From an optimization exercise on the open Yosys and OpenROAD flow, aimed at small area, a short achievable clock period and few clock cycles; shortcuts taken in it are not production practice.
At most, simulation tests tie the RTL to the original design; equivalence was not proved.
Not every run is shown, and edits may drop behaviour that the tests do not exercise.
No functional check of the RTL was part of runs 2, 3, 5 and 6.
Power and IR drop assume default switching activity.

<file path="flow/run.sh">
#!/bin/bash
# synth_recipe.tcl (not shown) runs the flow's synth.tcl, then flattens the netlist and writes it again
# the make line also repeats each setting of config.mk as NAME=value (left out here)
make -C /OpenROAD-flow-scripts/flow DESIGN_CONFIG=/design/flow/config.mk WORK_HOME=/design/flow/orfs CLKGATE_MAP_FILE= SYNTH_SCRIPT=/design/flow/synth_recipe.tcl finish
</file>
<file path="flow/config.mk">
export PLATFORM = sky130hd
export DESIGN_NAME = cpu_8bit
export DESIGN_NICKNAME = cpu_8bit
export VERILOG_FILES = /design/flow/design.v
export SDC_FILE = /design/flow/constraint.sdc
export NUM_CORES = 4
export LEC_CHECK = 0
export CAP_MARGIN = 20
export CORE_MARGIN = 2
export CORE_UTILIZATION = 40
export SLEW_MARGIN = 20
</file>
<file path="flow/constraint.sdc">
create_clock -name core_clock -period 4.0 [get_ports {clk}]
set_input_delay 0.8000 -clock core_clock [delete_from_list [all_inputs] [get_ports {clk}]]
set_output_delay 0.8000 -clock core_clock [all_outputs]
set_load 0.01 [all_outputs]
</file>
<file path="flow/design.v">
module control_unit (
    input wire clk,
    input wire reset,
    input wire [3:0] opcode,
    input wire zero_flag,
    input wire carry_flag,
    output reg pc_inc,
    output reg pc_load,
    output reg ir_load,
    output reg acc_load,
    output reg mar_load,
    output reg mdr_load,
    output reg addr_sel,
    output reg mem_write
);
    localparam [2:0] 
        FETCH     = 3'b000,
        DECODE    = 3'b001,
        EXECUTE   = 3'b010,
        MEM_READ  = 3'b011,
        MEM_WRITE = 3'b100;
    reg [2:0] current_state, next_state;
    always @(posedge clk or posedge reset) begin
        if (reset)
            current_state <= FETCH;
        else
            current_state <= next_state;
    end
    always @(*) begin
        next_state = current_state;  
        case (current_state)
            FETCH: next_state = DECODE;
            DECODE: next_state = EXECUTE;
            EXECUTE: begin
                case (opcode)
                    4'b0001, 4'b0010, 4'b0011: next_state = MEM_READ;  
                    4'b0100: next_state = MEM_READ;   
                    4'b0101: next_state = MEM_WRITE;  
                    4'b1001: next_state = FETCH;      
                    4'b1010: next_state = FETCH;      
                    4'b1011: next_state = FETCH;      
                    default: next_state = FETCH;
                endcase
            end
            MEM_READ: next_state = FETCH;
            MEM_WRITE: next_state = FETCH;
            default: next_state = FETCH;
        endcase
    end
always @(*) begin
    pc_inc = 1'b0;
    pc_load = 1'b0;
    ir_load = 1'b0;
    acc_load = 1'b0;
    mar_load = 1'b0;
    mdr_load = 1'b0;
    addr_sel = 1'b0;
    mem_write = 1'b0;
    case (current_state)
        FETCH: begin
            pc_inc = 1'b1;
            ir_load = 1'b1;
        end
        DECODE: begin
            mar_load = 1'b1;
        end
        EXECUTE: begin
            case (opcode)
                4'b0101: begin   
                    mdr_load = 1'b1;
                end
                4'b0110: begin   
                    acc_load = 1'b1;
                end
                4'b0111: begin   
                    acc_load = 1'b1;
                end
                4'b1000: begin   
                    acc_load = 1'b1;
                end
                4'b1001: begin   
                    pc_load = 1'b1;
                end
                4'b1010: begin   
                    pc_load = zero_flag;
                end
                4'b1011: begin   
                    pc_load = carry_flag;
                end
                default: begin   
                end
            endcase
        end
        MEM_READ: begin   
            addr_sel = 1'b1;
            acc_load = 1'b1;
        end
        MEM_WRITE: begin
            addr_sel = 1'b1;
            mem_write = 1'b1;
        end
    endcase
end
endmodule
module datapath (
    input wire clk,
    input wire reset,
    input wire [7:0] data_in,
    input wire pc_inc,
    input wire pc_load,
    input wire ir_load,
    input wire acc_load,
    input wire mar_load,
    input wire mdr_load,
    input wire addr_sel,
    output reg [7:0] instruction,
    output reg [3:0] opcode,
    output reg [3:0] operand,
    output reg [7:0] alu_result,
    output reg zero_flag,
    output reg carry_flag,
    output reg [7:0] data_out,
    output reg [7:0] address
);
    reg [7:0] pc;         
    reg [7:0] acc;        
    reg [7:0] mar;        
    reg [7:0] mdr;        
    reg       carry;      
    reg [8:0] alu_temp;   
    always @(posedge clk or posedge reset) begin
        if (reset)
            instruction <= 8'b0;
        else if (ir_load)
            instruction <= data_in;
    end
    always @(*) begin
        opcode = instruction[7:4];
        operand = instruction[3:0];
    end
    always @(posedge clk or posedge reset) begin
        if (reset)
            pc <= 8'b0;
        else if (pc_load)
            pc <= {4'b0, operand};   
        else if (pc_inc)
            pc <= pc + 1;            
    end
    always @(posedge clk or posedge reset) begin
        if (reset) begin
            acc <= 8'b0;
            carry <= 1'b0;
        end else if (acc_load) begin
            acc <= alu_result;
            carry <= alu_temp[8];
        end
    end
    always @(posedge clk or posedge reset) begin
        if (reset)
            mar <= 8'b0;
        else if (mar_load)
            mar <= {4'b0, operand};  
    end
    always @(posedge clk or posedge reset) begin
        if (reset)
            mdr <= 8'b0;
        else if (mdr_load)
            mdr <= acc;  
    end
    always @(*) begin
        alu_temp = 9'b0;
        case (opcode)
            4'b0001: alu_temp = {1'b0, acc} + {1'b0, data_in};  
            4'b0010: alu_temp = {1'b0, acc} - {1'b0, data_in};  
            4'b0011: alu_temp = acc & data_in;                  
            4'b0100: alu_temp = data_in;                        
            4'b0110: alu_temp = ~{1'b0, acc};                   
            4'b0111: alu_temp = {acc, 1'b0};                    
            4'b1000: alu_temp = {1'b0, acc[7:1]};               
            default: alu_temp = {1'b0, acc};
        endcase
        alu_result = alu_temp[7:0];
        carry_flag = carry;
        zero_flag = (acc == 8'b0);
    end
    always @(*) begin
        data_out = mdr;
        address = (addr_sel) ? mar : pc;
    end
endmodule
module cpu_8bit (
    input wire clk,
    input wire reset,
    input wire [7:0] data_in,
    output wire [7:0] data_out,
    output wire [7:0] address,
    output wire mem_write
);
    wire [7:0] instruction;
    wire [3:0] opcode;
    wire [3:0] operand;
    wire [7:0] alu_result;
    wire zero_flag;
    wire carry_flag;
    wire pc_inc;
    wire pc_load;
    wire ir_load;
    wire acc_load;
    wire mar_load;
    wire mdr_load;
    wire addr_sel;
    control_unit ctrl (
        .clk(clk),
        .reset(reset),
        .opcode(opcode),
        .zero_flag(zero_flag),
        .carry_flag(carry_flag),
        .pc_inc(pc_inc),
        .pc_load(pc_load),
        .ir_load(ir_load),
        .acc_load(acc_load),
        .mar_load(mar_load),
        .mdr_load(mdr_load),
        .addr_sel(addr_sel),
        .mem_write(mem_write)
    );
    datapath dp (
        .clk(clk),
        .reset(reset),
        .data_in(data_in),
        .pc_inc(pc_inc),
        .pc_load(pc_load),
        .ir_load(ir_load),
        .acc_load(acc_load),
        .mar_load(mar_load),
        .mdr_load(mdr_load),
        .addr_sel(addr_sel),
        .instruction(instruction),
        .opcode(opcode),
        .operand(operand),
        .alu_result(alu_result),
        .zero_flag(zero_flag),
        .carry_flag(carry_flag),
        .data_out(data_out),
        .address(address)
    );
endmodule
</file>
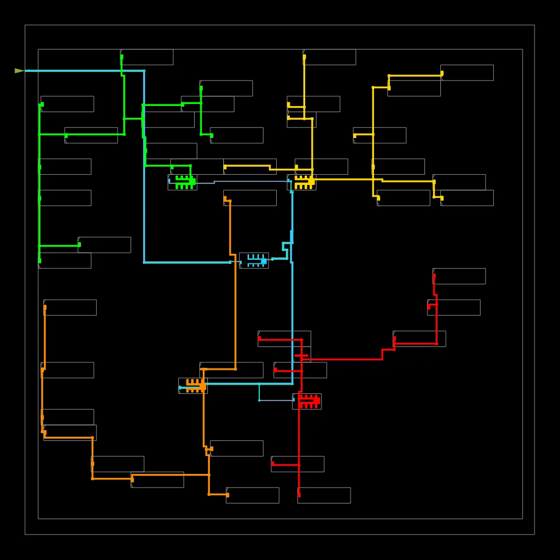
*CTS result over the die, run 1*
root cell of the clock tree: clkbuf_8
CTS H-tree lvls: 2
Num CTS Buffers: 5
TritonCTS Sinks: 40

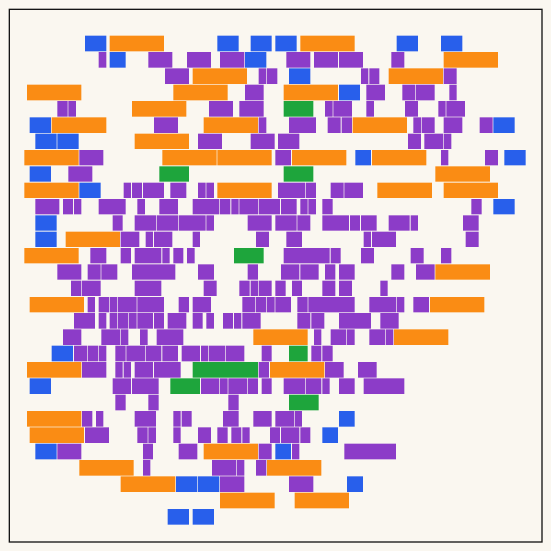
*Cells coloured by class, run 1*
Scale: 6 px per um.
- blue: other buffers and delay cells (cells 32; share of their area 9.6%)
- purple: all other logic (cells 245; share of their area 55%)
- green: clock drivers and dummy loads (cells 8; share of their area 3.8%)
- orange: flops (cells 40; share of their area 31%)

==> run_results.csv, run 1 <==
group,metric,value,unit
cts,ctsLongestPathBuffers,2,
finish,commonest_non_fill_non_tap_cells_in_the_layout,"40 x dfrtp_1, 26 x clkdlybuf4s50_1, 24 x nand2_1, 22 x a21oi_1, 22 x mux2_2",
worst_setup_path,arrival,2.41,ns
synth,yosys.area_share.xor_xnor,0.0582,
synth,synthesis.area,2860,um2
floorplan,die_height,88.5,um
cts,clock_tree_from_tritoncts,"yes",
floorplan,rows,30,
sta,timing.final.setup_violations,0,
power_and_ir_drop,clk-power,355,uW
synth,ys.warnings.count,2,
finish,layout-drive-gt1-share,0.145,
detailed_routing,antenna_violating_nets_post_route,0,
sta,timing.slew.headroom,0.443,
detailed_routing,drt-met1-wl,3410,um
worst_setup_path,critical_path.cell_chain,"nor2b_1, a21oi_1, mux2_2, clkdlybuf4s50_1",
sta,timing.final.ws_setup,0.786,ns
power_and_ir_drop,main_power_consuming_group,"combinational logic",
synth,synthArstFlopShare,1.00,
worst_setup_path,rr_endpoint,"dp.carry",
power_and_ir_drop,seqPwrFrac,0.291,
grt,grt_use_met2,0.294,
finish,final-nonclk-buf-share,0.0922,
detailed_routing,residual_drc,0,
worst_setup_path,cp_slowest_cell,"a21oi_1",
sta,whs,0.495,ns
synth,yosys_register_bits,40,
finish,clock_cell_area_share,0.0367,
detailed_routing,wire_per_inst,17.0,um
synth,synth.yosys.seq_area_share,0.350,
power_and_ir_drop,power_sequential,779,uW
grt,grt_first_pass_wirelength,12000,um
detailed_routing,firstDrtPassIters,5,
finish,nNonClkBuffers,32,
finish,design.final.nets,346,
worst_setup_path,critPathKind,"flip-flop to output pin",
floorplan,top_level_ports,27,
worst_setup_path,start_kind,"flip-flop",
placed_design,dp_hpwl,5210,um
finish,fillers,640,
finish,antenna-diode-count,0,
finish,most_frequent_standard_cell_in_the_layout_excluding_fill_and_tap_cells,"dfrtp_1",
power_and_ir_drop,post-layout-total-power,2680,uW
synth,synth_largest_type_area_fraction,0.350,
synth,post_synthesis_compound_gate_area_fraction,0.176,
sta,total_count_of_max_transition_violations_in_the_final_report,0,
outcome,status,"complete, no violations",
grt,largest_net_degree_at_the_start_of_global_routing,41,
detailed_routing,count_of_vias_placed_by_the_detailed_router,2349,
cts,post-cts-setup-buffer-count,0,
min_path,hold_path_startpoint,"dp.mdr[0]",
sta,maxClockFrequency,0.311,GHz
worst_setup_path,crit-reg2reg-launch,"dp.instruction[4]",
power_and_ir_drop,power_density,809,nW/um2
detailed_routing,highest-signal-layer,"met4",
worst_setup_path,ff2ff_setup_slack,1.18,ns
finish,clock_buffer_count,6,
finish,stdcell_area,3310,um2
detailed_routing,drt_iter0_markers,238,
grt,vias_in_the_first_global_route,2263,
finish,area_delta_synth_final,15.8,%
run,cap_violations,0,
worst_setup_path,crit_family,"compound AO/OA/AOI/OAI gates",
finish,final_cells,421,
placed_design,post-place-cells,413,
min_path,hold_worst_path_end,"dp.mdr[0]",
power_and_ir_drop,p_sw,1180,uW
synth,yosys_most_used_dff,"dfrtp_1",
power_and_ir_drop,max-vdd-ir-drop,329,uV
synth,main_combinational_cell_family_by_area_after_synthesis,"simple AND/OR/NAND/NOR gates",
cts,cts_hold_buf,0,
sta,shortest_clock_period_the_worst_path_allows_after_layout,3.21,ns
synth,synth_mux_area_frac,0.101,
power_and_ir_drop,power.switching_fraction,0.441,
worst_setup_path,end_kind,"output pin",
floorplan,core_area,6870,um2
sta,rsz_0062_raised_after_global_routing,"false",
synth,ys_types,58,
finish,regArea,1000,um2
finish,sequential_cell_total,40,
detailed_routing,met3_length,387,um
floorplan,tapCellCount,96,
Testbench counts for the RTL of run 1, summed over its fixed seeds: cycles 121,383.
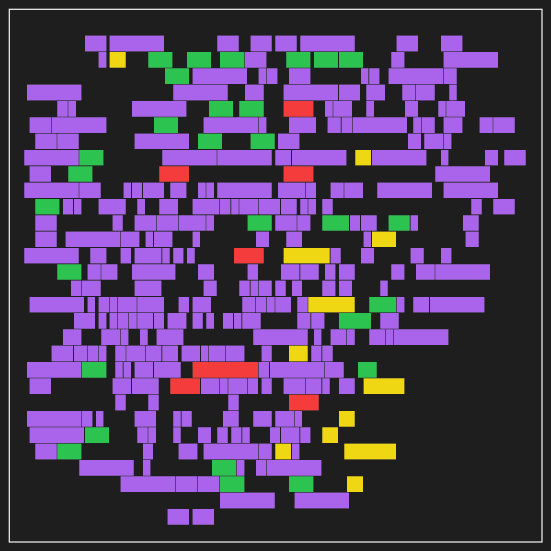
*Sizing map, run 1*
Scale: 6 px per um.
- yellow: drive 3 to 4 (cells 12)
- red: drive 6 and up (cells 7)
- purple: drive 1 or less (cells 278)
- green: drive 2 (cells 28)

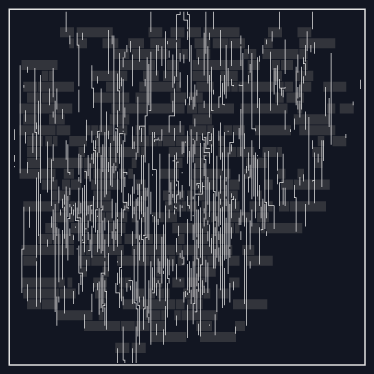
*M2 wires, run 1*
Scale: 4 px per um. Cells faint in the background.
- share of all routed wire: 45%
- longest straight run: 40.5 um

### Clock wires, drivers and flops, run 1

Scale: 8 px per um.
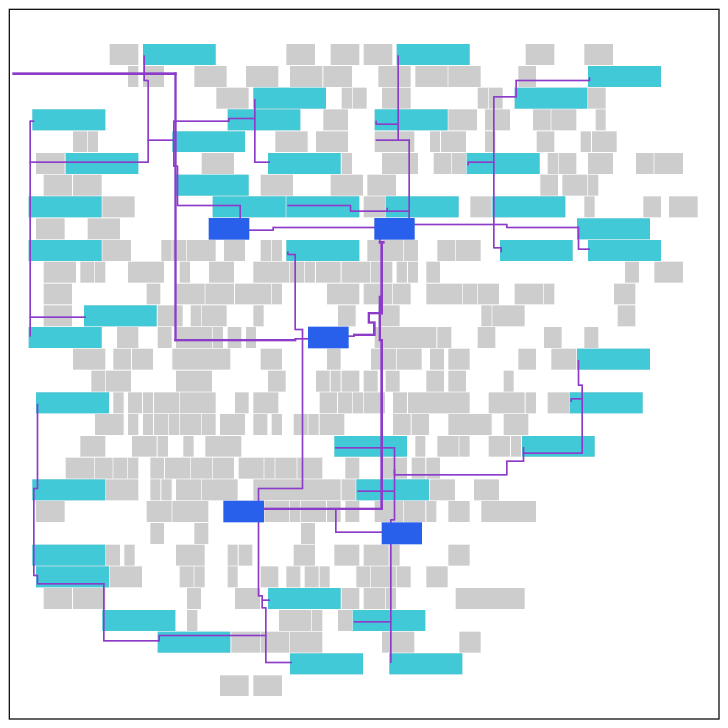

==> run 2, diff against run 1 <==
==> flow/design.v (replaced) <==
module control_unit (
    input wire clk,
    input wire reset,
    input wire [7:0] data_in,
    output reg dph,
    output reg [2:0] mop,
    output reg [3:0] mopd
);
    wire is_mem = (data_in[7:4] != 4'h0) && (data_in[7:4] <= 4'h5);
    always @(posedge clk or posedge reset) begin
        if (reset)
            dph <= 1'b0;
        else
            dph <= !dph && is_mem;
    end
    always @(posedge clk) begin
        mop  <= data_in[6:4];
        mopd <= data_in[3:0];
    end
endmodule
module datapath (
    input wire clk,
    input wire reset,
    input wire [7:0] data_in,
    input wire dph,
    input wire [2:0] mop,
    output reg [7:0] pc,
    output reg [7:0] acc,
    output reg carry
);
    wire [3:0] op  = data_in[7:4];
    wire [3:0] opd = data_in[3:0];
    wire take = (op == 4'h9) ||
                (op == 4'hA && acc == 8'h00) ||
                (op == 4'hB && carry);
    always @(posedge clk or posedge reset) begin
        if (reset)
            pc <= 8'h00;
        else if (!dph)
            pc <= take ? {4'h0, opd} : pc + 8'h01;
    end
    wire       sub = (mop == 3'b010);
    wire [8:0] sum = {1'b0, acc} + {1'b0, data_in ^ {8{sub}}} + {8'h00, sub};
    reg [7:0] acc_n;
    reg       c_n;
    always @(*) begin
        acc_n = acc;
        c_n   = carry;
        if (dph) begin
            case (mop)
                3'b001, 3'b010: begin acc_n = sum[7:0]; c_n = sum[8] ^ sub; end
                3'b011: begin acc_n = acc & data_in; c_n = 1'b0; end
                3'b100: begin acc_n = data_in; c_n = 1'b0; end
                default: ;
            endcase
        end else begin
            case (op)
                4'h6: begin acc_n = ~acc; c_n = 1'b1; end
                4'h7: begin acc_n = {acc[6:0], 1'b0}; c_n = acc[7]; end
                4'h8: begin acc_n = {1'b0, acc[7:1]}; c_n = 1'b0; end
                default: ;
            endcase
        end
    end
    always @(posedge clk or posedge reset) begin
        if (reset) begin
            acc   <= 8'h00;
            carry <= 1'b0;
        end else begin
            acc   <= acc_n;
            carry <= c_n;
        end
    end
endmodule
module cpu_8bit (
    input wire clk,
    input wire reset,
    input wire [7:0] data_in,
    output wire [7:0] data_out,
    output wire [7:0] address,
    output wire mem_write
);
    wire [7:0] pc;
    wire [7:0] acc;
    wire       carry;
    wire       dph;        
    wire [2:0] mop;        
    wire [3:0] mopd;       
    control_unit ctrl (
        .clk(clk),
        .reset(reset),
        .data_in(data_in),
        .dph(dph),
        .mop(mop),
        .mopd(mopd)
    );
    datapath dp (
        .clk(clk),
        .reset(reset),
        .data_in(data_in),
        .dph(dph),
        .mop(mop),
        .pc(pc),
        .acc(acc),
        .carry(carry)
    );
    assign address   = dph ? {4'b0, mopd} : pc;
    assign data_out  = acc;
    assign mem_write = dph & (mop == 3'b101);
endmodule
--- a/flow/config.mk
+++ b/flow/config.mk
@@ -5,6 +5,7 @@
 export SDC_FILE = /design/flow/constraint.sdc
 export NUM_CORES = 4
 export LEC_CHECK = 0
+export ABC_AREA = 1
 export CAP_MARGIN = 20
 export CORE_MARGIN = 2
 export CORE_UTILIZATION = 40
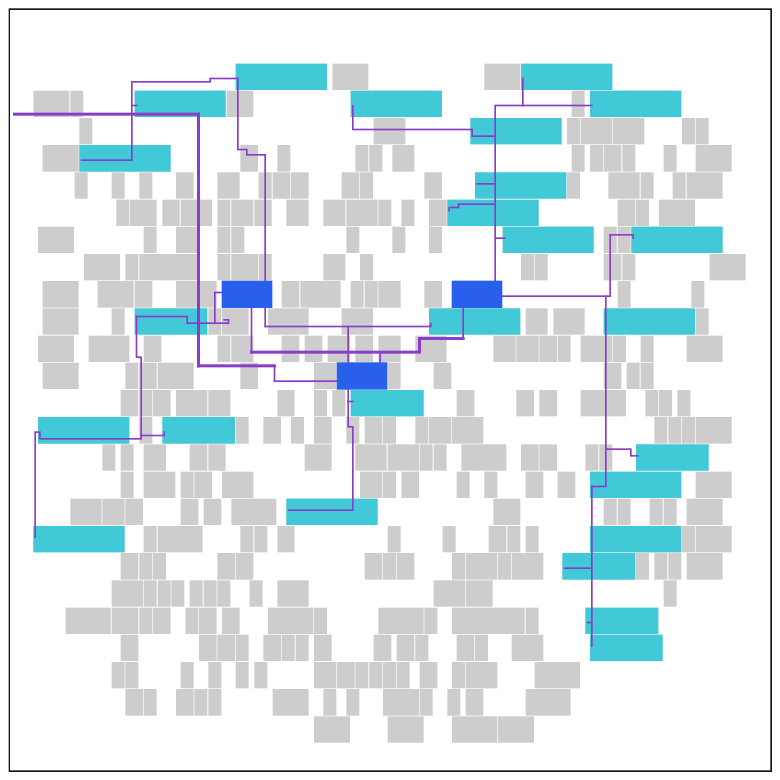
*Clock wires, drivers and flops, run 2*
Scale: 10 px per um.
- cyan: flip-flops (count 25)
- blue: cells driving clock nets (count 3)
- purple: clock wires (length 369 um)
- routed clock nets: 4

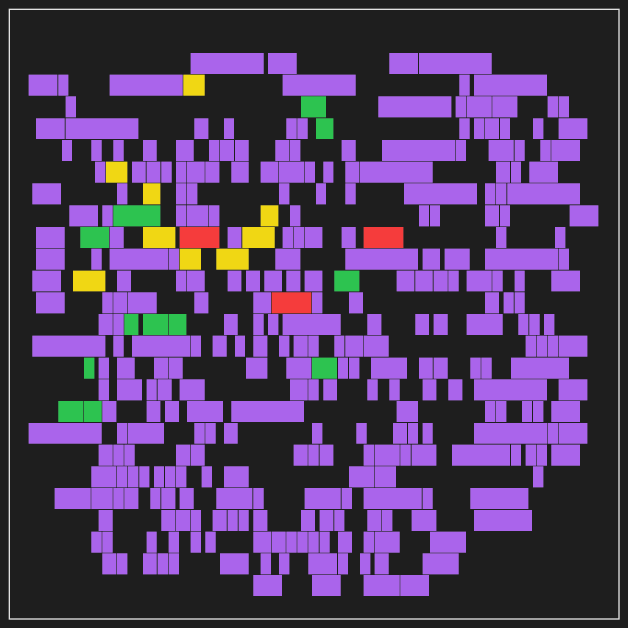
*Sizing map, run 2*
Scale: 8 px per um.
- yellow: drive 3 to 4 (cells 9)
- green: drive 2 (cells 12)
- red: drive 6 and up (cells 3)
- purple: drive 1 or less (cells 306)

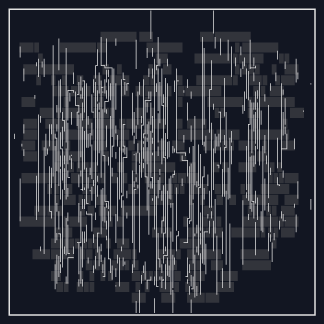
*M2 wires, run 2*
Scale: 4 px per um. Cells faint in the background.
- main direction: vertical
- longest straight run: 42.5 um
- wire length on this layer: 2720 um
- share of all routed wire: 48%
- nets with wire on the layer: 273

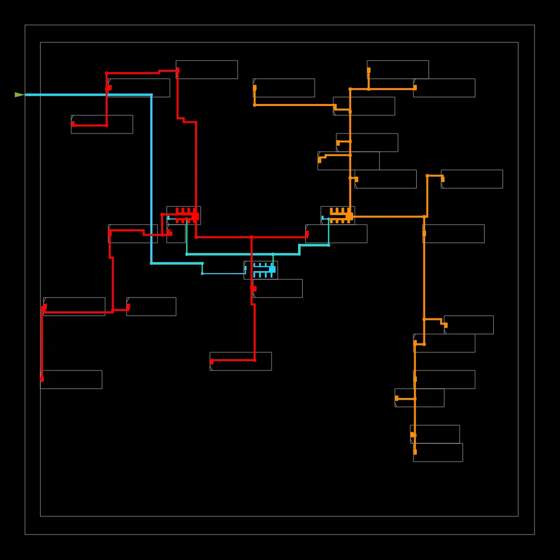
*CTS result over the die, run 2*
Num CTS Buffers: 3
TritonCTS Sinks: 25

==> run 2 against run 1 <==
Against the previous run:
- critical path depth rose by 1
- power fell by 50%
- clock-buffer cell count fell by 3
- via count fell by 12%
- routed wire length fell by 20%
- critical endpoint is now mem_write
- largest power group unchanged
- highest routed layer unchanged
==> run_results.csv, run 2 <==
group,metric,value,unit
outcome,status,"complete, no violations",
grt,grt_use_met2,0.355,
grt,grt_first_pass_wirelength,9720,um
detailed_routing,count_of_vias_placed_by_the_detailed_router,2062,
detailed_routing,wire_per_inst,14.3,um
synth,yosys_register_bits,25,
sta,whs,0.554,ns
finish,stdcell_area,2450,um2
sta,rsz_0062_raised_after_global_routing,"false",
synth,synth.yosys.seq_area_share,0.285,
detailed_routing,antenna_violating_nets_post_route,0,
finish,antenna-diode-count,0,
finish,most_frequent_standard_cell_in_the_layout_excluding_fill_and_tap_cells,"nand2_1",
detailed_routing,drt_iter0_markers,136,
finish,clock_cell_area_share,0.0199,
sta,timing.final.setup_violations,0,
worst_setup_path,rr_endpoint,"dp.acc[6]",
sta,total_count_of_max_transition_violations_in_the_final_report,0,
finish,final-nonclk-buf-share,0.112,
worst_setup_path,critical_path.cell_chain,"buf_4, clkinv_1, buf_4, nor4_1, clkdlybuf4s50_1",
power_and_ir_drop,max-vdd-ir-drop,222,uV
min_path,hold_worst_path_end,"dp.pc[0]",
finish,final_cells,400,
worst_setup_path,cp_slowest_cell,"clkdlybuf4s50_1",
worst_setup_path,end_kind,"output pin",
detailed_routing,firstDrtPassIters,4,
synth,main_combinational_cell_family_by_area_after_synthesis,"simple AND/OR/NAND/NOR gates",
sta,timing.final.ws_setup,1.02,ns
floorplan,tapCellCount,70,
min_path,hold_path_startpoint,"dp.pc[0]",
synth,synthesis.area,2080,um2
power_and_ir_drop,main_power_consuming_group,"combinational logic",
synth,ys.warnings.count,2,
power_and_ir_drop,post-layout-total-power,1330,uW
finish,regArea,591,um2
floorplan,top_level_ports,27,
detailed_routing,residual_drc,0,
detailed_routing,highest-signal-layer,"met4",
cts,cts_h_tree_lvls,1,
cts,cts_hold_buf,0,
finish,nNonClkBuffers,28,
placed_design,post-place-cells,396,
power_and_ir_drop,power_sequential,439,uW
power_and_ir_drop,clk-power,161,uW
### Cells coloured by class, run 2

Scale: 6 px per um.
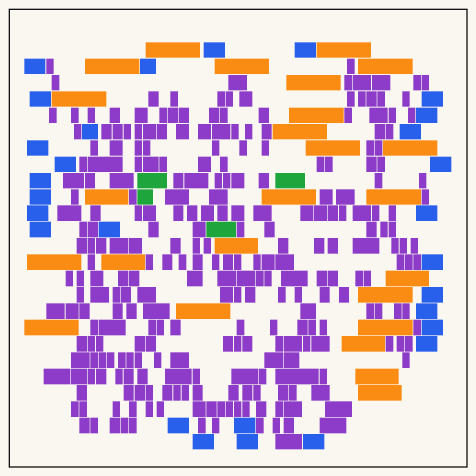

==> run 3, diff against run 2 <==
--- a/flow/config.mk
+++ b/flow/config.mk
@@ -9,4 +9,5 @@
 export CAP_MARGIN = 20
 export CORE_MARGIN = 2
 export CORE_UTILIZATION = 40
+export SETUP_SLACK_MARGIN = 1.5
 export SLEW_MARGIN = 20
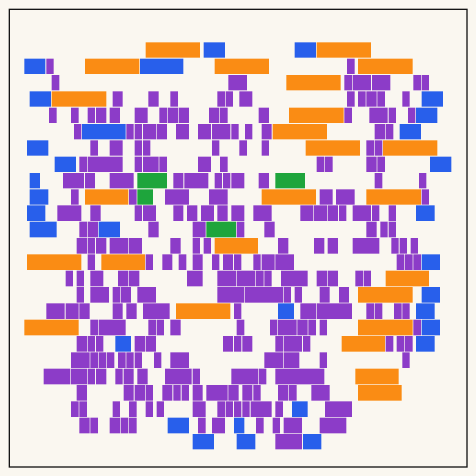
*Cells coloured by class, run 3*
Scale: 6 px per um.
- blue: other buffers and delay cells (cells 31; share of their area 12%)
- purple: all other logic (cells 273; share of their area 61%)
- orange: flops (cells 25; share of their area 24%)
- green: clock drivers and dummy loads (cells 4; share of their area 2.0%)

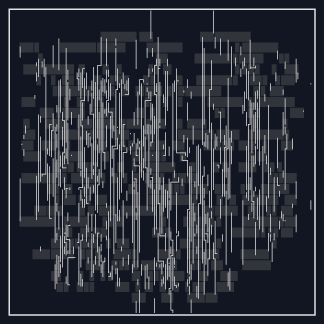
*M2 wires, run 3*
Scale: 4 px per um. Cells faint in the background.
- wire length on this layer: 2740 um
- main direction: vertical

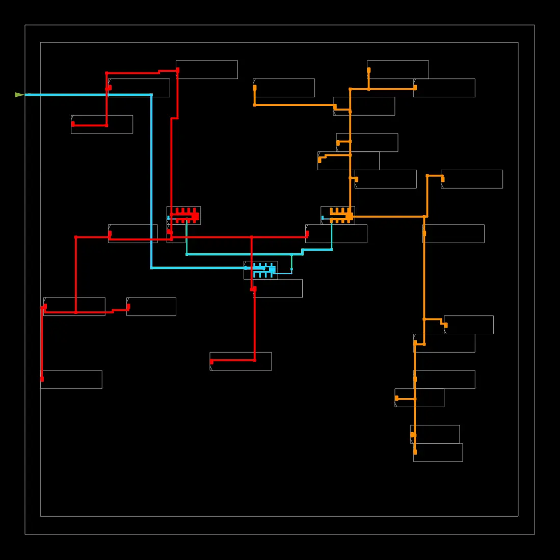
*CTS result over the die, run 3*
number of sequential cells in the layout: 25
CTS H-tree lvls: 1

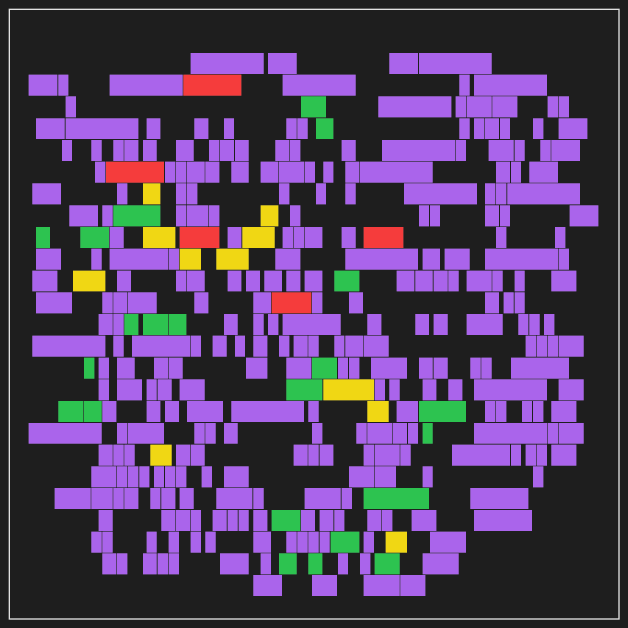
*Sizing map, run 3*
Scale: 8 px per um.
- purple: drive 1 or less (cells 295)
- green: drive 2 (cells 22)
- red: drive 6 and up (cells 5)
- yellow: drive 3 to 4 (cells 11)

==> run 3 against run 2 <==
Against the previous run:
- synthesized area unchanged
- utilization increased by 1.4 points
- still clean on timing, DRC and antenna
- critical endpoint unchanged
- sequential power about the same
- setup slack improved by 0.57 ns
- synthesized cell count unchanged
- critical path depth unchanged
- clock power about the same
- final cell count increased by 0.75%
==> run_results.csv, run 3 <==
group,metric,value,unit
grt,grt_first_pass_wirelength,9870,um
power_and_ir_drop,seqPwrFrac,0.323,
placed_design,dp_hpwl,4430,um
worst_setup_path,critical_path.cell_chain,"buf_12, clkinv_1, buf_12, nor4_2, clkbuf_2",
synth,yosys.area_share.xor_xnor,0.0549,
floorplan,die_height,76.0,um
sta,total_count_of_max_transition_violations_in_the_final_report,0,
power_and_ir_drop,clk-power,162,uW
sta,rsz_0062_raised_after_global_routing,"true",
min_path,hold_worst_path_end,"dp.pc[0]",
power_and_ir_drop,p_sw,634,uW
finish,clock_cell_area_share,0.0193,
worst_setup_path,rr_endpoint,"dp.acc[7]",
synth,yosys_register_bits,25,
synth,main_combinational_cell_family_by_area_after_synthesis,"simple AND/OR/NAND/NOR gates",
finish,clock_buffer_count,3,
worst_setup_path,start_kind,"flip-flop",
finish,layout-drive-gt1-share,0.114,
worst_setup_path,arrival,1.61,ns
sta,shortest_clock_period_the_worst_path_allows_after_layout,2.41,ns
power_and_ir_drop,main_power_consuming_group,"combinational logic",
worst_setup_path,crit-reg2reg-launch,"ctrl.mop[2]",
cts,numCtsBuffers,3,
floorplan,rows,26,
finish,antenna-diode-count,0,
detailed_routing,highest-signal-layer,"met4",
synth,ys.warnings.count,2,
synth,synthArstFlopShare,0.720,
cts,ctsLongestPathBuffers,2,
synth,ys_types,38,
cts,cts_hold_buf,0,
grt,largest_net_degree_at_the_start_of_global_routing,27,
detailed_routing,firstDrtPassIters,4,
synth,post_synthesis_compound_gate_area_fraction,0.156,
detailed_routing,residual_drc,0,
detailed_routing,antenna_violating_nets_post_route,0,
detailed_routing,drt_iter0_markers,134,
floorplan,top_level_ports,27,
finish,final_cells,403,
outcome,status,"complete, no violations",
cts,root_cell_of_the_clock_tree,"clkbuf_8",
finish,final-nonclk-buf-share,0.120,
synth,synthesis.area,2080,um2
worst_setup_path,crit_family,"buffers and inverters",
finish,design.final.nets,355,
synth,synth_mux_area_frac,0,
synth,synth_largest_type_area_fraction,0.217,
finish,commonest_non_fill_non_tap_cells_in_the_layout,"63 x nand2_1, 43 x inv_1, 32 x nand3_1, 29 x nor2_1, 18 x dfrtp_1",
floorplan,core_area,5040,um2
finish,fillers,522,
detailed_routing,wire_per_inst,14.6,um
finish,most_frequent_standard_cell_in_the_layout_excluding_fill_and_tap_cells,"nand2_1",
detailed_routing,met3_length,303,um
detailed_routing,drt-met1-wl,2770,um
grt,vias_in_the_first_global_route,1973,
cts,clock_sinks,25,
power_and_ir_drop,max-vdd-ir-drop,227,uV
placed_design,post-place-cells,396,
min_path,hold_path_startpoint,"dp.pc[0]",
sta,timing.final.setup_violations,0,
### Clock wires, drivers and flops, run 3

Scale: 10 px per um.
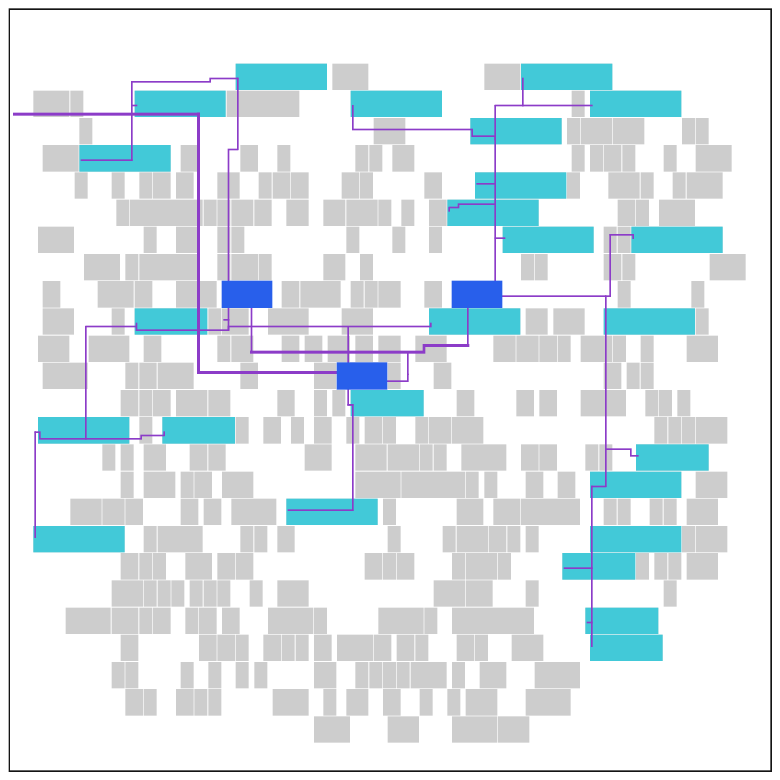

==> run 4, diff against run 3 <==
--- a/flow/design.v
+++ b/flow/design.v
@@ -14,8 +14,10 @@
             dph <= !dph && is_mem;
     end
     always @(posedge clk) begin
-        mop  <= data_in[6:4];
-        mopd <= data_in[3:0];
+        if (!dph) begin
+            mop  <= data_in[6:4];
+            mopd <= data_in[3:0];
+        end
     end
 endmodule
 module datapath (
--- a/flow/config.mk
+++ b/flow/config.mk
@@ -5,9 +5,7 @@
 export SDC_FILE = /design/flow/constraint.sdc
 export NUM_CORES = 4
 export LEC_CHECK = 0
-export ABC_AREA = 1
 export CAP_MARGIN = 20
 export CORE_MARGIN = 2
 export CORE_UTILIZATION = 40
-export SETUP_SLACK_MARGIN = 1.5
 export SLEW_MARGIN = 20
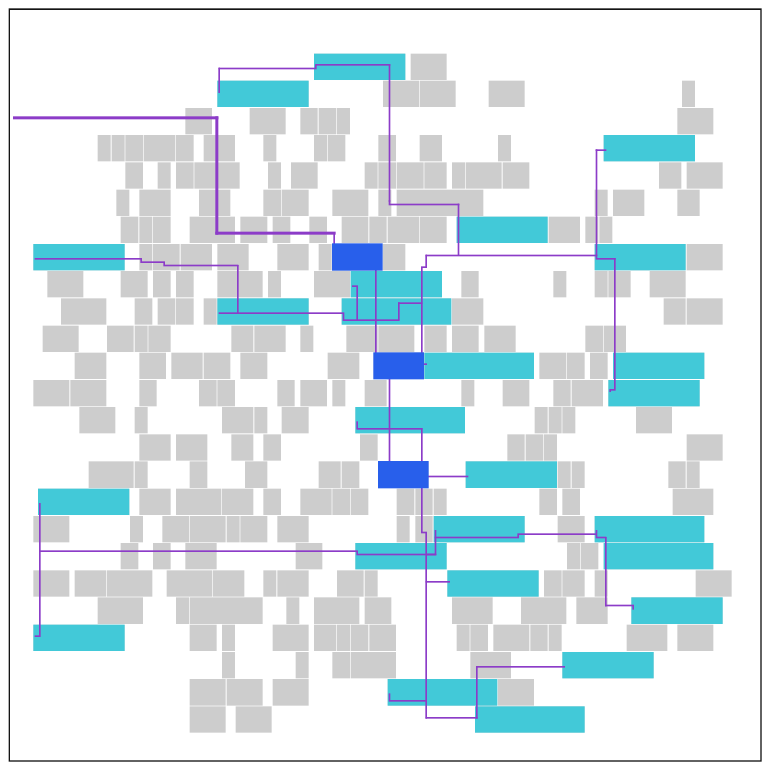
*Clock wires, drivers and flops, run 4*
Scale: 10 px per um.
- cyan: flip-flops (count 25)
- purple: clock wires (length 375 um)
- blue: cells driving clock nets (count 3)
- routed clock nets: 4

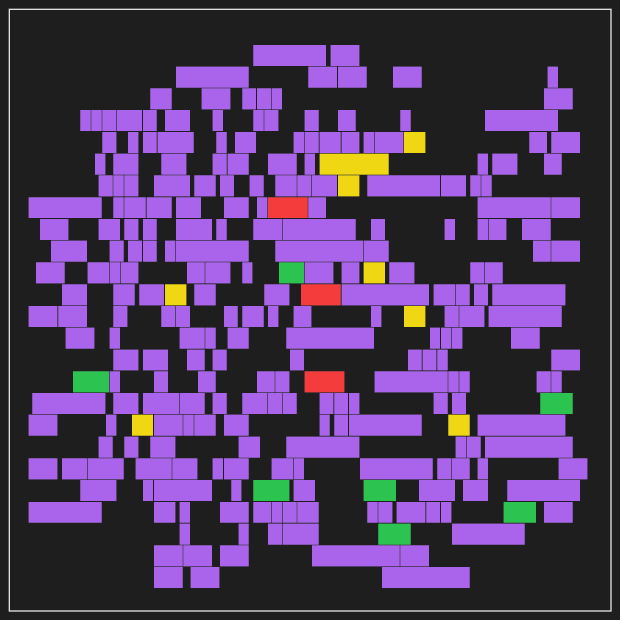
*Sizing map, run 4*
Scale: 8 px per um.
- yellow: drive 3 to 4 (cells 8)
- green: drive 2 (cells 7)
- red: drive 6 and up (cells 3)
- purple: drive 1 or less (cells 241)

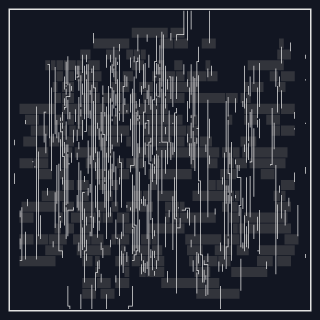
*M2 wires, run 4*
Scale: 4 px per um. Cells faint in the background.
- nets with wire on the layer: 216
- share of all routed wire: 47%
- wire length on this layer: 2400 um

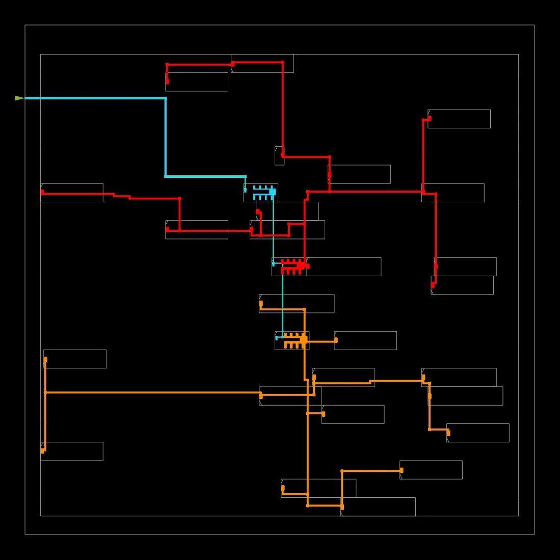
*CTS result over the die, run 4*

==> run 4 against run 3 <==
Against the previous run:
- still clean
- utilization about the same
- flip-flop and latch count unchanged
- critical path depth increased by 6
- clock power decreased by 4%
- critical endpoint is now dp.acc[6]
- highest routed layer unchanged
==> run_results.csv, run 4 <==
group,metric,value,unit
synth,synth_mux_area_frac,0.0322,
power_and_ir_drop,power_sequential,476,uW
sta,timing.final.ws_setup,0.788,ns
synth,yosys_most_used_dff,"dfrtp_1",
worst_setup_path,crit-reg2reg-launch,"ctrl.mop[1]",
cts,clock_sinks,25,
power_and_ir_drop,power.switching_fraction,0.421,
power_and_ir_drop,p_sw,568,uW
worst_setup_path,cp_slowest_cell,"nor2b_1",
finish,nNonClkBuffers,33,
synth,ys.warnings.count,2,
finish,clock_cell_area_share,0.0188,
synth,yosys_register_bits,25,
detailed_routing,drt-met1-wl,2470,um
detailed_routing,residual_drc,0,
min_path,hold_path_startpoint,"dp.carry",
grt,largest_net_degree_at_the_start_of_global_routing,23,
floorplan,die_height,75.0,um
run,cap_violations,0,
finish,most_frequent_standard_cell_in_the_layout_excluding_fill_and_tap_cells,"nand2_1",
cts,numCtsBuffers,3,
floorplan,core_area,4790,um2
sta,shortest_clock_period_the_worst_path_allows_after_layout,3.21,ns
finish,stdcell_area,2400,um2
power_and_ir_drop,seqPwrFrac,0.353,
sta,total_count_of_max_transition_violations_in_the_final_report,0,
detailed_routing,drt_iter0_markers,72,
cts,post-cts-setup-buffer-count,0,
worst_setup_path,critical_path.cell_chain,"buf_4, nor2b_1, nor2b_1, xor2_1, fa_1, a211o_1, o211ai_1, nand2b_1, a21oi_1, xnor2_1, a221o_1",
synth,synthArstFlopShare,0.720,
floorplan,rows,25,
finish,final-nonclk-buf-share,0.131,
finish,antenna-diode-count,0,
sta,timing.slew.headroom,0.357,
detailed_routing,highest-signal-layer,"met4",
power_and_ir_drop,main_power_consuming_group,"combinational logic",
placed_design,dp_hpwl,3750,um
worst_setup_path,start_kind,"flip-flop",
placed_design,post-place-cells,322,
finish,layout-drive-gt1-share,0.0695,
grt,grt_use_met2,0.319,
outcome,status,"complete, no violations",
cts,clock_tree_from_tritoncts,"yes",
synth,synthesis.area,2020,um2
cts,ctsLongestPathBuffers,2,
detailed_routing,count_of_vias_placed_by_the_detailed_router,1838,
power_and_ir_drop,clk-power,156,uW
grt,vias_in_the_first_global_route,1691,
finish,design.final.nets,281,
worst_setup_path,critPathKind,"flip-flop to flip-flop",
synth,synth_largest_type_area_fraction,0.223,
min_path,hold_worst_path_end,"dp.carry",
cts,root_cell_of_the_clock_tree,"clkbuf_8",
Testbench counts for the RTL of run 4, summed over its fixed seeds: cycles 52,861.
### Cells coloured by class, run 4

Scale: 6 px per um.
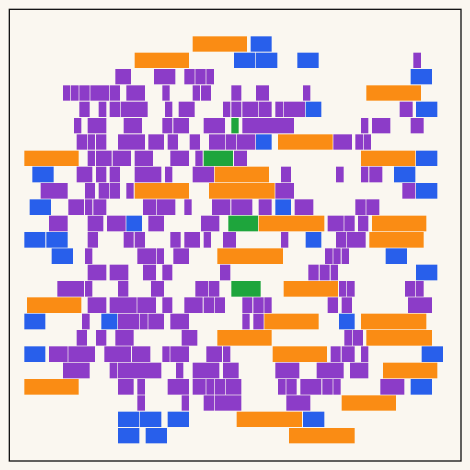

==> run 5, diff against run 4 <==
==> flow/design.v (replaced) <==
module control_unit (
    input wire clk,
    input wire reset,
    input wire [7:0] data_in,
    output reg rd,
    output reg wr,
    output reg [1:0] mop
);
    wire       fetch = !rd && !wr;
    wire [3:0] op    = data_in[7:4];
    always @(posedge clk or posedge reset) begin
        if (reset) begin
            rd <= 1'b0;
            wr <= 1'b0;
        end else begin
            rd <= fetch && (op == 4'h1 || op == 4'h2 || op == 4'h3 || op == 4'h4);
            wr <= fetch && (op == 4'h5);
        end
    end
    always @(posedge clk)
        mop <= data_in[5:4];
endmodule
module datapath (
    input wire clk,
    input wire reset,
    input wire [7:0] data_in,
    input wire rd,
    input wire wr,
    input wire [1:0] mop,
    output reg [7:0] acc,
    output reg [7:0] addr
);
    reg [7:0] pc;      
    reg       carry;
    wire       fetch = !rd && !wr;
    wire [3:0] op    = data_in[7:4];
    wire [3:0] opd   = data_in[3:0];
    wire take = (op == 4'h9) ||
                (op == 4'hA && acc == 8'h00) ||
                (op == 4'hB && carry);
    wire mem  = (op == 4'h1 || op == 4'h2 || op == 4'h3 || op == 4'h4 || op == 4'h5);
    wire [7:0] pc_n = take ? {4'h0, opd} : pc + 8'h01;
    always @(posedge clk or posedge reset) begin
        if (reset) begin
            pc   <= 8'h00;
            addr <= 8'h00;
        end else if (fetch) begin
            pc   <= pc_n;
            addr <= mem ? {4'h0, opd} : pc_n;
        end else begin
            addr <= pc;
        end
    end
    wire       sub = (mop == 2'b10);
    wire [7:0] ax  = acc ^ {8{sub}};
    wire [8:0] s   = {1'b0, ax} + {1'b0, data_in};
    reg [7:0] acc_n;
    reg       c_n;
    always @(*) begin
        acc_n = acc;
        c_n   = carry;
        if (rd) begin
            case (mop)
                2'b01, 2'b10: begin acc_n = s[7:0] ^ {8{sub}}; c_n = s[8]; end
                2'b11: begin acc_n = acc & data_in; c_n = 1'b0; end
                default: begin acc_n = data_in; c_n = 1'b0; end
            endcase
        end else if (fetch) begin
            case (op)
                4'h6: begin acc_n = ~acc; c_n = 1'b1; end
                4'h7: begin acc_n = {acc[6:0], 1'b0}; c_n = acc[7]; end
                4'h8: begin acc_n = {1'b0, acc[7:1]}; c_n = 1'b0; end
                default: ;
            endcase
        end
    end
    always @(posedge clk or posedge reset) begin
        if (reset) begin
            acc   <= 8'h00;
            carry <= 1'b0;
        end else begin
            acc   <= acc_n;
            carry <= c_n;
        end
    end
endmodule
module cpu_8bit (
    input wire clk,
    input wire reset,
    input wire [7:0] data_in,
    output wire [7:0] data_out,
    output wire [7:0] address,
    output wire mem_write
);
    wire       rd;         
    wire       wr;         
    wire [1:0] mop;        
    wire [7:0] acc;
    control_unit ctrl (
        .clk(clk),
        .reset(reset),
        .data_in(data_in),
        .rd(rd),
        .wr(wr),
        .mop(mop)
    );
    datapath dp (
        .clk(clk),
        .reset(reset),
        .data_in(data_in),
        .rd(rd),
        .wr(wr),
        .mop(mop),
        .acc(acc),
        .addr(address)
    );
    assign data_out  = acc;
    assign mem_write = wr;
endmodule
--- a/flow/config.mk
+++ b/flow/config.mk
@@ -5,7 +5,9 @@
 export SDC_FILE = /design/flow/constraint.sdc
 export NUM_CORES = 4
 export LEC_CHECK = 0
+export ABC_AREA = 1
 export CAP_MARGIN = 20
 export CORE_MARGIN = 2
 export CORE_UTILIZATION = 40
+export SETUP_SLACK_MARGIN = 1.5
 export SLEW_MARGIN = 20
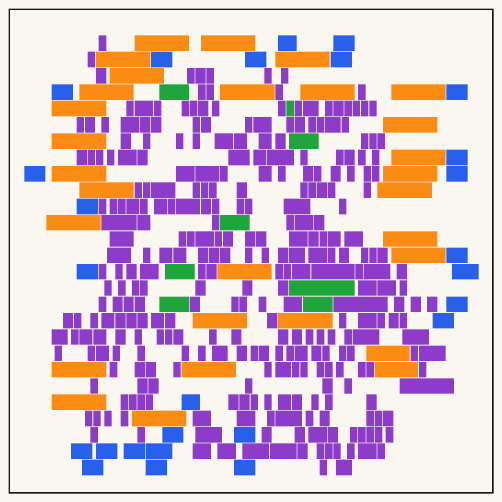
*Cells coloured by class, run 5*
Scale: 6 px per um.
- purple: all other logic (cells 304; share of their area 60%)
- blue: other buffers and delay cells (cells 26; share of their area 9.7%)
- green: clock drivers and dummy loads (cells 8; share of their area 4.3%)
- orange: flops (cells 29; share of their area 26%)

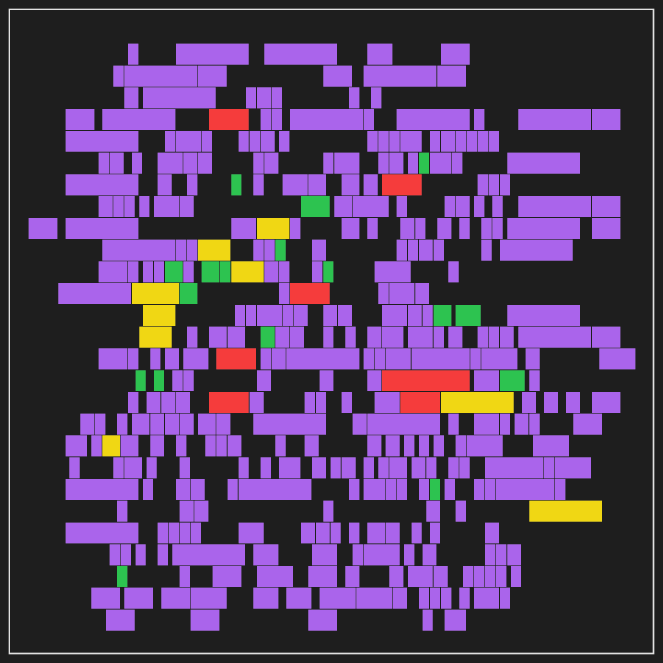
*Sizing map, run 5*
Scale: 8 px per um.
- red: drive 6 and up (cells 7)
- green: drive 2 (cells 17)
- purple: drive 1 or less (cells 334)
- yellow: drive 3 to 4 (cells 9)

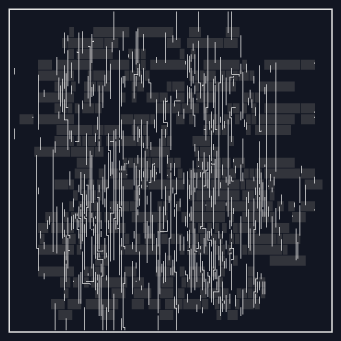
*M2 wires, run 5*
Scale: 4 px per um. Cells faint in the background.
- longest straight run: 35.7 um
- wire length on this layer: 2460 um
- share of all routed wire: 42%
- nets with wire on the layer: 284
- main direction: vertical

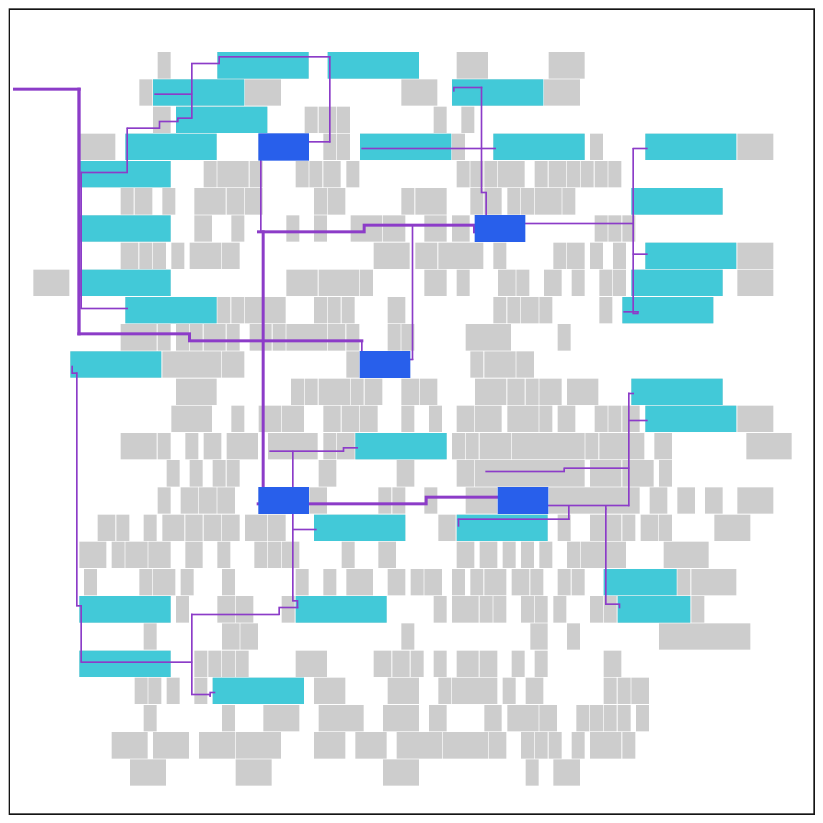
*Clock wires, drivers and flops, run 5*
Scale: 10 px per um.
- blue: cells driving clock nets (count 5)
- cyan: flip-flops (count 29)
- purple: clock wires (length 451 um)
- flops lie: spread over the die

==> run 5 against run 4 <==
Against the previous run:
- first-iteration DRC count grew to 2.6 times the previous value
- final cell count grew 35%
- non-clock buffer count shrank 7
- highest routed layer unchanged
- fmax grew 36%
- still clean on timing, DRC and antenna
- global-route usage grew 1.4 points
- largest power group unchanged
- power grew 17%
- critical path type is now input pin to flip-flop
- synthesized cell count grew 44%
- cell area grew 17%
- setup slack gained 0.86 ns
- routed wire length grew 17%
==> run_results.csv, run 5 <==
group,metric,value,unit
power_and_ir_drop,power_density,565,nW/um2
detailed_routing,drt_iter0_markers,187,
grt,largest_net_degree_at_the_start_of_global_routing,28,
worst_setup_path,arrival,2.54,ns
detailed_routing,count_of_vias_placed_by_the_detailed_router,2219,
synth,yosys.area_share.xor_xnor,0.0676,
synth,yosys_most_used_dff,"dfrtp_1",
floorplan,die_height,80.3,um
finish,area_delta_synth_final,20.3,%
synth,post_synthesis_compound_gate_area_fraction,0.144,
detailed_routing,residual_drc,0,
placed_design,post-place-cells,431,
finish,clock_cell_area_share,0.0415,
outcome,status,"complete, no violations",
sta,rsz_0062_raised_after_global_routing,"true",
worst_setup_path,cp_slowest_cell,"clkdlybuf4s50_1",
synth,synth_largest_type_area_fraction,0.290,
cts,cts_h_tree_lvls,2,
sta,total_count_of_max_transition_violations_in_the_final_report,0,
finish,design.final.nets,389,
power_and_ir_drop,max-vdd-ir-drop,235,uV
finish,layout-drive-gt1-share,0.0899,
finish,nNonClkBuffers,26,
finish,antenna-diode-count,0,
power_and_ir_drop,main_power_consuming_group,"combinational logic",
finish,final_cells,439,
cts,ctsLongestPathBuffers,2,
worst_setup_path,rr_endpoint,"dp.acc[1]",
power_and_ir_drop,clk-power,317,uW
synth,synth.yosys.seq_area_share,0.307,
min_path,hold_path_startpoint,"dp.pc[7]",
detailed_routing,firstDrtPassIters,4,
sta,maxClockFrequency,0.425,GHz
grt,grt_use_met2,0.294,
worst_setup_path,critical_path.cell_chain,"clkdlybuf4s50_1, ha_1, a21oi_1, a21boi_0, nand3_1, nand3_1, nand2_1, nand2_1, nand2_1",
sta,shortest_clock_period_the_worst_path_allows_after_layout,2.35,ns
min_path,hold_worst_path_end,"dp.addr[7]",
finish,sequential_cell_total,29,
sta,timing.final.ws_setup,1.65,ns
power_and_ir_drop,post-layout-total-power,1580,uW
### CTS result over the die, run 5

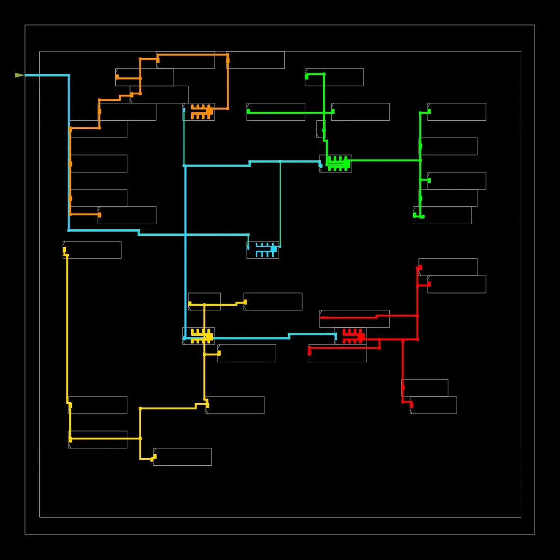

==> run 6, diff against run 5 <==
--- a/flow/design.v
+++ b/flow/design.v
@@ -4,6 +4,7 @@
     input wire [7:0] data_in,
     output reg rd,
     output reg wr,
+    output reg sub,
     output reg [1:0] mop
 );
     wire       fetch = !rd && !wr;
@@ -17,8 +18,10 @@
             wr <= fetch && (op == 4'h5);
         end
     end
-    always @(posedge clk)
+    always @(posedge clk) begin
+        sub <= (op == 4'h2);
         mop <= data_in[5:4];
+    end
 endmodule
 module datapath (
     input wire clk,
@@ -26,6 +29,7 @@
     input wire [7:0] data_in,
     input wire rd,
     input wire wr,
+    input wire sub,
     input wire [1:0] mop,
     output reg [7:0] acc,
     output reg [7:0] addr
@@ -51,7 +55,6 @@
             addr <= pc;
         end
     end
-    wire       sub = (mop == 2'b10);
     wire [7:0] ax  = acc ^ {8{sub}};
     wire [8:0] s   = {1'b0, ax} + {1'b0, data_in};
     reg [7:0] acc_n;
@@ -94,6 +97,7 @@
 );
     wire       rd;         
     wire       wr;         
+    wire       sub;        
     wire [1:0] mop;        
     wire [7:0] acc;
     control_unit ctrl (
@@ -102,6 +106,7 @@
         .data_in(data_in),
         .rd(rd),
         .wr(wr),
+        .sub(sub),
         .mop(mop)
     );
     datapath dp (
@@ -110,6 +115,7 @@
         .data_in(data_in),
         .rd(rd),
         .wr(wr),
+        .sub(sub),
         .mop(mop),
         .acc(acc),
         .addr(address)
==> flow/flow/run.sh (new file) <==
#!/bin/bash
# Standard layout, except: no full/half-adder cells in synthesis, plain
# buffers on the ports, and resizing free to change a cell's footprint.
export BUFFER_PORTS_ARGS="-buffer_cell sky130_fd_sc_hd__buf_2"
bash standard.sh ADDER_MAP_FILE= MATCH_CELL_FOOTPRINT=0 finish > standard.log 2>&1
==> flow/standard.sh (new file) <==
#!/bin/bash
# synth_recipe.tcl (not shown) runs the flow's synth.tcl, then flattens the netlist and writes it again
# the make line also repeats each setting of config.mk as NAME=value (left out here)
make -C /OpenROAD-flow-scripts/flow DESIGN_CONFIG=/design/flow/config.mk WORK_HOME=/design/flow/orfs CLKGATE_MAP_FILE= SYNTH_SCRIPT=/design/flow/synth_recipe.tcl "${@:-finish}"
--- a/flow/config.mk
+++ b/flow/config.mk
@@ -9,5 +9,5 @@
 export CAP_MARGIN = 20
 export CORE_MARGIN = 2
 export CORE_UTILIZATION = 40
-export SETUP_SLACK_MARGIN = 1.5
+export SETUP_SLACK_MARGIN = 2.0
 export SLEW_MARGIN = 20
removed: flow/run.sh
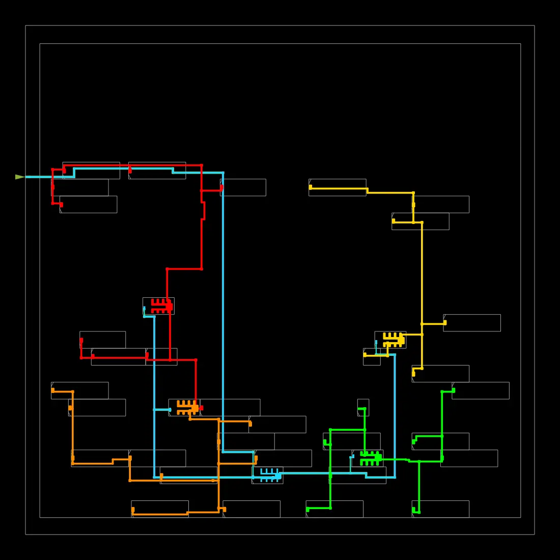
*CTS result over the die, run 6*
Num CTS Buffers: 5
CTS H-tree lvls: 2
number of sequential cells in the layout: 30
TritonCTS Sinks: 30

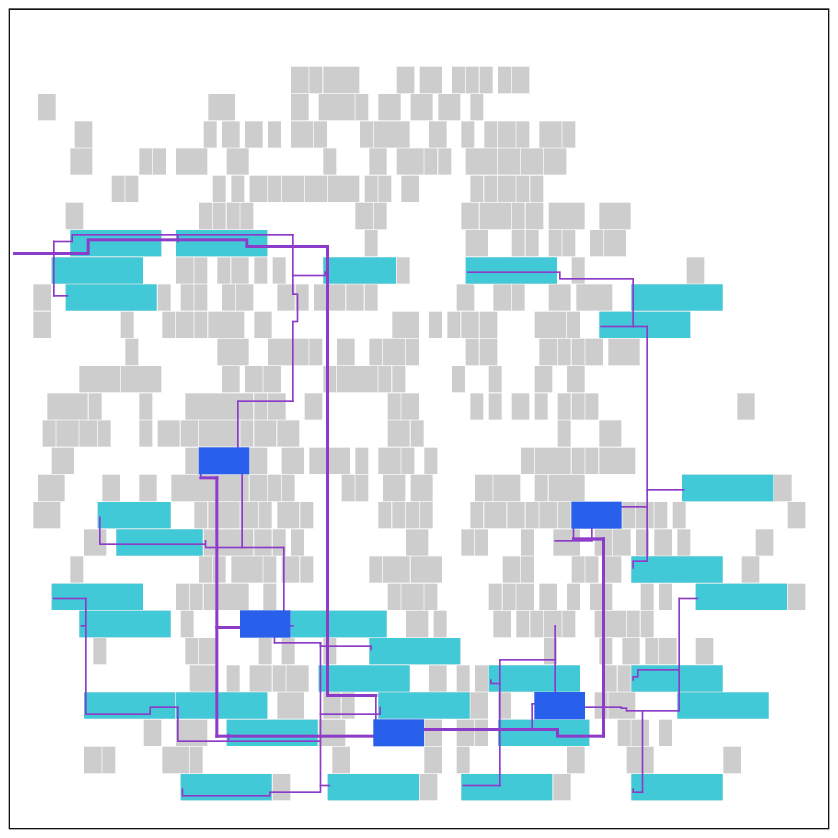
*Clock wires, drivers and flops, run 6*
Scale: 10 px per um.
- cyan: flip-flops (count 30)
- purple: clock wires (length 523 um)
- blue: cells driving clock nets (count 5)
- flops lie: spread over the die

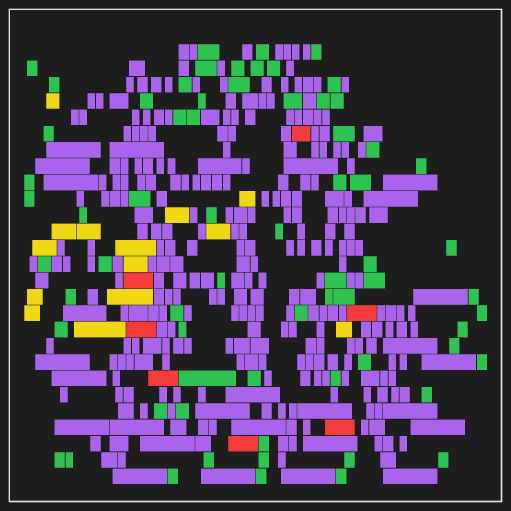
*Sizing map, run 6*
Scale: 6 px per um.
- purple: drive 1 or less (cells 298)
- red: drive 6 and up (cells 7)
- green: drive 2 (cells 67)
- yellow: drive 3 to 4 (cells 14)

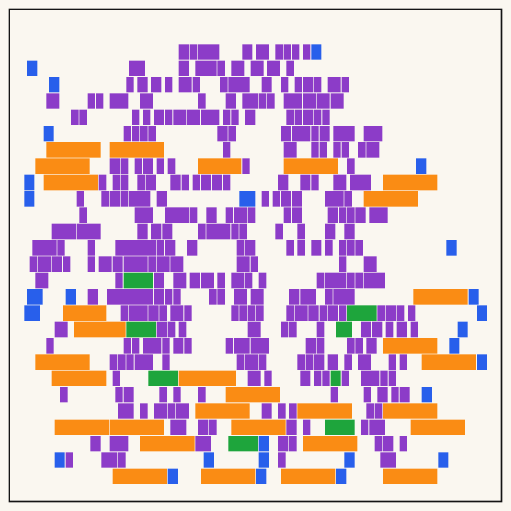
*Cells coloured by class, run 6*
Scale: 6 px per um.
- green: clock drivers and dummy loads (cells 8; share of their area 3.6%)
- orange: flops (cells 30; share of their area 28%)
- blue: other buffers and delay cells (cells 27; share of their area 5.5%)
- purple: all other logic (cells 321; share of their area 62%)

==> run 6 against run 5 <==
Against the previous run:
- combinational power fell by 11%
- critical endpoint is now dp.acc[4]
- setup slack improved by 0.42 ns
- routed wire length rose by 18%
- first-iteration DRC count fell by 27%
- sequential share of layout area rose by 1.9 points
- largest cell class unchanged
- clock power fell by 16%
- flip-flop and latch count rose by 1
- highest routed layer unchanged
- still clean
==> run_results.csv, run 6 <==
group,metric,value,unit
synth,synthArstFlopShare,0.900,
synth,main_combinational_cell_family_by_area_after_synthesis,"simple AND/OR/NAND/NOR gates",
sta,whs,0.509,ns
detailed_routing,drt-met1-wl,3170,um
sta,timing.final.ws_setup,2.07,ns
worst_setup_path,start_kind,"input pin",
cts,post-cts-setup-buffer-count,0,
cts,cts_hold_buf,0,
finish,nNonClkBuffers,27,
finish,top_regs,"dp.acc: 8 flops, dp.addr: 8 flops, dp.pc: 8 flops",
finish,multi_input_comb_area,1460,um2
finish,most_frequent_standard_cell_in_the_layout_excluding_fill_and_tap_cells,"nand2_1",
power_and_ir_drop,p_sw,683,uW
placed_design,post-place-cells,451,
grt,vias_in_the_first_global_route,2163,
sta,timing.final.setup_violations,0,
worst_setup_path,crit-reg2reg-launch,"dp.acc[2]",
synth,post_synth.cell_area_avg,6.73,um2
sta,maxClockFrequency,0.517,GHz
finish,antenna-diode-count,0,
finish,area_delta_synth_final,11.5,%
detailed_routing,wire_per_inst,15.1,um
cts,clock_tree_from_tritoncts,"yes",
synth,synthesis.instances,360,
detailed_routing,firstDrtPassIters,5,
cts,ctsLongestPathBuffers,2,
sta,timing.slew.headroom,0.586,
finish,fillers,625,
power_and_ir_drop,clockPowerShare,0.181,
synth,ys.warnings.count,2,
placed_design,dp_hpwl,5140,um
finish,fin_util,0.459,
finish,layout-drive-gt1-share,0.228,
power_and_ir_drop,cellLeakagePower,0.00137,uW
min_path,holdPathStages,2,
synth,yosys.area_share.xor_xnor,0.0253,
floorplan,rows,28,
power_and_ir_drop,power_density,547,nW/um2
synth,synth_most_common_cell,"nand2_1",
worst_setup_path,ff2ff_setup_slack,2.15,ns
floorplan,die_height,81.8,um
grt,grt_use_met2,0.344,
power_and_ir_drop,seqPwrFrac,0.345,
power_and_ir_drop,clk-power,267,uW
power_and_ir_drop,power.switching_fraction,0.462,
floorplan,core_area,5890,um2
synth,yosys_register_bits,30,
synth,ys_types,37,
placed_design,gp_congestion,0.992,
finish,clock_buffer_count,6,
synth,yosys_most_used_dff,"dfrtp_1",
worst_setup_path,arrival,2.11,ns
synth,synth_largest_type_area_fraction,0.279,
power_and_ir_drop,main_power_consuming_group,"combinational logic",
detailed_routing,drt_iter0_markers,137,
run,cap_violations,0,
worst_setup_path,critical_path.cell_chain,"buf_2, inv_4, nor2_4, nand2_4, clkinv_2, nor2_4, buf_4, a21oi_1, o21ai_0, nand2_1, o21ai_0",
floorplan,tapCellCount,75,
finish,final-nonclk-buf-share,0.0528,
power_and_ir_drop,max-vdd-ir-drop,262,uV
placed_design,io_buffer_count,26,
worst_setup_path,rr_endpoint,"dp.addr[2]",
synth,synthSimpleGateAreaFrac,0.401,
synth,synth_mux_area_frac,0,
detailed_routing,residual_drc,0,
worst_setup_path,critPathKind,"input pin to flip-flop",
grt,largest_net_degree_at_the_start_of_global_routing,28,
finish,regArea,741,um2
detailed_routing,routed_wirelength,6980,um
synth,post_synthesis_compound_gate_area_fraction,0.166,
power_and_ir_drop,power_sequential,509,uW
worst_setup_path,end_kind,"flip-flop",
worst_setup_path,cp_slowest_cell,"buf_2",
finish,clock_cell_area_share,0.0352,
finish,commonest_non_fill_non_tap_cells_in_the_layout,"110 x nand2_1, 33 x inv_1, 26 x dfrtp_1, 24 x buf_2",
sta,rsz_0062_raised_after_global_routing,"true",
finish,design.final.nets,395,
synth,synth_area_leaders,"dfrtp_1 28%, nand2_1 17%, inv_1 5.6%",
detailed_routing,met3_length,443,um
synth,synth.yosys.seq_area_share,0.304,
finish,biggestCellCategory,"multi-input gates",
power_and_ir_drop,post-layout-total-power,1480,uW
min_path,hold_worst_path_end,"dp.addr[6]",
outcome,status,"complete, no violations",
floorplan,top_level_ports,27,
sta,timing_worst_slew_pin_value,0.620,ns
placed_design,dpl_cell_area,2560,um2
worst_setup_path,crit_path_start,"data_in[5]",
finish,stdcell_area,2700,um2
floorplan,die_area,6690,um2
finish,final_cells,461,
sta,shortest_clock_period_the_worst_path_allows_after_layout,1.93,ns
detailed_routing,antenna_violating_nets_post_route,0,
sta,total_count_of_max_transition_violations_in_the_final_report,0,
sta,post-route-period-util,0.483,
grt,grt_first_pass_wirelength,10900,um
detailed_routing,highest-signal-layer,"met4",
worst_setup_path,crit_family,"buffers and inverters",
synth,synthesis.area,2420,um2
detailed_routing,count_of_vias_placed_by_the_detailed_router,2471,
min_path,hold_path_startpoint,"dp.pc[6]",
cts,root_cell_of_the_clock_tree,"clkbuf_8",
### M2 wires, run 6

Scale: 4 px per um. Cells faint in the background.
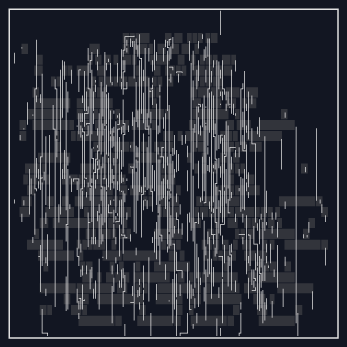

==> run 7, diff against run 6 <==
==> flow/design.v (replaced) <==
module control_unit (
    input wire clk,
    input wire reset,
    input wire [7:0] data_in,
    output reg rd,
    output reg wr,
    output reg dsel,
    output reg sub,
    output reg [1:0] mop,
    output reg [3:0] mopd
);
    wire [3:0] op    = data_in[7:4];
    wire       ld    = !dsel && (op == 4'h1 || op == 4'h2 || op == 4'h3 || op == 4'h4);
    wire       st    = !dsel && (op == 4'h5);
    always @(posedge clk or posedge reset) begin
        if (reset) begin
            rd   <= 1'b0;
            wr   <= 1'b0;
            dsel <= 1'b0;
        end else begin
            rd   <= ld;
            wr   <= st;
            dsel <= ld || st;
        end
    end
    always @(posedge clk) begin
        sub  <= (op == 4'h2);
        mop  <= data_in[5:4];
        mopd <= data_in[3:0];
    end
endmodule
module datapath (
    input wire clk,
    input wire reset,
    input wire [7:0] data_in,
    input wire rd,
    input wire dsel,
    input wire sub,
    input wire [1:0] mop,
    output reg [7:0] pc,
    output reg [7:0] acc
);
    reg        carry;
    wire [3:0] op  = data_in[7:4];
    wire [3:0] opd = data_in[3:0];
    wire take = (op == 4'h9) ||
                (op == 4'hA && acc == 8'h00) ||
                (op == 4'hB && carry);
    always @(posedge clk or posedge reset) begin
        if (reset)
            pc <= 8'h00;
        else if (!dsel)
            pc <= take ? {4'h0, opd} : pc + 8'h01;
    end
    wire [7:0] ax = acc ^ {8{sub}};
    wire [8:0] s  = {1'b0, ax} + {1'b0, data_in};
    reg [7:0] acc_n;
    reg       c_n;
    always @(*) begin
        acc_n = acc;
        c_n   = carry;
        if (rd) begin
            case (mop)
                2'b01, 2'b10: begin acc_n = s[7:0] ^ {8{sub}}; c_n = s[8]; end
                2'b11: begin acc_n = acc & data_in; c_n = 1'b0; end
                default: begin acc_n = data_in; c_n = 1'b0; end
            endcase
        end else if (!dsel) begin
            case (op)
                4'h6: begin acc_n = ~acc; c_n = 1'b1; end
                4'h7: begin acc_n = {acc[6:0], 1'b0}; c_n = acc[7]; end
                4'h8: begin acc_n = {1'b0, acc[7:1]}; c_n = 1'b0; end
                default: ;
            endcase
        end
    end
    always @(posedge clk or posedge reset) begin
        if (reset) begin
            acc   <= 8'h00;
            carry <= 1'b0;
        end else begin
            acc   <= acc_n;
            carry <= c_n;
        end
    end
endmodule
module cpu_8bit (
    input wire clk,
    input wire reset,
    input wire [7:0] data_in,
    output wire [7:0] data_out,
    output wire [7:0] address,
    output wire mem_write
);
    wire       rd;         
    wire       wr;         
    wire       dsel;       
    wire       sub;        
    wire [1:0] mop;        
    wire [3:0] mopd;       
    wire [7:0] pc;
    wire [7:0] acc;
    control_unit ctrl (
        .clk(clk),
        .reset(reset),
        .data_in(data_in),
        .rd(rd),
        .wr(wr),
        .dsel(dsel),
        .sub(sub),
        .mop(mop),
        .mopd(mopd)
    );
    datapath dp (
        .clk(clk),
        .reset(reset),
        .data_in(data_in),
        .rd(rd),
        .dsel(dsel),
        .sub(sub),
        .mop(mop),
        .pc(pc),
        .acc(acc)
    );
    assign address   = dsel ? {4'h0, mopd} : pc;
    assign data_out  = acc;
    assign mem_write = wr;
endmodule
==> flow/run.sh (new file) <==
#!/bin/bash
# synth_recipe.tcl (not shown) runs the flow's synth.tcl, then flattens the netlist and writes it again
# the make line also repeats each setting of config.mk as NAME=value (left out here)
make -C /OpenROAD-flow-scripts/flow DESIGN_CONFIG=/design/flow/config.mk WORK_HOME=/design/flow/orfs CLKGATE_MAP_FILE= SYNTH_SCRIPT=/design/flow/synth_recipe.tcl finish
removed: flow/flow/run.sh
removed: flow/standard.sh
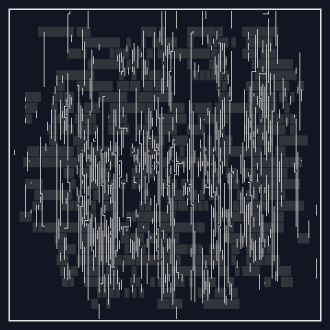
*M2 wires, run 7*
Scale: 4 px per um. Cells faint in the background.
- main direction: vertical
- share of all routed wire: 47%
- longest straight run: 42.8 um
- nets with wire on the layer: 308

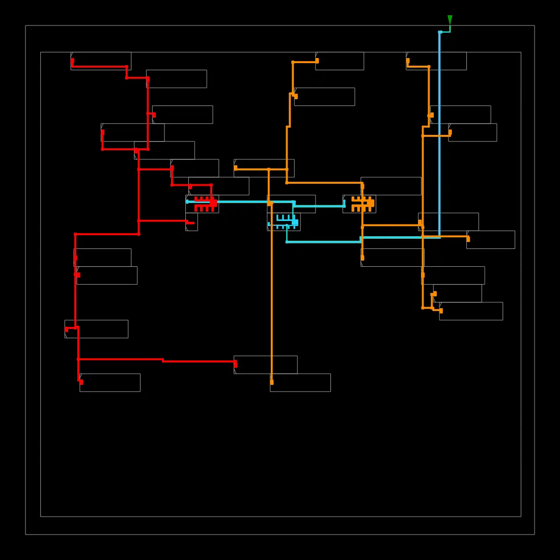
*CTS result over the die, run 7*
number of sequential cells in the layout: 27
CTS H-tree lvls: 1

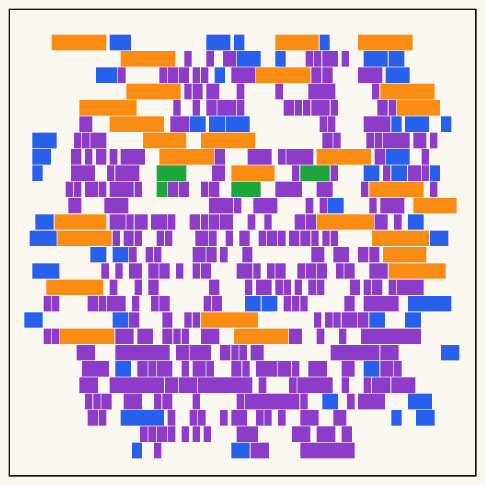
*Cells coloured by class, run 7*
Scale: 6 px per um.
- orange: flops (cells 27; share of their area 23%)
- purple: all other logic (cells 283; share of their area 60%)
- green: clock drivers and dummy loads (cells 4; share of their area 1.7%)
- blue: other buffers and delay cells (cells 49; share of their area 15%)

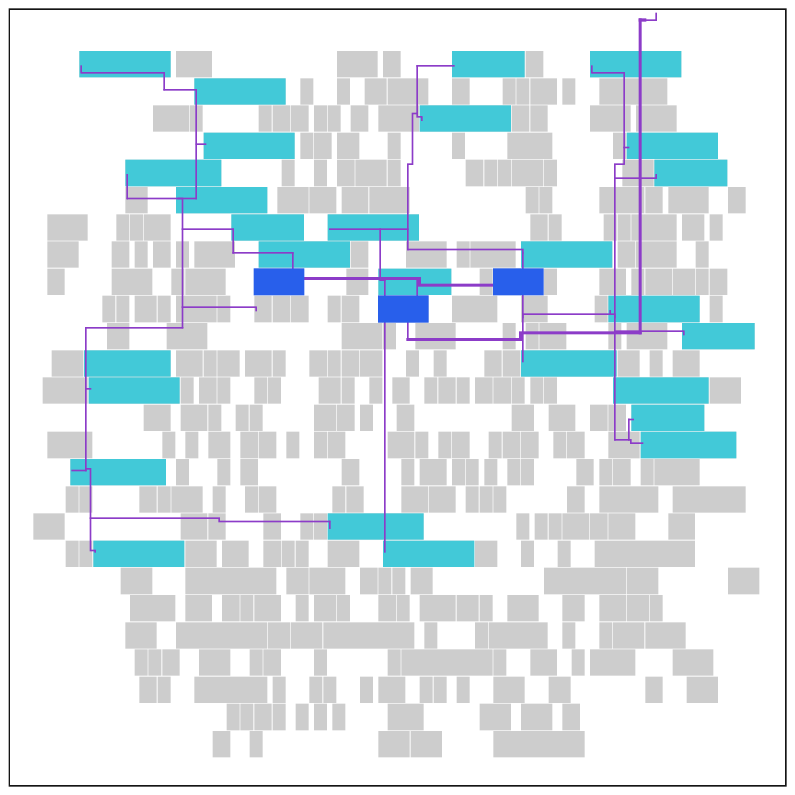
*Clock wires, drivers and flops, run 7*
Scale: 10 px per um.
- purple: clock wires (length 382 um)
- cyan: flip-flops (count 27)
- blue: cells driving clock nets (count 3)
- routed clock nets: 4

==> run 7 against run 6 <==
Against the previous run:
- critical path depth is 1 lower
- still clean on timing, DRC and antenna
- sequential power is 17% lower
- highest routed layer unchanged
- non-clock buffer count increased by 22
==> run_results.csv, run 7 <==
group,metric,value,unit
synth,yosys.area_share.xor_xnor,0.0608,
floorplan,rows,26,
detailed_routing,drt_iter0_markers,198,
power_and_ir_drop,p_sw,679,uW
cts,clock_sinks,27,
placed_design,post-place-cells,407,
worst_setup_path,cp_slowest_cell,"fa_2",
finish,area_delta_synth_final,33.8,%
grt,largest_net_degree_at_the_start_of_global_routing,21,
finish,multi_input_comb_area,1460,um2
power_and_ir_drop,clk-power,161,uW
finish,antenna-diode-count,0,
power_and_ir_drop,power_sequential,421,uW
finish,fin_util,0.559,
placed_design,dp_hpwl,4220,um
detailed_routing,routed_wirelength,6090,um
synth,post_synth.cell_area_avg,6.86,um2
synth,ys.warnings.count,2,
synth,synthesis.area,2160,um2
sta,maxClockFrequency,0.483,GHz
worst_setup_path,critPathKind,"input pin to flip-flop",
finish,regArea,652,um2
cts,numCtsBuffers,3,
power_and_ir_drop,main_power_consuming_group,"combinational logic",
power_and_ir_drop,seqPwrFrac,0.277,
cts,clock_tree_from_tritoncts,"yes",
sta,timing.final.ws_setup,1.93,ns
detailed_routing,antenna_violating_nets_post_route,0,
finish,clock_cell_area_share,0.0160,
detailed_routing,count_of_vias_placed_by_the_detailed_router,2205,
synth,synthArstFlopShare,0.741,
synth,synthesis.instances,315,
finish,fillers,501,
outcome,status,"complete, no violations",
floorplan,die_area,6010,um2
power_and_ir_drop,power_density,526,nW/um2
finish,layout-drive-gt1-share,0.273,
worst_setup_path,crit-reg2reg-launch,"ctrl.sub",
detailed_routing,wire_per_inst,14.1,um
detailed_routing,met3_length,238,um
min_path,holdPathStages,2,
Testbench counts for the RTL of run 7, summed over its fixed seeds: cycles 52,861.
### Sizing map, run 7

Scale: 8 px per um.
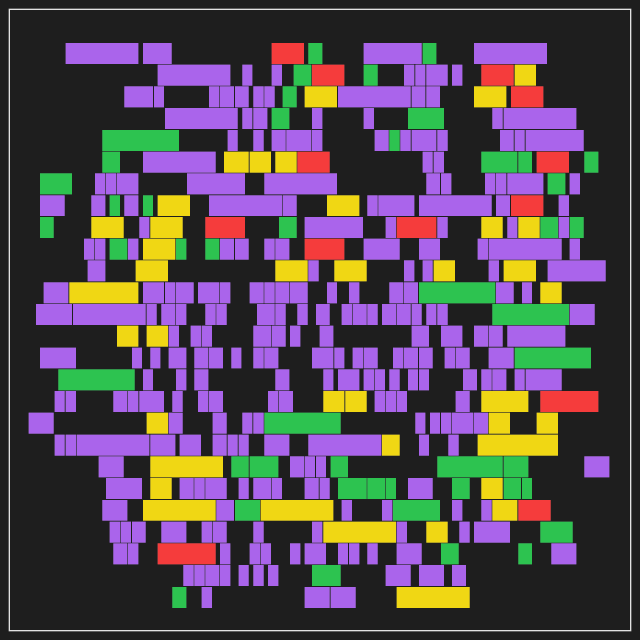

==> run 8, diff against run 7 <==
==> flow/flow/run.sh (new file) <==
#!/bin/bash
# Standard layout, except: no full/half-adder cells in synthesis, plain
# buffers on the ports, and resizing free to change a cell's footprint.
export BUFFER_PORTS_ARGS="-buffer_cell sky130_fd_sc_hd__buf_2"
bash standard.sh ADDER_MAP_FILE= MATCH_CELL_FOOTPRINT=0 finish > standard.log 2>&1
==> flow/standard.sh (new file) <==
#!/bin/bash
# synth_recipe.tcl (not shown) runs the flow's synth.tcl, then flattens the netlist and writes it again
# the make line also repeats each setting of config.mk as NAME=value (left out here)
make -C /OpenROAD-flow-scripts/flow DESIGN_CONFIG=/design/flow/config.mk WORK_HOME=/design/flow/orfs CLKGATE_MAP_FILE= SYNTH_SCRIPT=/design/flow/synth_recipe.tcl "${@:-finish}"
--- a/flow/config.mk
+++ b/flow/config.mk
@@ -9,5 +9,5 @@
 export CAP_MARGIN = 20
 export CORE_MARGIN = 2
 export CORE_UTILIZATION = 40
-export SETUP_SLACK_MARGIN = 2.0
+export SETUP_SLACK_MARGIN = 2.3
 export SLEW_MARGIN = 20
removed: flow/run.sh
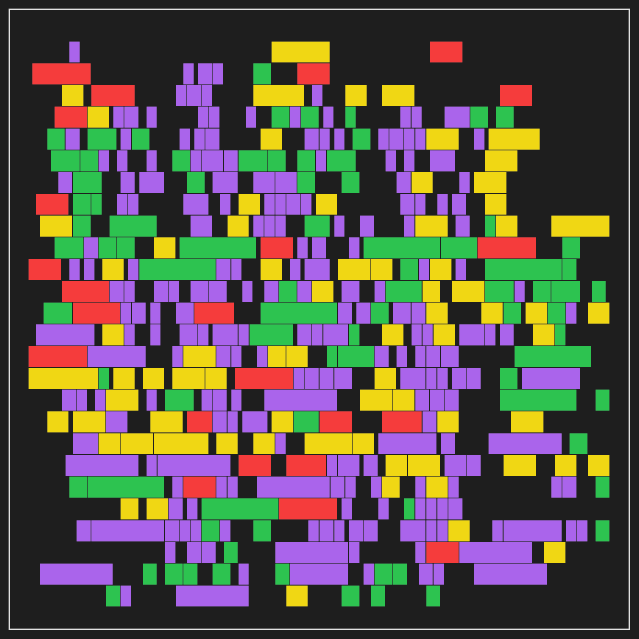
*Sizing map, run 8*
Scale: 8 px per um.
- green: drive 2 (cells 82)
- purple: drive 1 or less (cells 221)
- red: drive 6 and up (cells 23)
- yellow: drive 3 to 4 (cells 74)

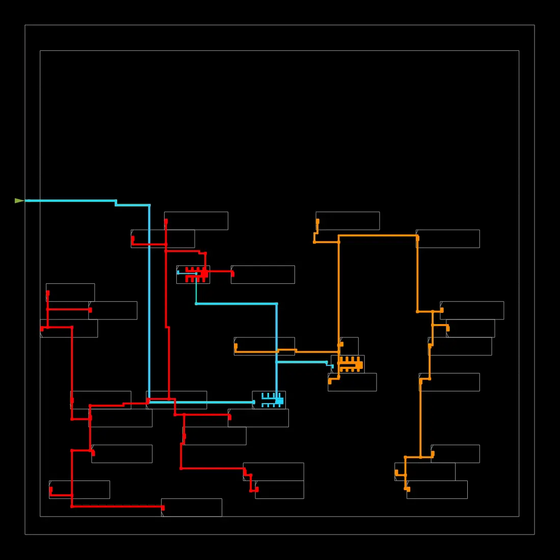
*CTS result over the die, run 8*
Num CTS Buffers: 3
TritonCTS Sinks: 27

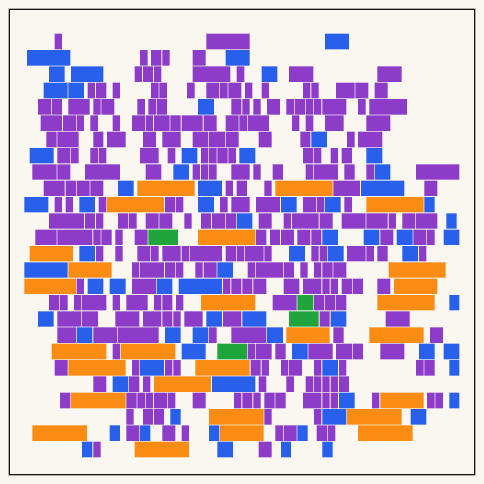
*Cells coloured by class, run 8*
Scale: 6 px per um.
- blue: other buffers and delay cells (cells 72; share of their area 20%)
- purple: all other logic (cells 297; share of their area 57%)
- green: clock drivers and dummy loads (cells 4; share of their area 1.6%)
- orange: flops (cells 27; share of their area 21%)

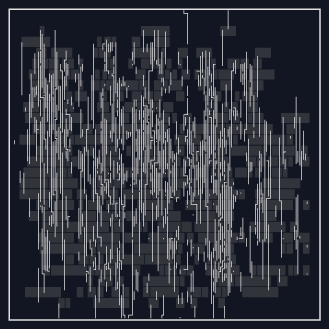
*M2 wires, run 8*
Scale: 4 px per um. Cells faint in the background.
- wire length on this layer: 3160 um
- nets with wire on the layer: 338

==> run 8 against run 7 <==
Against the previous run:
- still clean
- via count up 14%
- cell area is 10% higher
- combinational power fell by 3.0%
- critical path depth is 7 lower
- largest cell class unchanged
==> run_results.csv, run 8 <==
group,metric,value,unit
sta,shortest_clock_period_the_worst_path_allows_after_layout,1.99,ns
finish,regArea,656,um2
finish,design.final.nets,411,
sta,total_count_of_max_transition_violations_in_the_final_report,0,
finish,clock_cell_area_share,0.0153,
finish,multi_input_comb_area,1570,um2
synth,synthArstFlopShare,0.741,
detailed_routing,drt_iter0_markers,200,
finish,commonest_non_fill_non_tap_cells_in_the_layout,"71 x nand2_1, 41 x buf_4, 26 x inv_1, 23 x nand2_2, 21 x nor2_1",
synth,ys.warnings.count,2,
cts,cts_hold_buf,0,
power_and_ir_drop,seqPwrFrac,0.286,
synth,synth.yosys.seq_area_share,0.298,
floorplan,rows,26,
power_and_ir_drop,power_density,473,nW/um2
worst_setup_path,critPathKind,"flip-flop to output pin",
power_and_ir_drop,power_sequential,431,uW
cts,post-cts-setup-buffer-count,28,
cts,cts_h_tree_lvls,1,
worst_setup_path,end_kind,"output pin",
worst_setup_path,arrival,1.19,ns
detailed_routing,antenna_violating_nets_post_route,0,
sta,rsz_0062_raised_after_global_routing,"true",
synth,yosys_most_used_dff,"dfrtp_1",
power_and_ir_drop,main_power_consuming_group,"combinational logic",
worst_setup_path,critical_path.cell_chain,"nor2_1, nor2_1, buf_2",
power_and_ir_drop,max-vdd-ir-drop,258,uV
power_and_ir_drop,p_sw,692,uW
finish,fillers,497,
sta,timing.final.setup_violations,0,
finish,area_delta_synth_final,48.3,%
detailed_routing,residual_drc,0,
sta,timing.final.ws_setup,2.01,ns
finish,antenna-diode-count,0,
min_path,holdPathStages,2,
floorplan,die_height,77.3,um
sta,timing.slew.headroom,0.462,
worst_setup_path,rr_endpoint,"dp.acc[6]",
detailed_routing,met3_length,386,um
synth,ys_types,41,
finish,clock_buffer_count,3,
power_and_ir_drop,power.switching_fraction,0.459,
placed_design,dp_hpwl,4560,um
worst_setup_path,ff2ff_setup_slack,2.29,ns
detailed_routing,drt-met1-wl,3150,um
detailed_routing,wire_per_inst,14.6,um
detailed_routing,count_of_vias_placed_by_the_detailed_router,2512,
grt,vias_in_the_first_global_route,2228,
outcome,status,"complete, no violations",
synth,synth_largest_type_area_fraction,0.233,
min_path,hold_worst_path_end,"dp.pc[7]",
finish,final_cells,470,
power_and_ir_drop,post-layout-total-power,1510,uW
synth,main_combinational_cell_family_by_area_after_synthesis,"simple AND/OR/NAND/NOR gates",
### Clock wires, drivers and flops, run 8

Scale: 10 px per um.
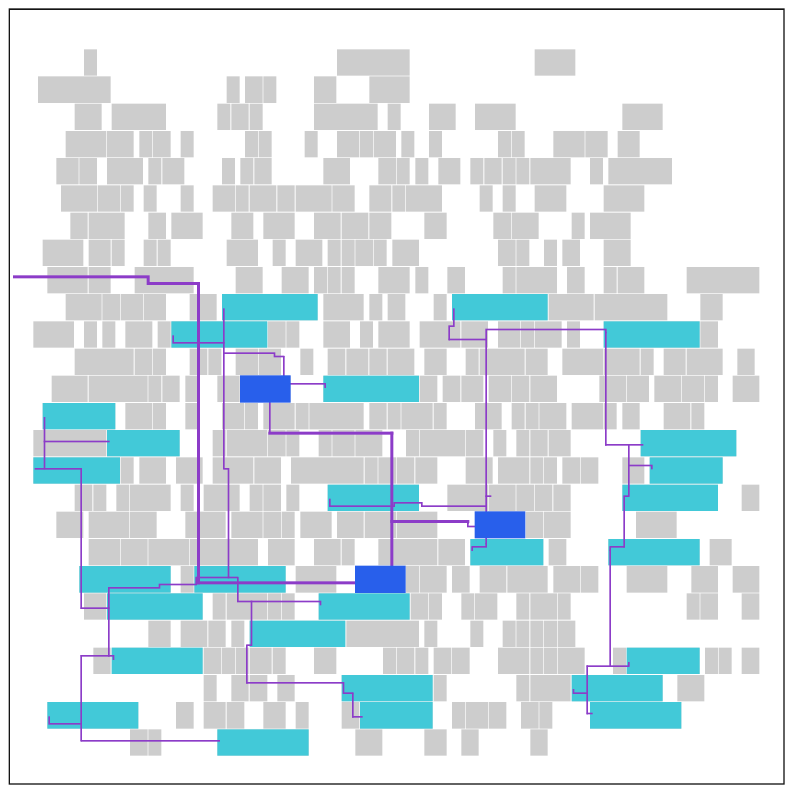

==> run 9, diff against run 8 <==
--- a/flow/config.mk
+++ b/flow/config.mk
@@ -9,5 +9,5 @@
 export CAP_MARGIN = 20
 export CORE_MARGIN = 2
 export CORE_UTILIZATION = 40
-export SETUP_SLACK_MARGIN = 2.3
+export SETUP_SLACK_MARGIN = 2.6
 export SLEW_MARGIN = 20
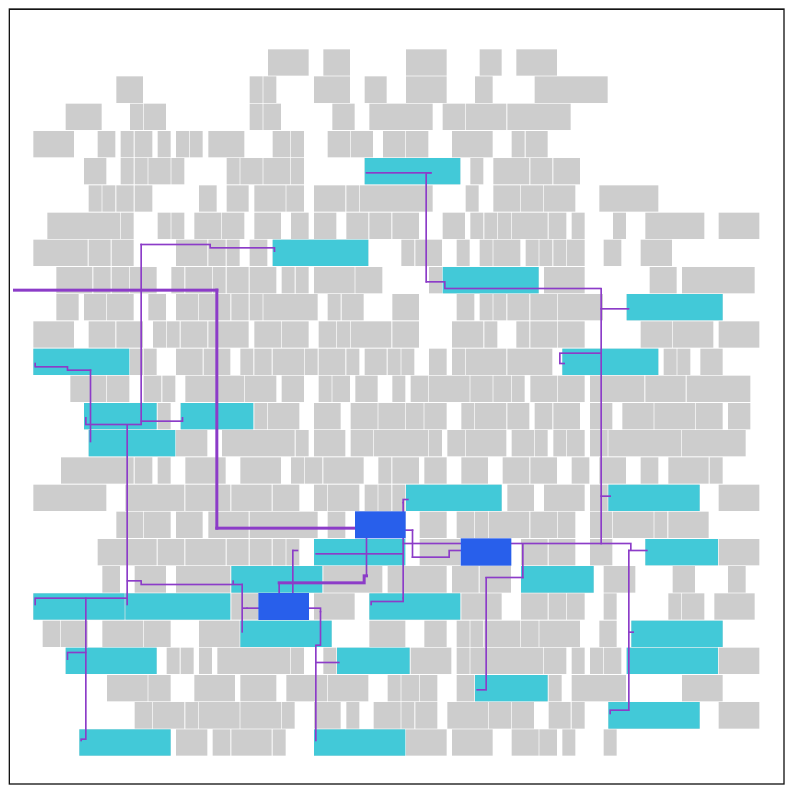
*Clock wires, drivers and flops, run 9*
Scale: 10 px per um.
- cyan: flip-flops (count 27)
- blue: cells driving clock nets (count 3)
- purple: clock wires (length 394 um)
- routed clock nets: 4

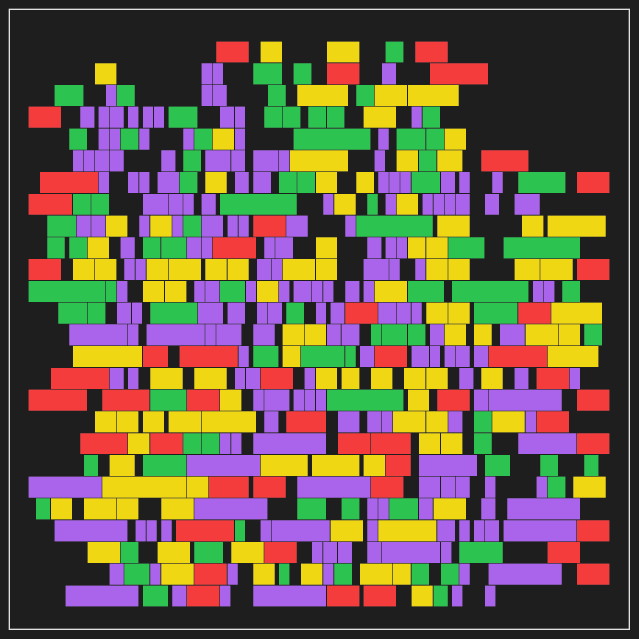
*Sizing map, run 9*
Scale: 8 px per um.
- yellow: drive 3 to 4 (cells 98)
- green: drive 2 (cells 84)
- red: drive 6 and up (cells 47)
- purple: drive 1 or less (cells 189)

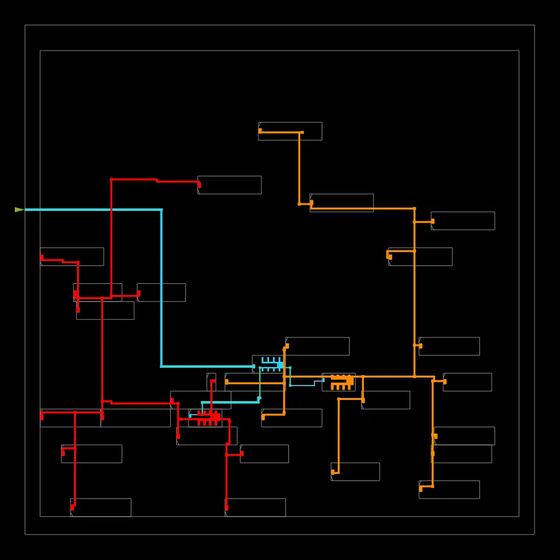
*CTS result over the die, run 9*

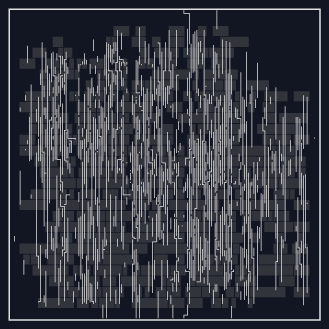
*M2 wires, run 9*
Scale: 4 px per um. Cells faint in the background.
- nets with wire on the layer: 373
- main direction: vertical
- longest straight run: 48.3 um

==> run 9 against run 8 <==
Against the previous run:
- still clean
- first-iteration DRC count grew 14%
- sequential power hardly changed
- combinational power increased by 23%
- register-to-register slack barely moved
- routed wire length increased by 12%
- sequential share of layout area decreased by 2.6 points
- setup slack worse by 0.027 ns
- power grew 14%
- critical endpoint is now address[2]
==> run_results.csv, run 9 <==
group,metric,value,unit
power_and_ir_drop,clockPowerShare,0.095,
power_and_ir_drop,p_sw,781,uW
worst_setup_path,critical_path.cell_chain,"buf_6, o21ai_2, buf_2",
power_and_ir_drop,clk-power,164,uW
power_and_ir_drop,cellLeakagePower,0.00170,uW
worst_setup_path,ff2ff_setup_slack,2.29,ns
floorplan,core_area,5140,um2
cts,numCtsBuffers,3,
finish,commonest_non_fill_non_tap_cells_in_the_layout,"57 x nand2_1, 51 x buf_4, 33 x nand2_2, 29 x buf_6, 21 x inv_1",
worst_setup_path,crit-reg2reg-launch,"dp.acc[0]",
finish,layout-drive-gt1-share,0.548,
placed_design,post-place-cells,420,
finish,most_frequent_standard_cell_in_the_layout_excluding_fill_and_tap_cells,"nand2_1",
synth,ys.warnings.count,2,
cts,cts_hold_buf,0,
finish,final-nonclk-buf-share,0.235,
finish,multi_input_area_share,0.481,
worst_setup_path,crit_path_start,"ctrl.dsel",
sta,timing.slew.headroom,0.669,
finish,stdcell_area,3660,um2
finish,final_cells,488,
synth,synth.yosys.seq_area_share,0.298,
sta,timing.final.setup_violations,0,
detailed_routing,drt-met1-wl,3270,um
floorplan,start_util,0.418,
floorplan,die_area,5980,um2
grt,grt_first_pass_wirelength,10900,um
placed_design,dpl_cell_area,2400,um2
detailed_routing,drt_iter0_markers,228,
synth,yosys_most_used_dff,"dfrtp_1",
worst_setup_path,critPathCapture,"address[2]",
finish,clock_buffer_count,4,
cts,root_cell_of_the_clock_tree,"clkbuf_8",
sta,shortest_clock_period_the_worst_path_allows_after_layout,2.02,ns
synth,ys_types,41,
synth,yosys_register_bits,27,
sta,post-route-period-util,0.505,
power_and_ir_drop,power_sequential,433,uW
power_and_ir_drop,main_power_consuming_group,"combinational logic",
finish,fillers,409,
finish,fin_util,0.711,
power_and_ir_drop,pwr.group.combinational,1120,uW
grt,grt_use_met2,0.350,
worst_setup_path,critPathKind,"flip-flop to output pin",
worst_setup_path,arrival,1.22,ns
cts,clock_sinks,27,
finish,regArea,657,um2
power_and_ir_drop,post-layout-total-power,1720,uW
cts,ctsLongestPathBuffers,2,
synth,synth_mux_area_frac,0,
detailed_routing,count_of_vias_placed_by_the_detailed_router,2596,
sta,timing.final.ws_setup,1.98,ns
finish,area_delta_synth_final,70.0,%
power_and_ir_drop,seqPwrFrac,0.252,
synth,synthesis.area,2150,um2
worst_setup_path,end_kind,"output pin",
finish,sequential_cell_total,27,
detailed_routing,wire_per_inst,15.7,um
floorplan,die_height,77.3,um
synth,synth_most_common_cell,"nand2_1",
floorplan,rows,26,
detailed_routing,antenna_violating_nets_post_route,0,
finish,antenna-diode-count,0,
synth,post_synth.cell_area_avg,6.50,um2
cts,clock_tree_from_tritoncts,"yes",
worst_setup_path,rr_endpoint,"dp.acc[7]",
finish,biggestCellCategory,"multi-input gates",
synth,synth_largest_type_area_fraction,0.233,
sta,rsz_0062_raised_after_global_routing,"true",
cts,cts_h_tree_lvls,1,
floorplan,tapCellCount,70,
power_and_ir_drop,power_density,470,nW/um2
cts,clock_latency,0.28,ns
grt,largest_net_degree_at_the_start_of_global_routing,21,
power_and_ir_drop,max-vdd-ir-drop,301,uV
power_and_ir_drop,power.switching_fraction,0.455,
synth,post_synthesis_compound_gate_area_fraction,0.165,
placed_design,dp_hpwl,4380,um
detailed_routing,residual_drc,0,
sta,maxClockFrequency,0.495,GHz
worst_setup_path,crit_family,"flip-flops",
placed_design,gp_congestion,0.880,
detailed_routing,firstDrtPassIters,5,
synth,synthesis.instances,331,
grt,gr-usage-met1,0.324,
finish,design.final.nets,429,
outcome,status,"complete, no violations",
synth,synth_area_leaders,"dfrtp_1 23%, nand2_1 16%, inv_1 6.6%",
grt,vias_in_the_first_global_route,2239,
worst_setup_path,cp_slowest_cell,"dfrtp_4",
finish,multi_input_comb_area,1760,um2
synth,synthArstFlopShare,0.741,
placed_design,io_buffer_count,26,
sta,total_count_of_max_transition_violations_in_the_final_report,0,
cts,post-cts-setup-buffer-count,28,
run,cap_violations,0,
detailed_routing,routed_wirelength,7650,um
### Cells coloured by class, run 9

Scale: 6 px per um.
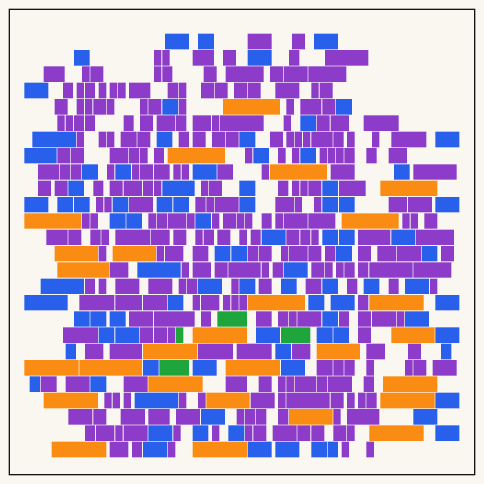

==> run 10, diff against run 9 <==
--- a/flow/config.mk
+++ b/flow/config.mk
@@ -9,5 +9,5 @@
 export CAP_MARGIN = 20
 export CORE_MARGIN = 2
 export CORE_UTILIZATION = 40
-export SETUP_SLACK_MARGIN = 2.6
+export SETUP_SLACK_MARGIN = 2.0
 export SLEW_MARGIN = 20
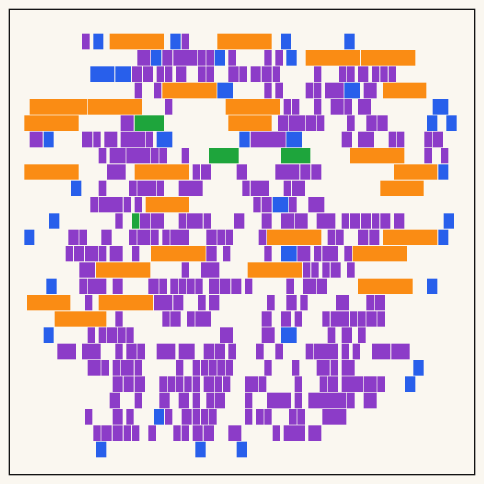
*Cells coloured by class, run 10*
Scale: 6 px per um.
- orange: flops (cells 27; share of their area 27%)
- purple: all other logic (cells 296; share of their area 62%)
- blue: other buffers and delay cells (cells 36; share of their area 8.8%)
- green: clock drivers and dummy loads (cells 4; share of their area 1.9%)

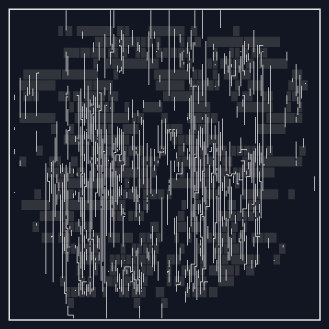
*M2 wires, run 10*
Scale: 4 px per um. Cells faint in the background.
- nets with wire on the layer: 293
- longest straight run: 37.7 um
- wire length on this layer: 2580 um

==> run 10 against run 9 <==
Against the previous run:
- synthesized area did not move
- register-to-register slack got worse by 0.19 ns
- utilization is 23 points lower
- still clean on timing, DRC and antenna
- combinational power down 43%
- critical endpoint unchanged
- sequential share of layout area up 8.2 points
- clock-buffer cell count unchanged
- cell area down 32%
- non-clock buffer count fell by 55
- clock power is 4% lower
- sequential power barely moved
- first-iteration DRC count shrank 42%
- routed wire length fell by 23%
==> run_results.csv, run 10 <==
group,metric,value,unit
outcome,status,"complete, no violations",
synth,synthesis.instances,331,
cts,cts_h_tree_lvls,1,
grt,gr-usage-met1,0.302,
placed_design,io_buffer_count,26,
sta,timing.final.ws_setup,2.01,ns
synth,synth_mux_area_frac,0,
min_path,holdPathStages,2,
finish,most_frequent_standard_cell_in_the_layout_excluding_fill_and_tap_cells,"nand2_1",
detailed_routing,count_of_vias_placed_by_the_detailed_router,2296,
synth,synthSimpleGateAreaFrac,0.394,
finish,top_regs,"dp.acc: 8 flops, dp.pc: 8 flops, ctrl.mopd: 4 flops",
worst_setup_path,crit_family,"flip-flops",
min_path,hold_worst_path_end,"dp.carry",
finish,layout-drive-gt1-share,0.212,
synth,yosys_most_used_dff,"dfrtp_1",
sta,shortest_clock_period_the_worst_path_allows_after_layout,1.99,ns
worst_setup_path,arrival,1.19,ns
grt,grt_first_pass_wirelength,10100,um
floorplan,rows,26,
finish,clock_buffer_count,4,
power_and_ir_drop,power.switching_fraction,0.466,
floorplan,start_util,0.418,
power_and_ir_drop,power_density,497,nW/um2
cts,root_cell_of_the_clock_tree,"clkbuf_8",
finish,sequential_cell_total,27,
finish,fin_util,0.481,
floorplan,die_area,5980,um2
worst_setup_path,start_kind,"flip-flop",
synth,synth_most_common_cell,"nand2_1",
detailed_routing,firstDrtPassIters,5,
power_and_ir_drop,cellLeakagePower,0.00125,uW
cts,clock_sinks,27,
finish,nNonClkBuffers,36,
finish,stdcell_area,2470,um2
placed_design,dp_hpwl,4500,um
synth,ys.warnings.count,2,
power_and_ir_drop,power_sequential,434,uW
power_and_ir_drop,clockPowerShare,0.129,
cts,numCtsBuffers,3,
placed_design,post-place-cells,419,
finish,area_delta_synth_final,14.8,%
detailed_routing,met3_length,398,um
grt,vias_in_the_first_global_route,2098,
synth,synth.yosys.seq_area_share,0.298,
sta,timing_worst_slew_pin_value,0.826,ns
finish,multi_input_area_share,0.531,
finish,fillers,557,
sta,timing.final.setup_violations,0,
finish,final-nonclk-buf-share,0.0846,
sta,whs,0.552,ns
finish,regArea,646,um2
synth,synthesis.area,2150,um2
cts,clock_latency,0.27,ns
cts,cts_hold_buf,0,
synth,main_combinational_cell_family_by_area_after_synthesis,"simple AND/OR/NAND/NOR gates",
sta,post-route-period-util,0.496,
floorplan,top_level_ports,27,
finish,biggestCellCategory,"multi-input gates",
finish,antenna-diode-count,0,
worst_setup_path,critPathKind,"flip-flop to output pin",
sta,timing.slew.headroom,0.449,
cts,clock_tree_from_tritoncts,"yes",
synth,synthArstFlopShare,0.741,
detailed_routing,antenna_violating_nets_post_route,0,
cts,post-cts-setup-buffer-count,4,
finish,clock_cell_area_share,0.0182,
synth,synth_largest_type_area_fraction,0.233,
sta,maxClockFrequency,0.504,GHz
sta,rsz_0062_raised_after_global_routing,"true",
cts,postCtsResizedCells,5,
finish,commonest_non_fill_non_tap_cells_in_the_layout,"94 x nand2_1, 35 x inv_1, 29 x nor2_1, 28 x nand3_1, 26 x buf_2",
worst_setup_path,critPathCapture,"address[2]",
finish,final_cells,433,
power_and_ir_drop,main_power_consuming_group,"combinational logic",
synth,yosys.area_share.xor_xnor,0.0366,
detailed_routing,wire_per_inst,13.7,um
worst_setup_path,crit_path_start,"ctrl.dsel",
power_and_ir_drop,pwr.group.combinational,634,uW
synth,ys_types,41,
worst_setup_path,end_kind,"output pin",
power_and_ir_drop,p_sw,572,uW
worst_setup_path,ff2ff_setup_slack,2.10,ns
finish,design.final.nets,374,
grt,largest_net_degree_at_the_start_of_global_routing,21,
synth,yosys_register_bits,27,
floorplan,core_area,5140,um2
grt,grt_use_met2,0.316,
power_and_ir_drop,seqPwrFrac,0.354,
power_and_ir_drop,clk-power,158,uW
detailed_routing,routed_wirelength,5920,um
detailed_routing,drt-met1-wl,2880,um
worst_setup_path,crit-reg2reg-launch,"dp.acc[4]",
synth,post_synth.cell_area_avg,6.50,um2
worst_setup_path,rr_endpoint,"dp.carry",
cts,ctsLongestPathBuffers,2,
sta,total_count_of_max_transition_violations_in_the_final_report,0,
detailed_routing,drt_iter0_markers,133,
synth,synth_area_leaders,"dfrtp_1 23%, nand2_1 16%, inv_1 6.6%",
floorplan,die_height,77.3,um
floorplan,tapCellCount,70,
power_and_ir_drop,post-layout-total-power,1230,uW
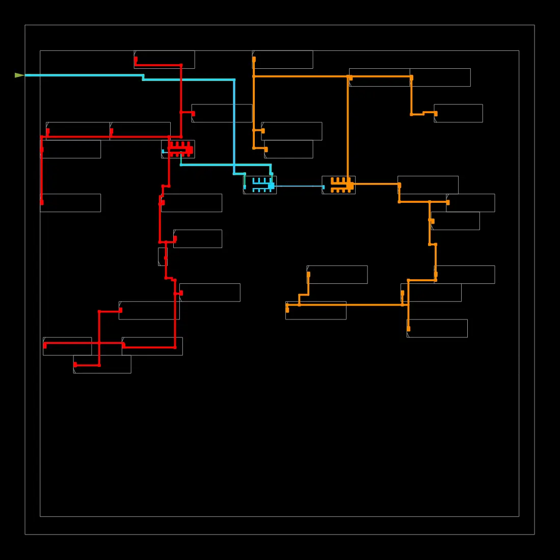
*CTS result over the die, run 10*

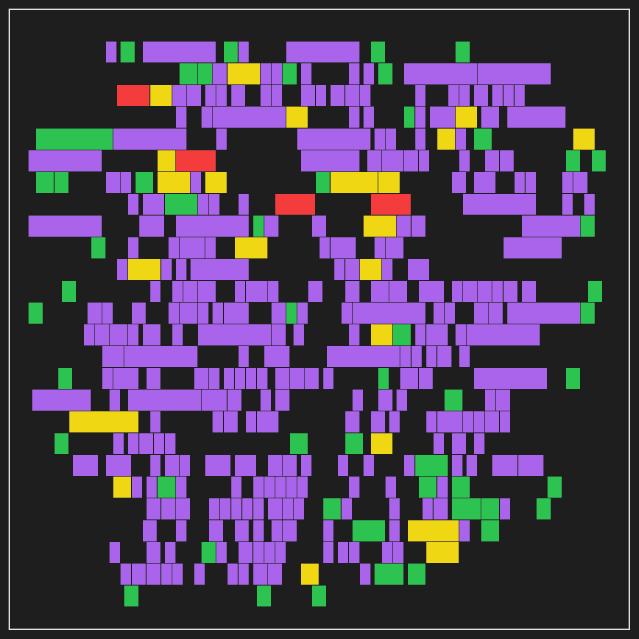
*Sizing map, run 10*
Scale: 8 px per um.
- purple: drive 1 or less (cells 286)
- red: drive 6 and up (cells 4)
- yellow: drive 3 to 4 (cells 22)
- green: drive 2 (cells 51)

### Clock wires, drivers and flops, run 10

Scale: 10 px per um.
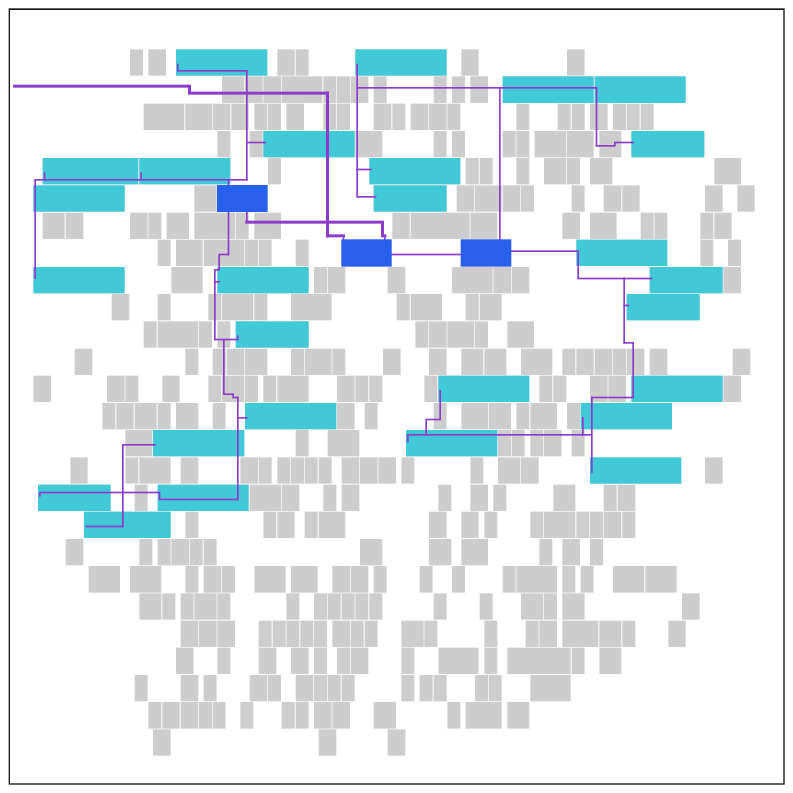

==> run 11, diff against run 10 <==
--- a/flow/config.mk
+++ b/flow/config.mk
@@ -5,7 +5,7 @@
 export SDC_FILE = /design/flow/constraint.sdc
 export NUM_CORES = 4
 export LEC_CHECK = 0
-export ABC_AREA = 1
+export ABC_AREA = 0
 export CAP_MARGIN = 20
 export CORE_MARGIN = 2
 export CORE_UTILIZATION = 40
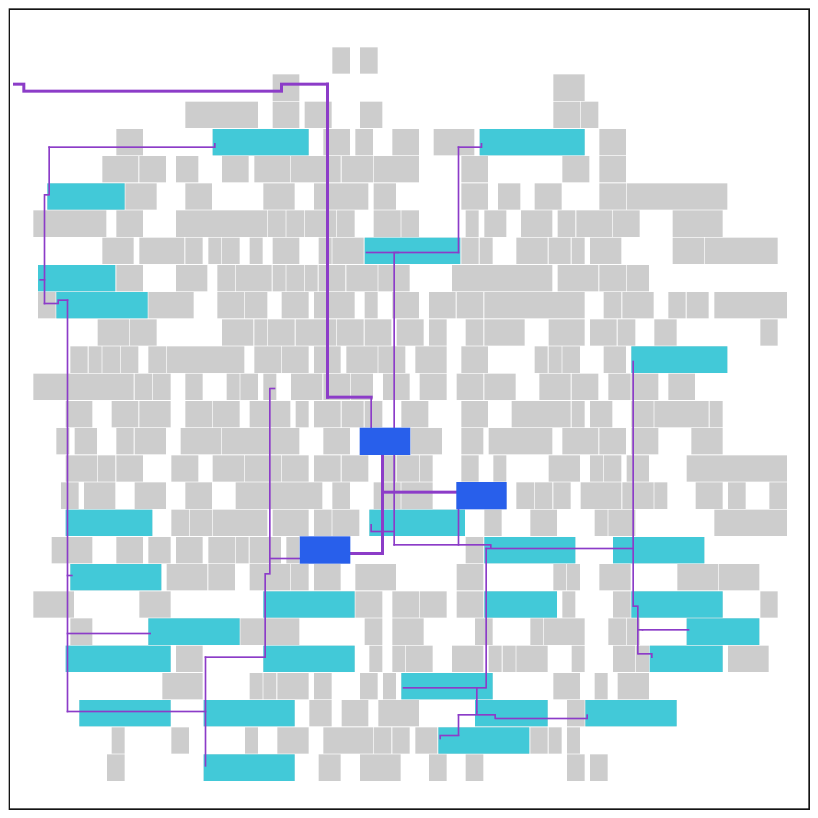
*Clock wires, drivers and flops, run 11*
Scale: 10 px per um.
- cyan: flip-flops (count 27)
- blue: cells driving clock nets (count 3)
- purple: clock wires (length 422 um)
- flops lie: spread over the die

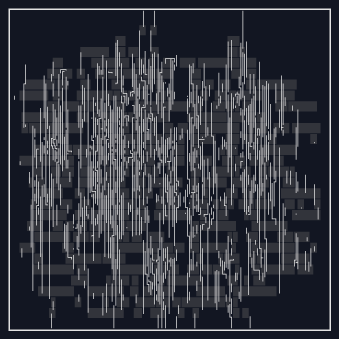
*M2 wires, run 11*
Scale: 4 px per um. Cells faint in the background.
- share of all routed wire: 47%
- main direction: vertical
- nets with wire on the layer: 307
- longest straight run: 43.2 um
- wire length on this layer: 3480 um

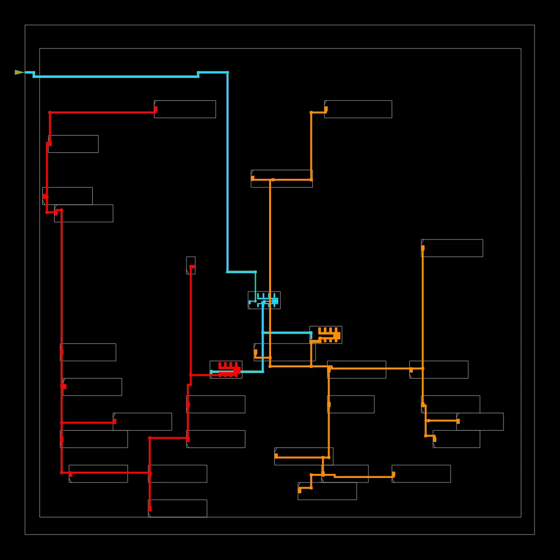
*CTS result over the die, run 11*

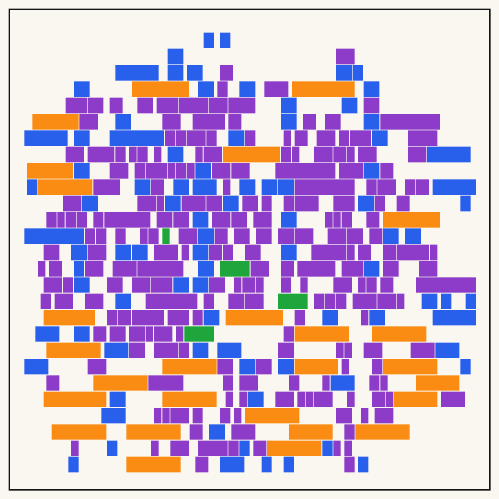
*Cells coloured by class, run 11*
Scale: 6 px per um.
- purple: all other logic (cells 226; share of their area 54%)
- orange: flops (cells 27; share of their area 21%)
- blue: other buffers and delay cells (cells 88; share of their area 24%)
- green: clock drivers and dummy loads (cells 4; share of their area 1.4%)

==> run 11 against run 10 <==
Against the previous run:
- clock skew up 0.0036 ns
- critical endpoint is now dp.acc[5]
- non-clock buffer count is 52 higher
- highest routed layer unchanged
- routed wire length increased by 25%
- still clean on timing, DRC and antenna
- hold slack got worse by 0.036 ns
==> run_results.csv, run 11 <==
group,metric,value,unit
outcome,status,"complete, no violations",
floorplan,die_area,6380,um2
finish,nNonClkBuffers,88,
sta,whs,0.516,ns
grt,gr-usage-met1,0.302,
synth,synth_largest_type_area_fraction,0.218,
sta,shortest_clock_period_the_worst_path_allows_after_layout,2.24,ns
cts,clock_latency,0.28,ns
finish,clock_cell_area_share,0.0139,
synth,yosys_most_used_dff,"dfrtp_1",
min_path,hold_worst_path_end,"dp.pc[4]",
worst_setup_path,arrival,2.45,ns
finish,fin_util,0.586,
sta,timing_worst_slew_pin_value,0.881,ns
detailed_routing,highest-signal-layer,"met4",
detailed_routing,drt-met1-wl,3350,um
finish,clock_buffer_count,4,
worst_setup_path,crit_family,"multiplexers",
run,cap_violations,0,
worst_setup_path,crit-reg2reg-launch,"dp.acc[3]",
sta,total_count_of_max_transition_violations_in_the_final_report,0,
detailed_routing,count_of_vias_placed_by_the_detailed_router,2516,
power_and_ir_drop,max-vdd-ir-drop,251,uV
floorplan,start_util,0.415,
synth,synthSimpleGateAreaFrac,0.229,
power_and_ir_drop,clk-power,162,uW
placed_design,post-place-cells,352,
cts,root_cell_of_the_clock_tree,"clkbuf_8",
floorplan,core_area,5540,um2
finish,area_delta_synth_final,41.0,%
finish,stdcell_area,3240,um2
finish,layout-drive-gt1-share,0.406,
synth,ys_types,63,
finish,fillers,512,
synth,main_combinational_cell_family_by_area_after_synthesis,"compound AO/OA/AOI/OAI gates",
synth,synth.yosys.seq_area_share,0.278,
finish,seq_area_frac,0.203,
synth,synth_most_common_cell,"nand2_1",
finish,antenna-diode-count,0,
worst_setup_path,start_kind,"input pin",
sta,timing.slew.headroom,0.412,
synth,synthArstFlopShare,0.741,
placed_design,io_buffer_count,26,
power_and_ir_drop,main_power_consuming_group,"combinational logic",
cts,post-cts-setup-buffer-count,25,
power_and_ir_drop,power_sequential,480,uW
power_and_ir_drop,power.switching_fraction,0.435,
power_and_ir_drop,power_density,486,nW/um2
cts,numCtsBuffers,3,
floorplan,tapCellCount,72,
worst_setup_path,crit_path_start,"data_in[1]",
cts,postCtsResizedCells,59,
synth,post_synthesis_compound_gate_area_fraction,0.286,
worst_setup_path,critPathKind,"input pin to flip-flop",
synth,synth_area_leaders,"dfrtp_1 22%, dfxtp_1 6.1%, xor2_1 5.3%",
floorplan,top_level_ports,27,
power_and_ir_drop,clockPowerShare,0.102,
grt,largest_net_degree_at_the_start_of_global_routing,25,
synth,post_synth.cell_area_avg,8.02,um2
detailed_routing,drt_iter0_markers,176,
finish,multi_input_comb_area,1670,um2
detailed_routing,firstDrtPassIters,5,
placed_design,gp_congestion,0.871,
detailed_routing,residual_drc,0,
min_path,holdPathStages,1,
synth,yosys.area_share.xor_xnor,0.0647,
worst_setup_path,rr_endpoint,"dp.acc[7]",
min_path,hold_path_startpoint,"dp.pc[4]",
sta,post-route-period-util,0.559,
power_and_ir_drop,seqPwrFrac,0.304,
finish,sequential_cell_total,27,
finish,final_cells,417,
synth,synthesis.instances,287,
detailed_routing,routed_wirelength,7390,um
cts,clock_tree_from_tritoncts,"yes",
worst_setup_path,critical_path.cell_chain,"buf_12, mux2_4, a32oi_4, nand2_2, maj3_2, a21boi_2, mux2_4, nand4b_1",
cts,clock_sinks,27,
synth,synth_mux_area_frac,0.0484,
grt,grt_use_met2,0.334,
finish,commonest_non_fill_non_tap_cells_in_the_layout,"56 x buf_4, 22 x nand2_1, 16 x buf_2, 15 x nand3_1, 15 x nor2_1",
worst_setup_path,ff2ff_setup_slack,1.79,ns
power_and_ir_drop,p_sw,686,uW
finish,regArea,659,um2
power_and_ir_drop,post-layout-total-power,1580,uW
cts,ctsLongestPathBuffers,2,
finish,most_frequent_standard_cell_in_the_layout_excluding_fill_and_tap_cells,"buf_4",
finish,final-nonclk-buf-share,0.233,
floorplan,rows,27,
detailed_routing,antenna_violating_nets_post_route,0,
synth,synthesis.area,2300,um2
grt,total_routing_resource_utilization_after_global_routing,0.210,
sta,rsz_0062_raised_after_global_routing,"true",
synth,yosys_register_bits,27,
cts,cts_hold_buf,0,
placed_design,dpl_cell_area,2380,um2
detailed_routing,wire_per_inst,17.7,um
worst_setup_path,end_kind,"flip-flop",
worst_setup_path,cp_slowest_cell,"maj3_2",
finish,biggestCellCategory,"multi-input gates",
### Sizing map, run 11

Scale: 8 px per um.
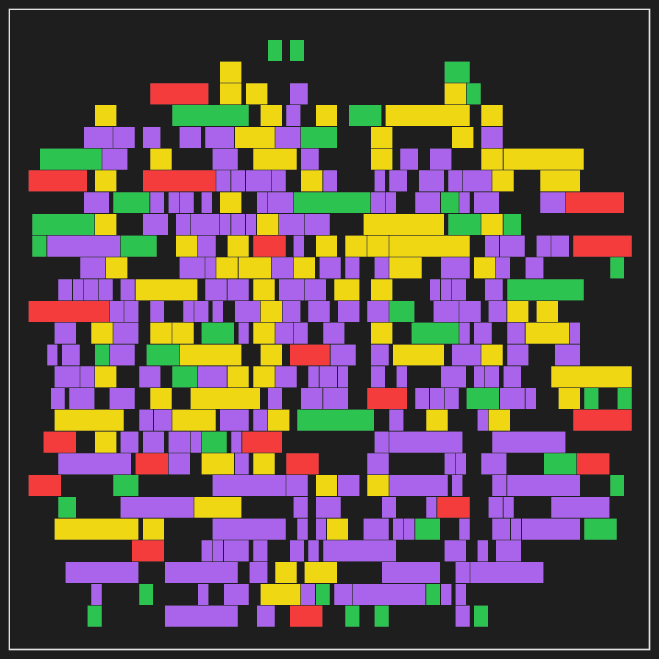

==> run 12, diff against run 11 <==
--- a/flow/config.mk
+++ b/flow/config.mk
@@ -5,9 +5,9 @@
 export SDC_FILE = /design/flow/constraint.sdc
 export NUM_CORES = 4
 export LEC_CHECK = 0
-export ABC_AREA = 0
+export ABC_AREA = 1
 export CAP_MARGIN = 20
 export CORE_MARGIN = 2
 export CORE_UTILIZATION = 40
-export SETUP_SLACK_MARGIN = 2.0
+export SETUP_SLACK_MARGIN = 1.8
 export SLEW_MARGIN = 20
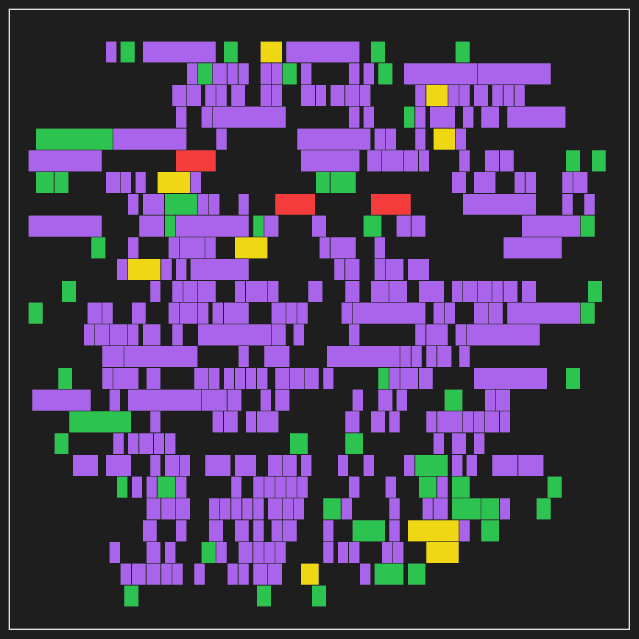
*Sizing map, run 12*
Scale: 8 px per um.
- red: drive 6 and up (cells 3)
- purple: drive 1 or less (cells 292)
- yellow: drive 3 to 4 (cells 9)
- green: drive 2 (cells 51)

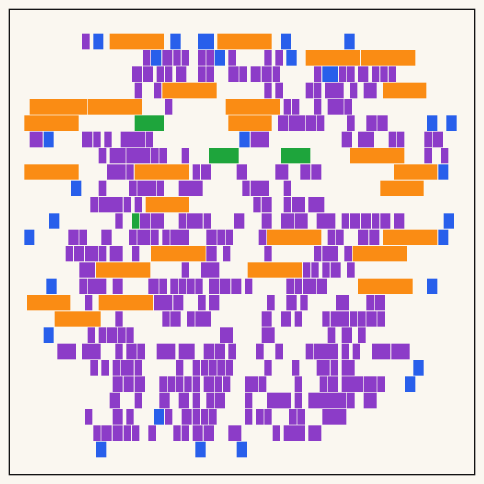
*Cells coloured by class, run 12*
Scale: 6 px per um.
- purple: all other logic (cells 296; share of their area 63%)
- blue: other buffers and delay cells (cells 28; share of their area 6.4%)
- orange: flops (cells 27; share of their area 28%)
- green: clock drivers and dummy loads (cells 4; share of their area 2.0%)

==> run 12 against run 11 <==
Against the previous run:
- still clean
- die area decreased by 6.2%
- via count fell by 11%
- sequential share of layout area grew 6.8 points
- global-route usage shrank 0.70 points
- critical path type is now flip-flop to output pin
==> run_results.csv, run 12 <==
group,metric,value,unit
sta,rsz_0062_raised_after_global_routing,"true",
synth,synth_largest_type_area_fraction,0.233,
sta,total_count_of_max_transition_violations_in_the_final_report,0,
sta,timing.slew.headroom,0.442,
worst_setup_path,end_kind,"output pin",
finish,layout-drive-gt1-share,0.177,
synth,synth_most_common_cell,"nand2_1",
finish,multi_input_area_share,0.541,
finish,top_regs,"dp.acc: 8 flops, dp.pc: 8 flops, ctrl.mopd: 4 flops",
grt,gr-usage-met1,0.299,
sta,timing.final.setup_violations,0,
floorplan,die_height,77.3,um
sta,timing.final.ws_setup,1.91,ns
synth,yosys.area_share.xor_xnor,0.0366,
cts,cts_h_tree_lvls,1,
worst_setup_path,start_kind,"flip-flop",
synth,synthArstFlopShare,0.741,
sta,post-route-period-util,0.524,
detailed_routing,residual_drc,0,
floorplan,tapCellCount,70,
synth,synthesis.instances,331,
floorplan,start_util,0.418,
worst_setup_path,critPathKind,"flip-flop to output pin",
placed_design,dp_hpwl,4500,um
finish,most_frequent_standard_cell_in_the_layout_excluding_fill_and_tap_cells,"nand2_1",
power_and_ir_drop,max-vdd-ir-drop,286,uV
sta,whs,0.539,ns
grt,grt_first_pass_wirelength,9960,um
grt,largest_net_degree_at_the_start_of_global_routing,21,
detailed_routing,wire_per_inst,13.7,um
power_and_ir_drop,power_sequential,434,uW
worst_setup_path,cp_slowest_cell,"dfrtp_2",
placed_design,dpl_cell_area,2300,um2
cts,clock_sinks,27,
floorplan,top_level_ports,27,
cts,cts_hold_buf,0,
cts,numCtsBuffers,3,
finish,antenna-diode-count,0,
outcome,status,"complete, no violations",
finish,fin_util,0.461,
cts,clock_latency,0.27,ns
power_and_ir_drop,p_sw,566,uW
finish,design.final.nets,366,
finish,biggestCellCategory,"multi-input gates",
cts,postCtsResizedCells,1,
detailed_routing,routed_wirelength,5840,um
finish,nNonClkBuffers,28,
power_and_ir_drop,main_power_consuming_group,"combinational logic",
synth,yosys_register_bits,27,
synth,post_synth.cell_area_avg,6.50,um2
min_path,hold_worst_path_end,"dp.pc[7]",
placed_design,gp_congestion,0.945,
detailed_routing,count_of_vias_placed_by_the_detailed_router,2247,
synth,synthesis.area,2150,um2
sta,timing_worst_slew_pin_value,0.836,ns
synth,synth.yosys.seq_area_share,0.298,
worst_setup_path,crit-reg2reg-launch,"ctrl.mop[0]",
synth,yosys_most_used_dff,"dfrtp_1",
finish,multi_input_comb_area,1280,um2
finish,commonest_non_fill_non_tap_cells_in_the_layout,"94 x nand2_1, 36 x inv_1, 34 x nor2_1, 28 x nand3_1, 26 x buf_2",
worst_setup_path,crit_family,"flip-flops",
sta,shortest_clock_period_the_worst_path_allows_after_layout,2.09,ns
worst_setup_path,critPathCapture,"address[3]",
sta,maxClockFrequency,0.477,GHz
synth,synth_mux_area_frac,0,
finish,fillers,565,
detailed_routing,highest-signal-layer,"met4",
synth,ys.warnings.count,2,
detailed_routing,firstDrtPassIters,5,
floorplan,die_area,5980,um2
synth,main_combinational_cell_family_by_area_after_synthesis,"simple AND/OR/NAND/NOR gates",
power_and_ir_drop,power.switching_fraction,0.469,
finish,clock_buffer_count,4,
finish,stdcell_area,2370,um2
detailed_routing,antenna_violating_nets_post_route,0,
power_and_ir_drop,pwr.group.combinational,616,uW
floorplan,core_area,5140,um2
worst_setup_path,critical_path.cell_chain,"clkinvlp_4, nand2_1, nand2_1, buf_2",
worst_setup_path,crit_path_start,"ctrl.dsel",
finish,seq_area_frac,0.271,
power_and_ir_drop,clockPowerShare,0.130,
cts,post-cts-setup-buffer-count,0,
finish,clock_cell_area_share,0.0190,
synth,post_synthesis_compound_gate_area_fraction,0.165,
cts,ctsLongestPathBuffers,2,
min_path,holdPathStages,2,
floorplan,rows,26,
finish,regArea,643,um2
worst_setup_path,arrival,1.29,ns
cts,root_cell_of_the_clock_tree,"clkbuf_8",
grt,vias_in_the_first_global_route,2066,
detailed_routing,met3_length,402,um
worst_setup_path,rr_endpoint,"dp.carry",
power_and_ir_drop,cellLeakagePower,0.00120,uW
power_and_ir_drop,clk-power,157,uW
power_and_ir_drop,seqPwrFrac,0.360,
run,cap_violations,0,
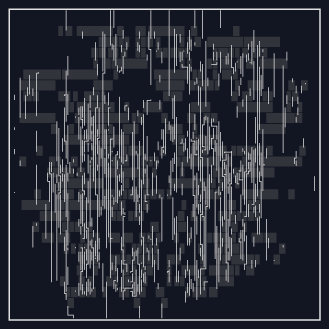
*M2 wires, run 12*
Scale: 4 px per um. Cells faint in the background.
- share of all routed wire: 44%
- longest straight run: 37.7 um
- main direction: vertical
- wire length on this layer: 2540 um
- nets with wire on the layer: 286

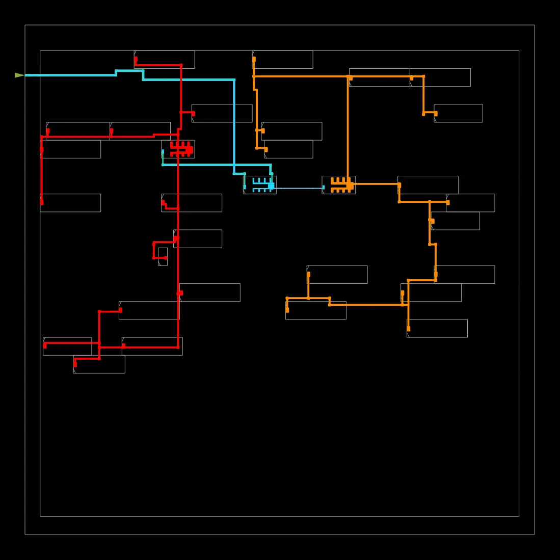
*CTS result over the die, run 12*

## re-timing with driven ports
How much do the figures lean on ideal ports? The routed layouts below were timed once more, with nothing changed but the port constraints. Step 1 (the two cells are an assumption about what drives the block):
set clk [get_ports {clk}]
set_driving_cell -lib_cell sky130_fd_sc_hd__clkbuf_16 $clk
set_driving_cell -lib_cell sky130_fd_sc_hd__buf_2 [delete_from_list [all_inputs] $clk]
Step 2 times the ports against the registers' clock, not the clock port: input delays grow and output delays shrink by t, the midpoint of the rising clock arrivals with the driver on. Three values: ideal ports, drivers, drivers and shift; two values: the first two.
| run | shift t [ns] | slack for setup (ns) | latest minus earliest clock arrival (ns) | worst slew at a driven data input, ns | pins driven straight from the clock port |
|---|---|---|---|---|---|
| run 1 | 0.326 | 0.786 / 0.758 / 0.527 | 0.008 / 0.008 | 0.03 | 1 |
| run 2 | 0.303 | 1.021 / 0.993 / 0.947 | 0.009 / 0.009 | 0.03 | 1 |
| run 3 | 0.306 | 1.595 / 1.565 / 1.369 | 0.008 / 0.008 | 0.03 | 1 |
| run 4 | 0.290 | 0.788 / 0.788 / 0.657 | 0.003 / 0.003 | 0.03 | 1 |
| run 5 | 0.311 | 1.646 / 1.653 / 1.342 | 0.006 / 0.006 | 0.03 | 1 |
| run 6 | 0.325 | 2.066 / 2.080 / 1.755 | 0.009 / 0.009 | 0.03 | 1 |
| run 7 | 0.303 | 1.930 / 1.893 / 1.590 | 0.005 / 0.004 | 0.06 | 1 |
| run 8 | 0.311 | 2.006 / 1.976 / 1.923 | 0.009 / 0.010 | 0.06 | 1 |
| run 9 | 0.304 | 1.979 / 1.950 / 1.940 | 0.004 / 0.004 | 0.06 | 1 |
| run 10 | 0.294 | 2.015 / 1.990 / 1.794 | 0.003 / 0.003 | 0.03 | 1 |
| run 11 | 0.303 | 1.762 / 1.745 / 1.441 | 0.007 / 0.007 | 0.10 | 1 |
| run 12 | 0.294 | 1.906 / 1.881 / 1.739 | 0.002 / 0.002 | 0.03 | 1 |
After both steps setup and hold are still met in every run listed. The setup slack of run 7, which loses most, moves by -0.037 ns with the drivers and by -0.340 ns with both steps.
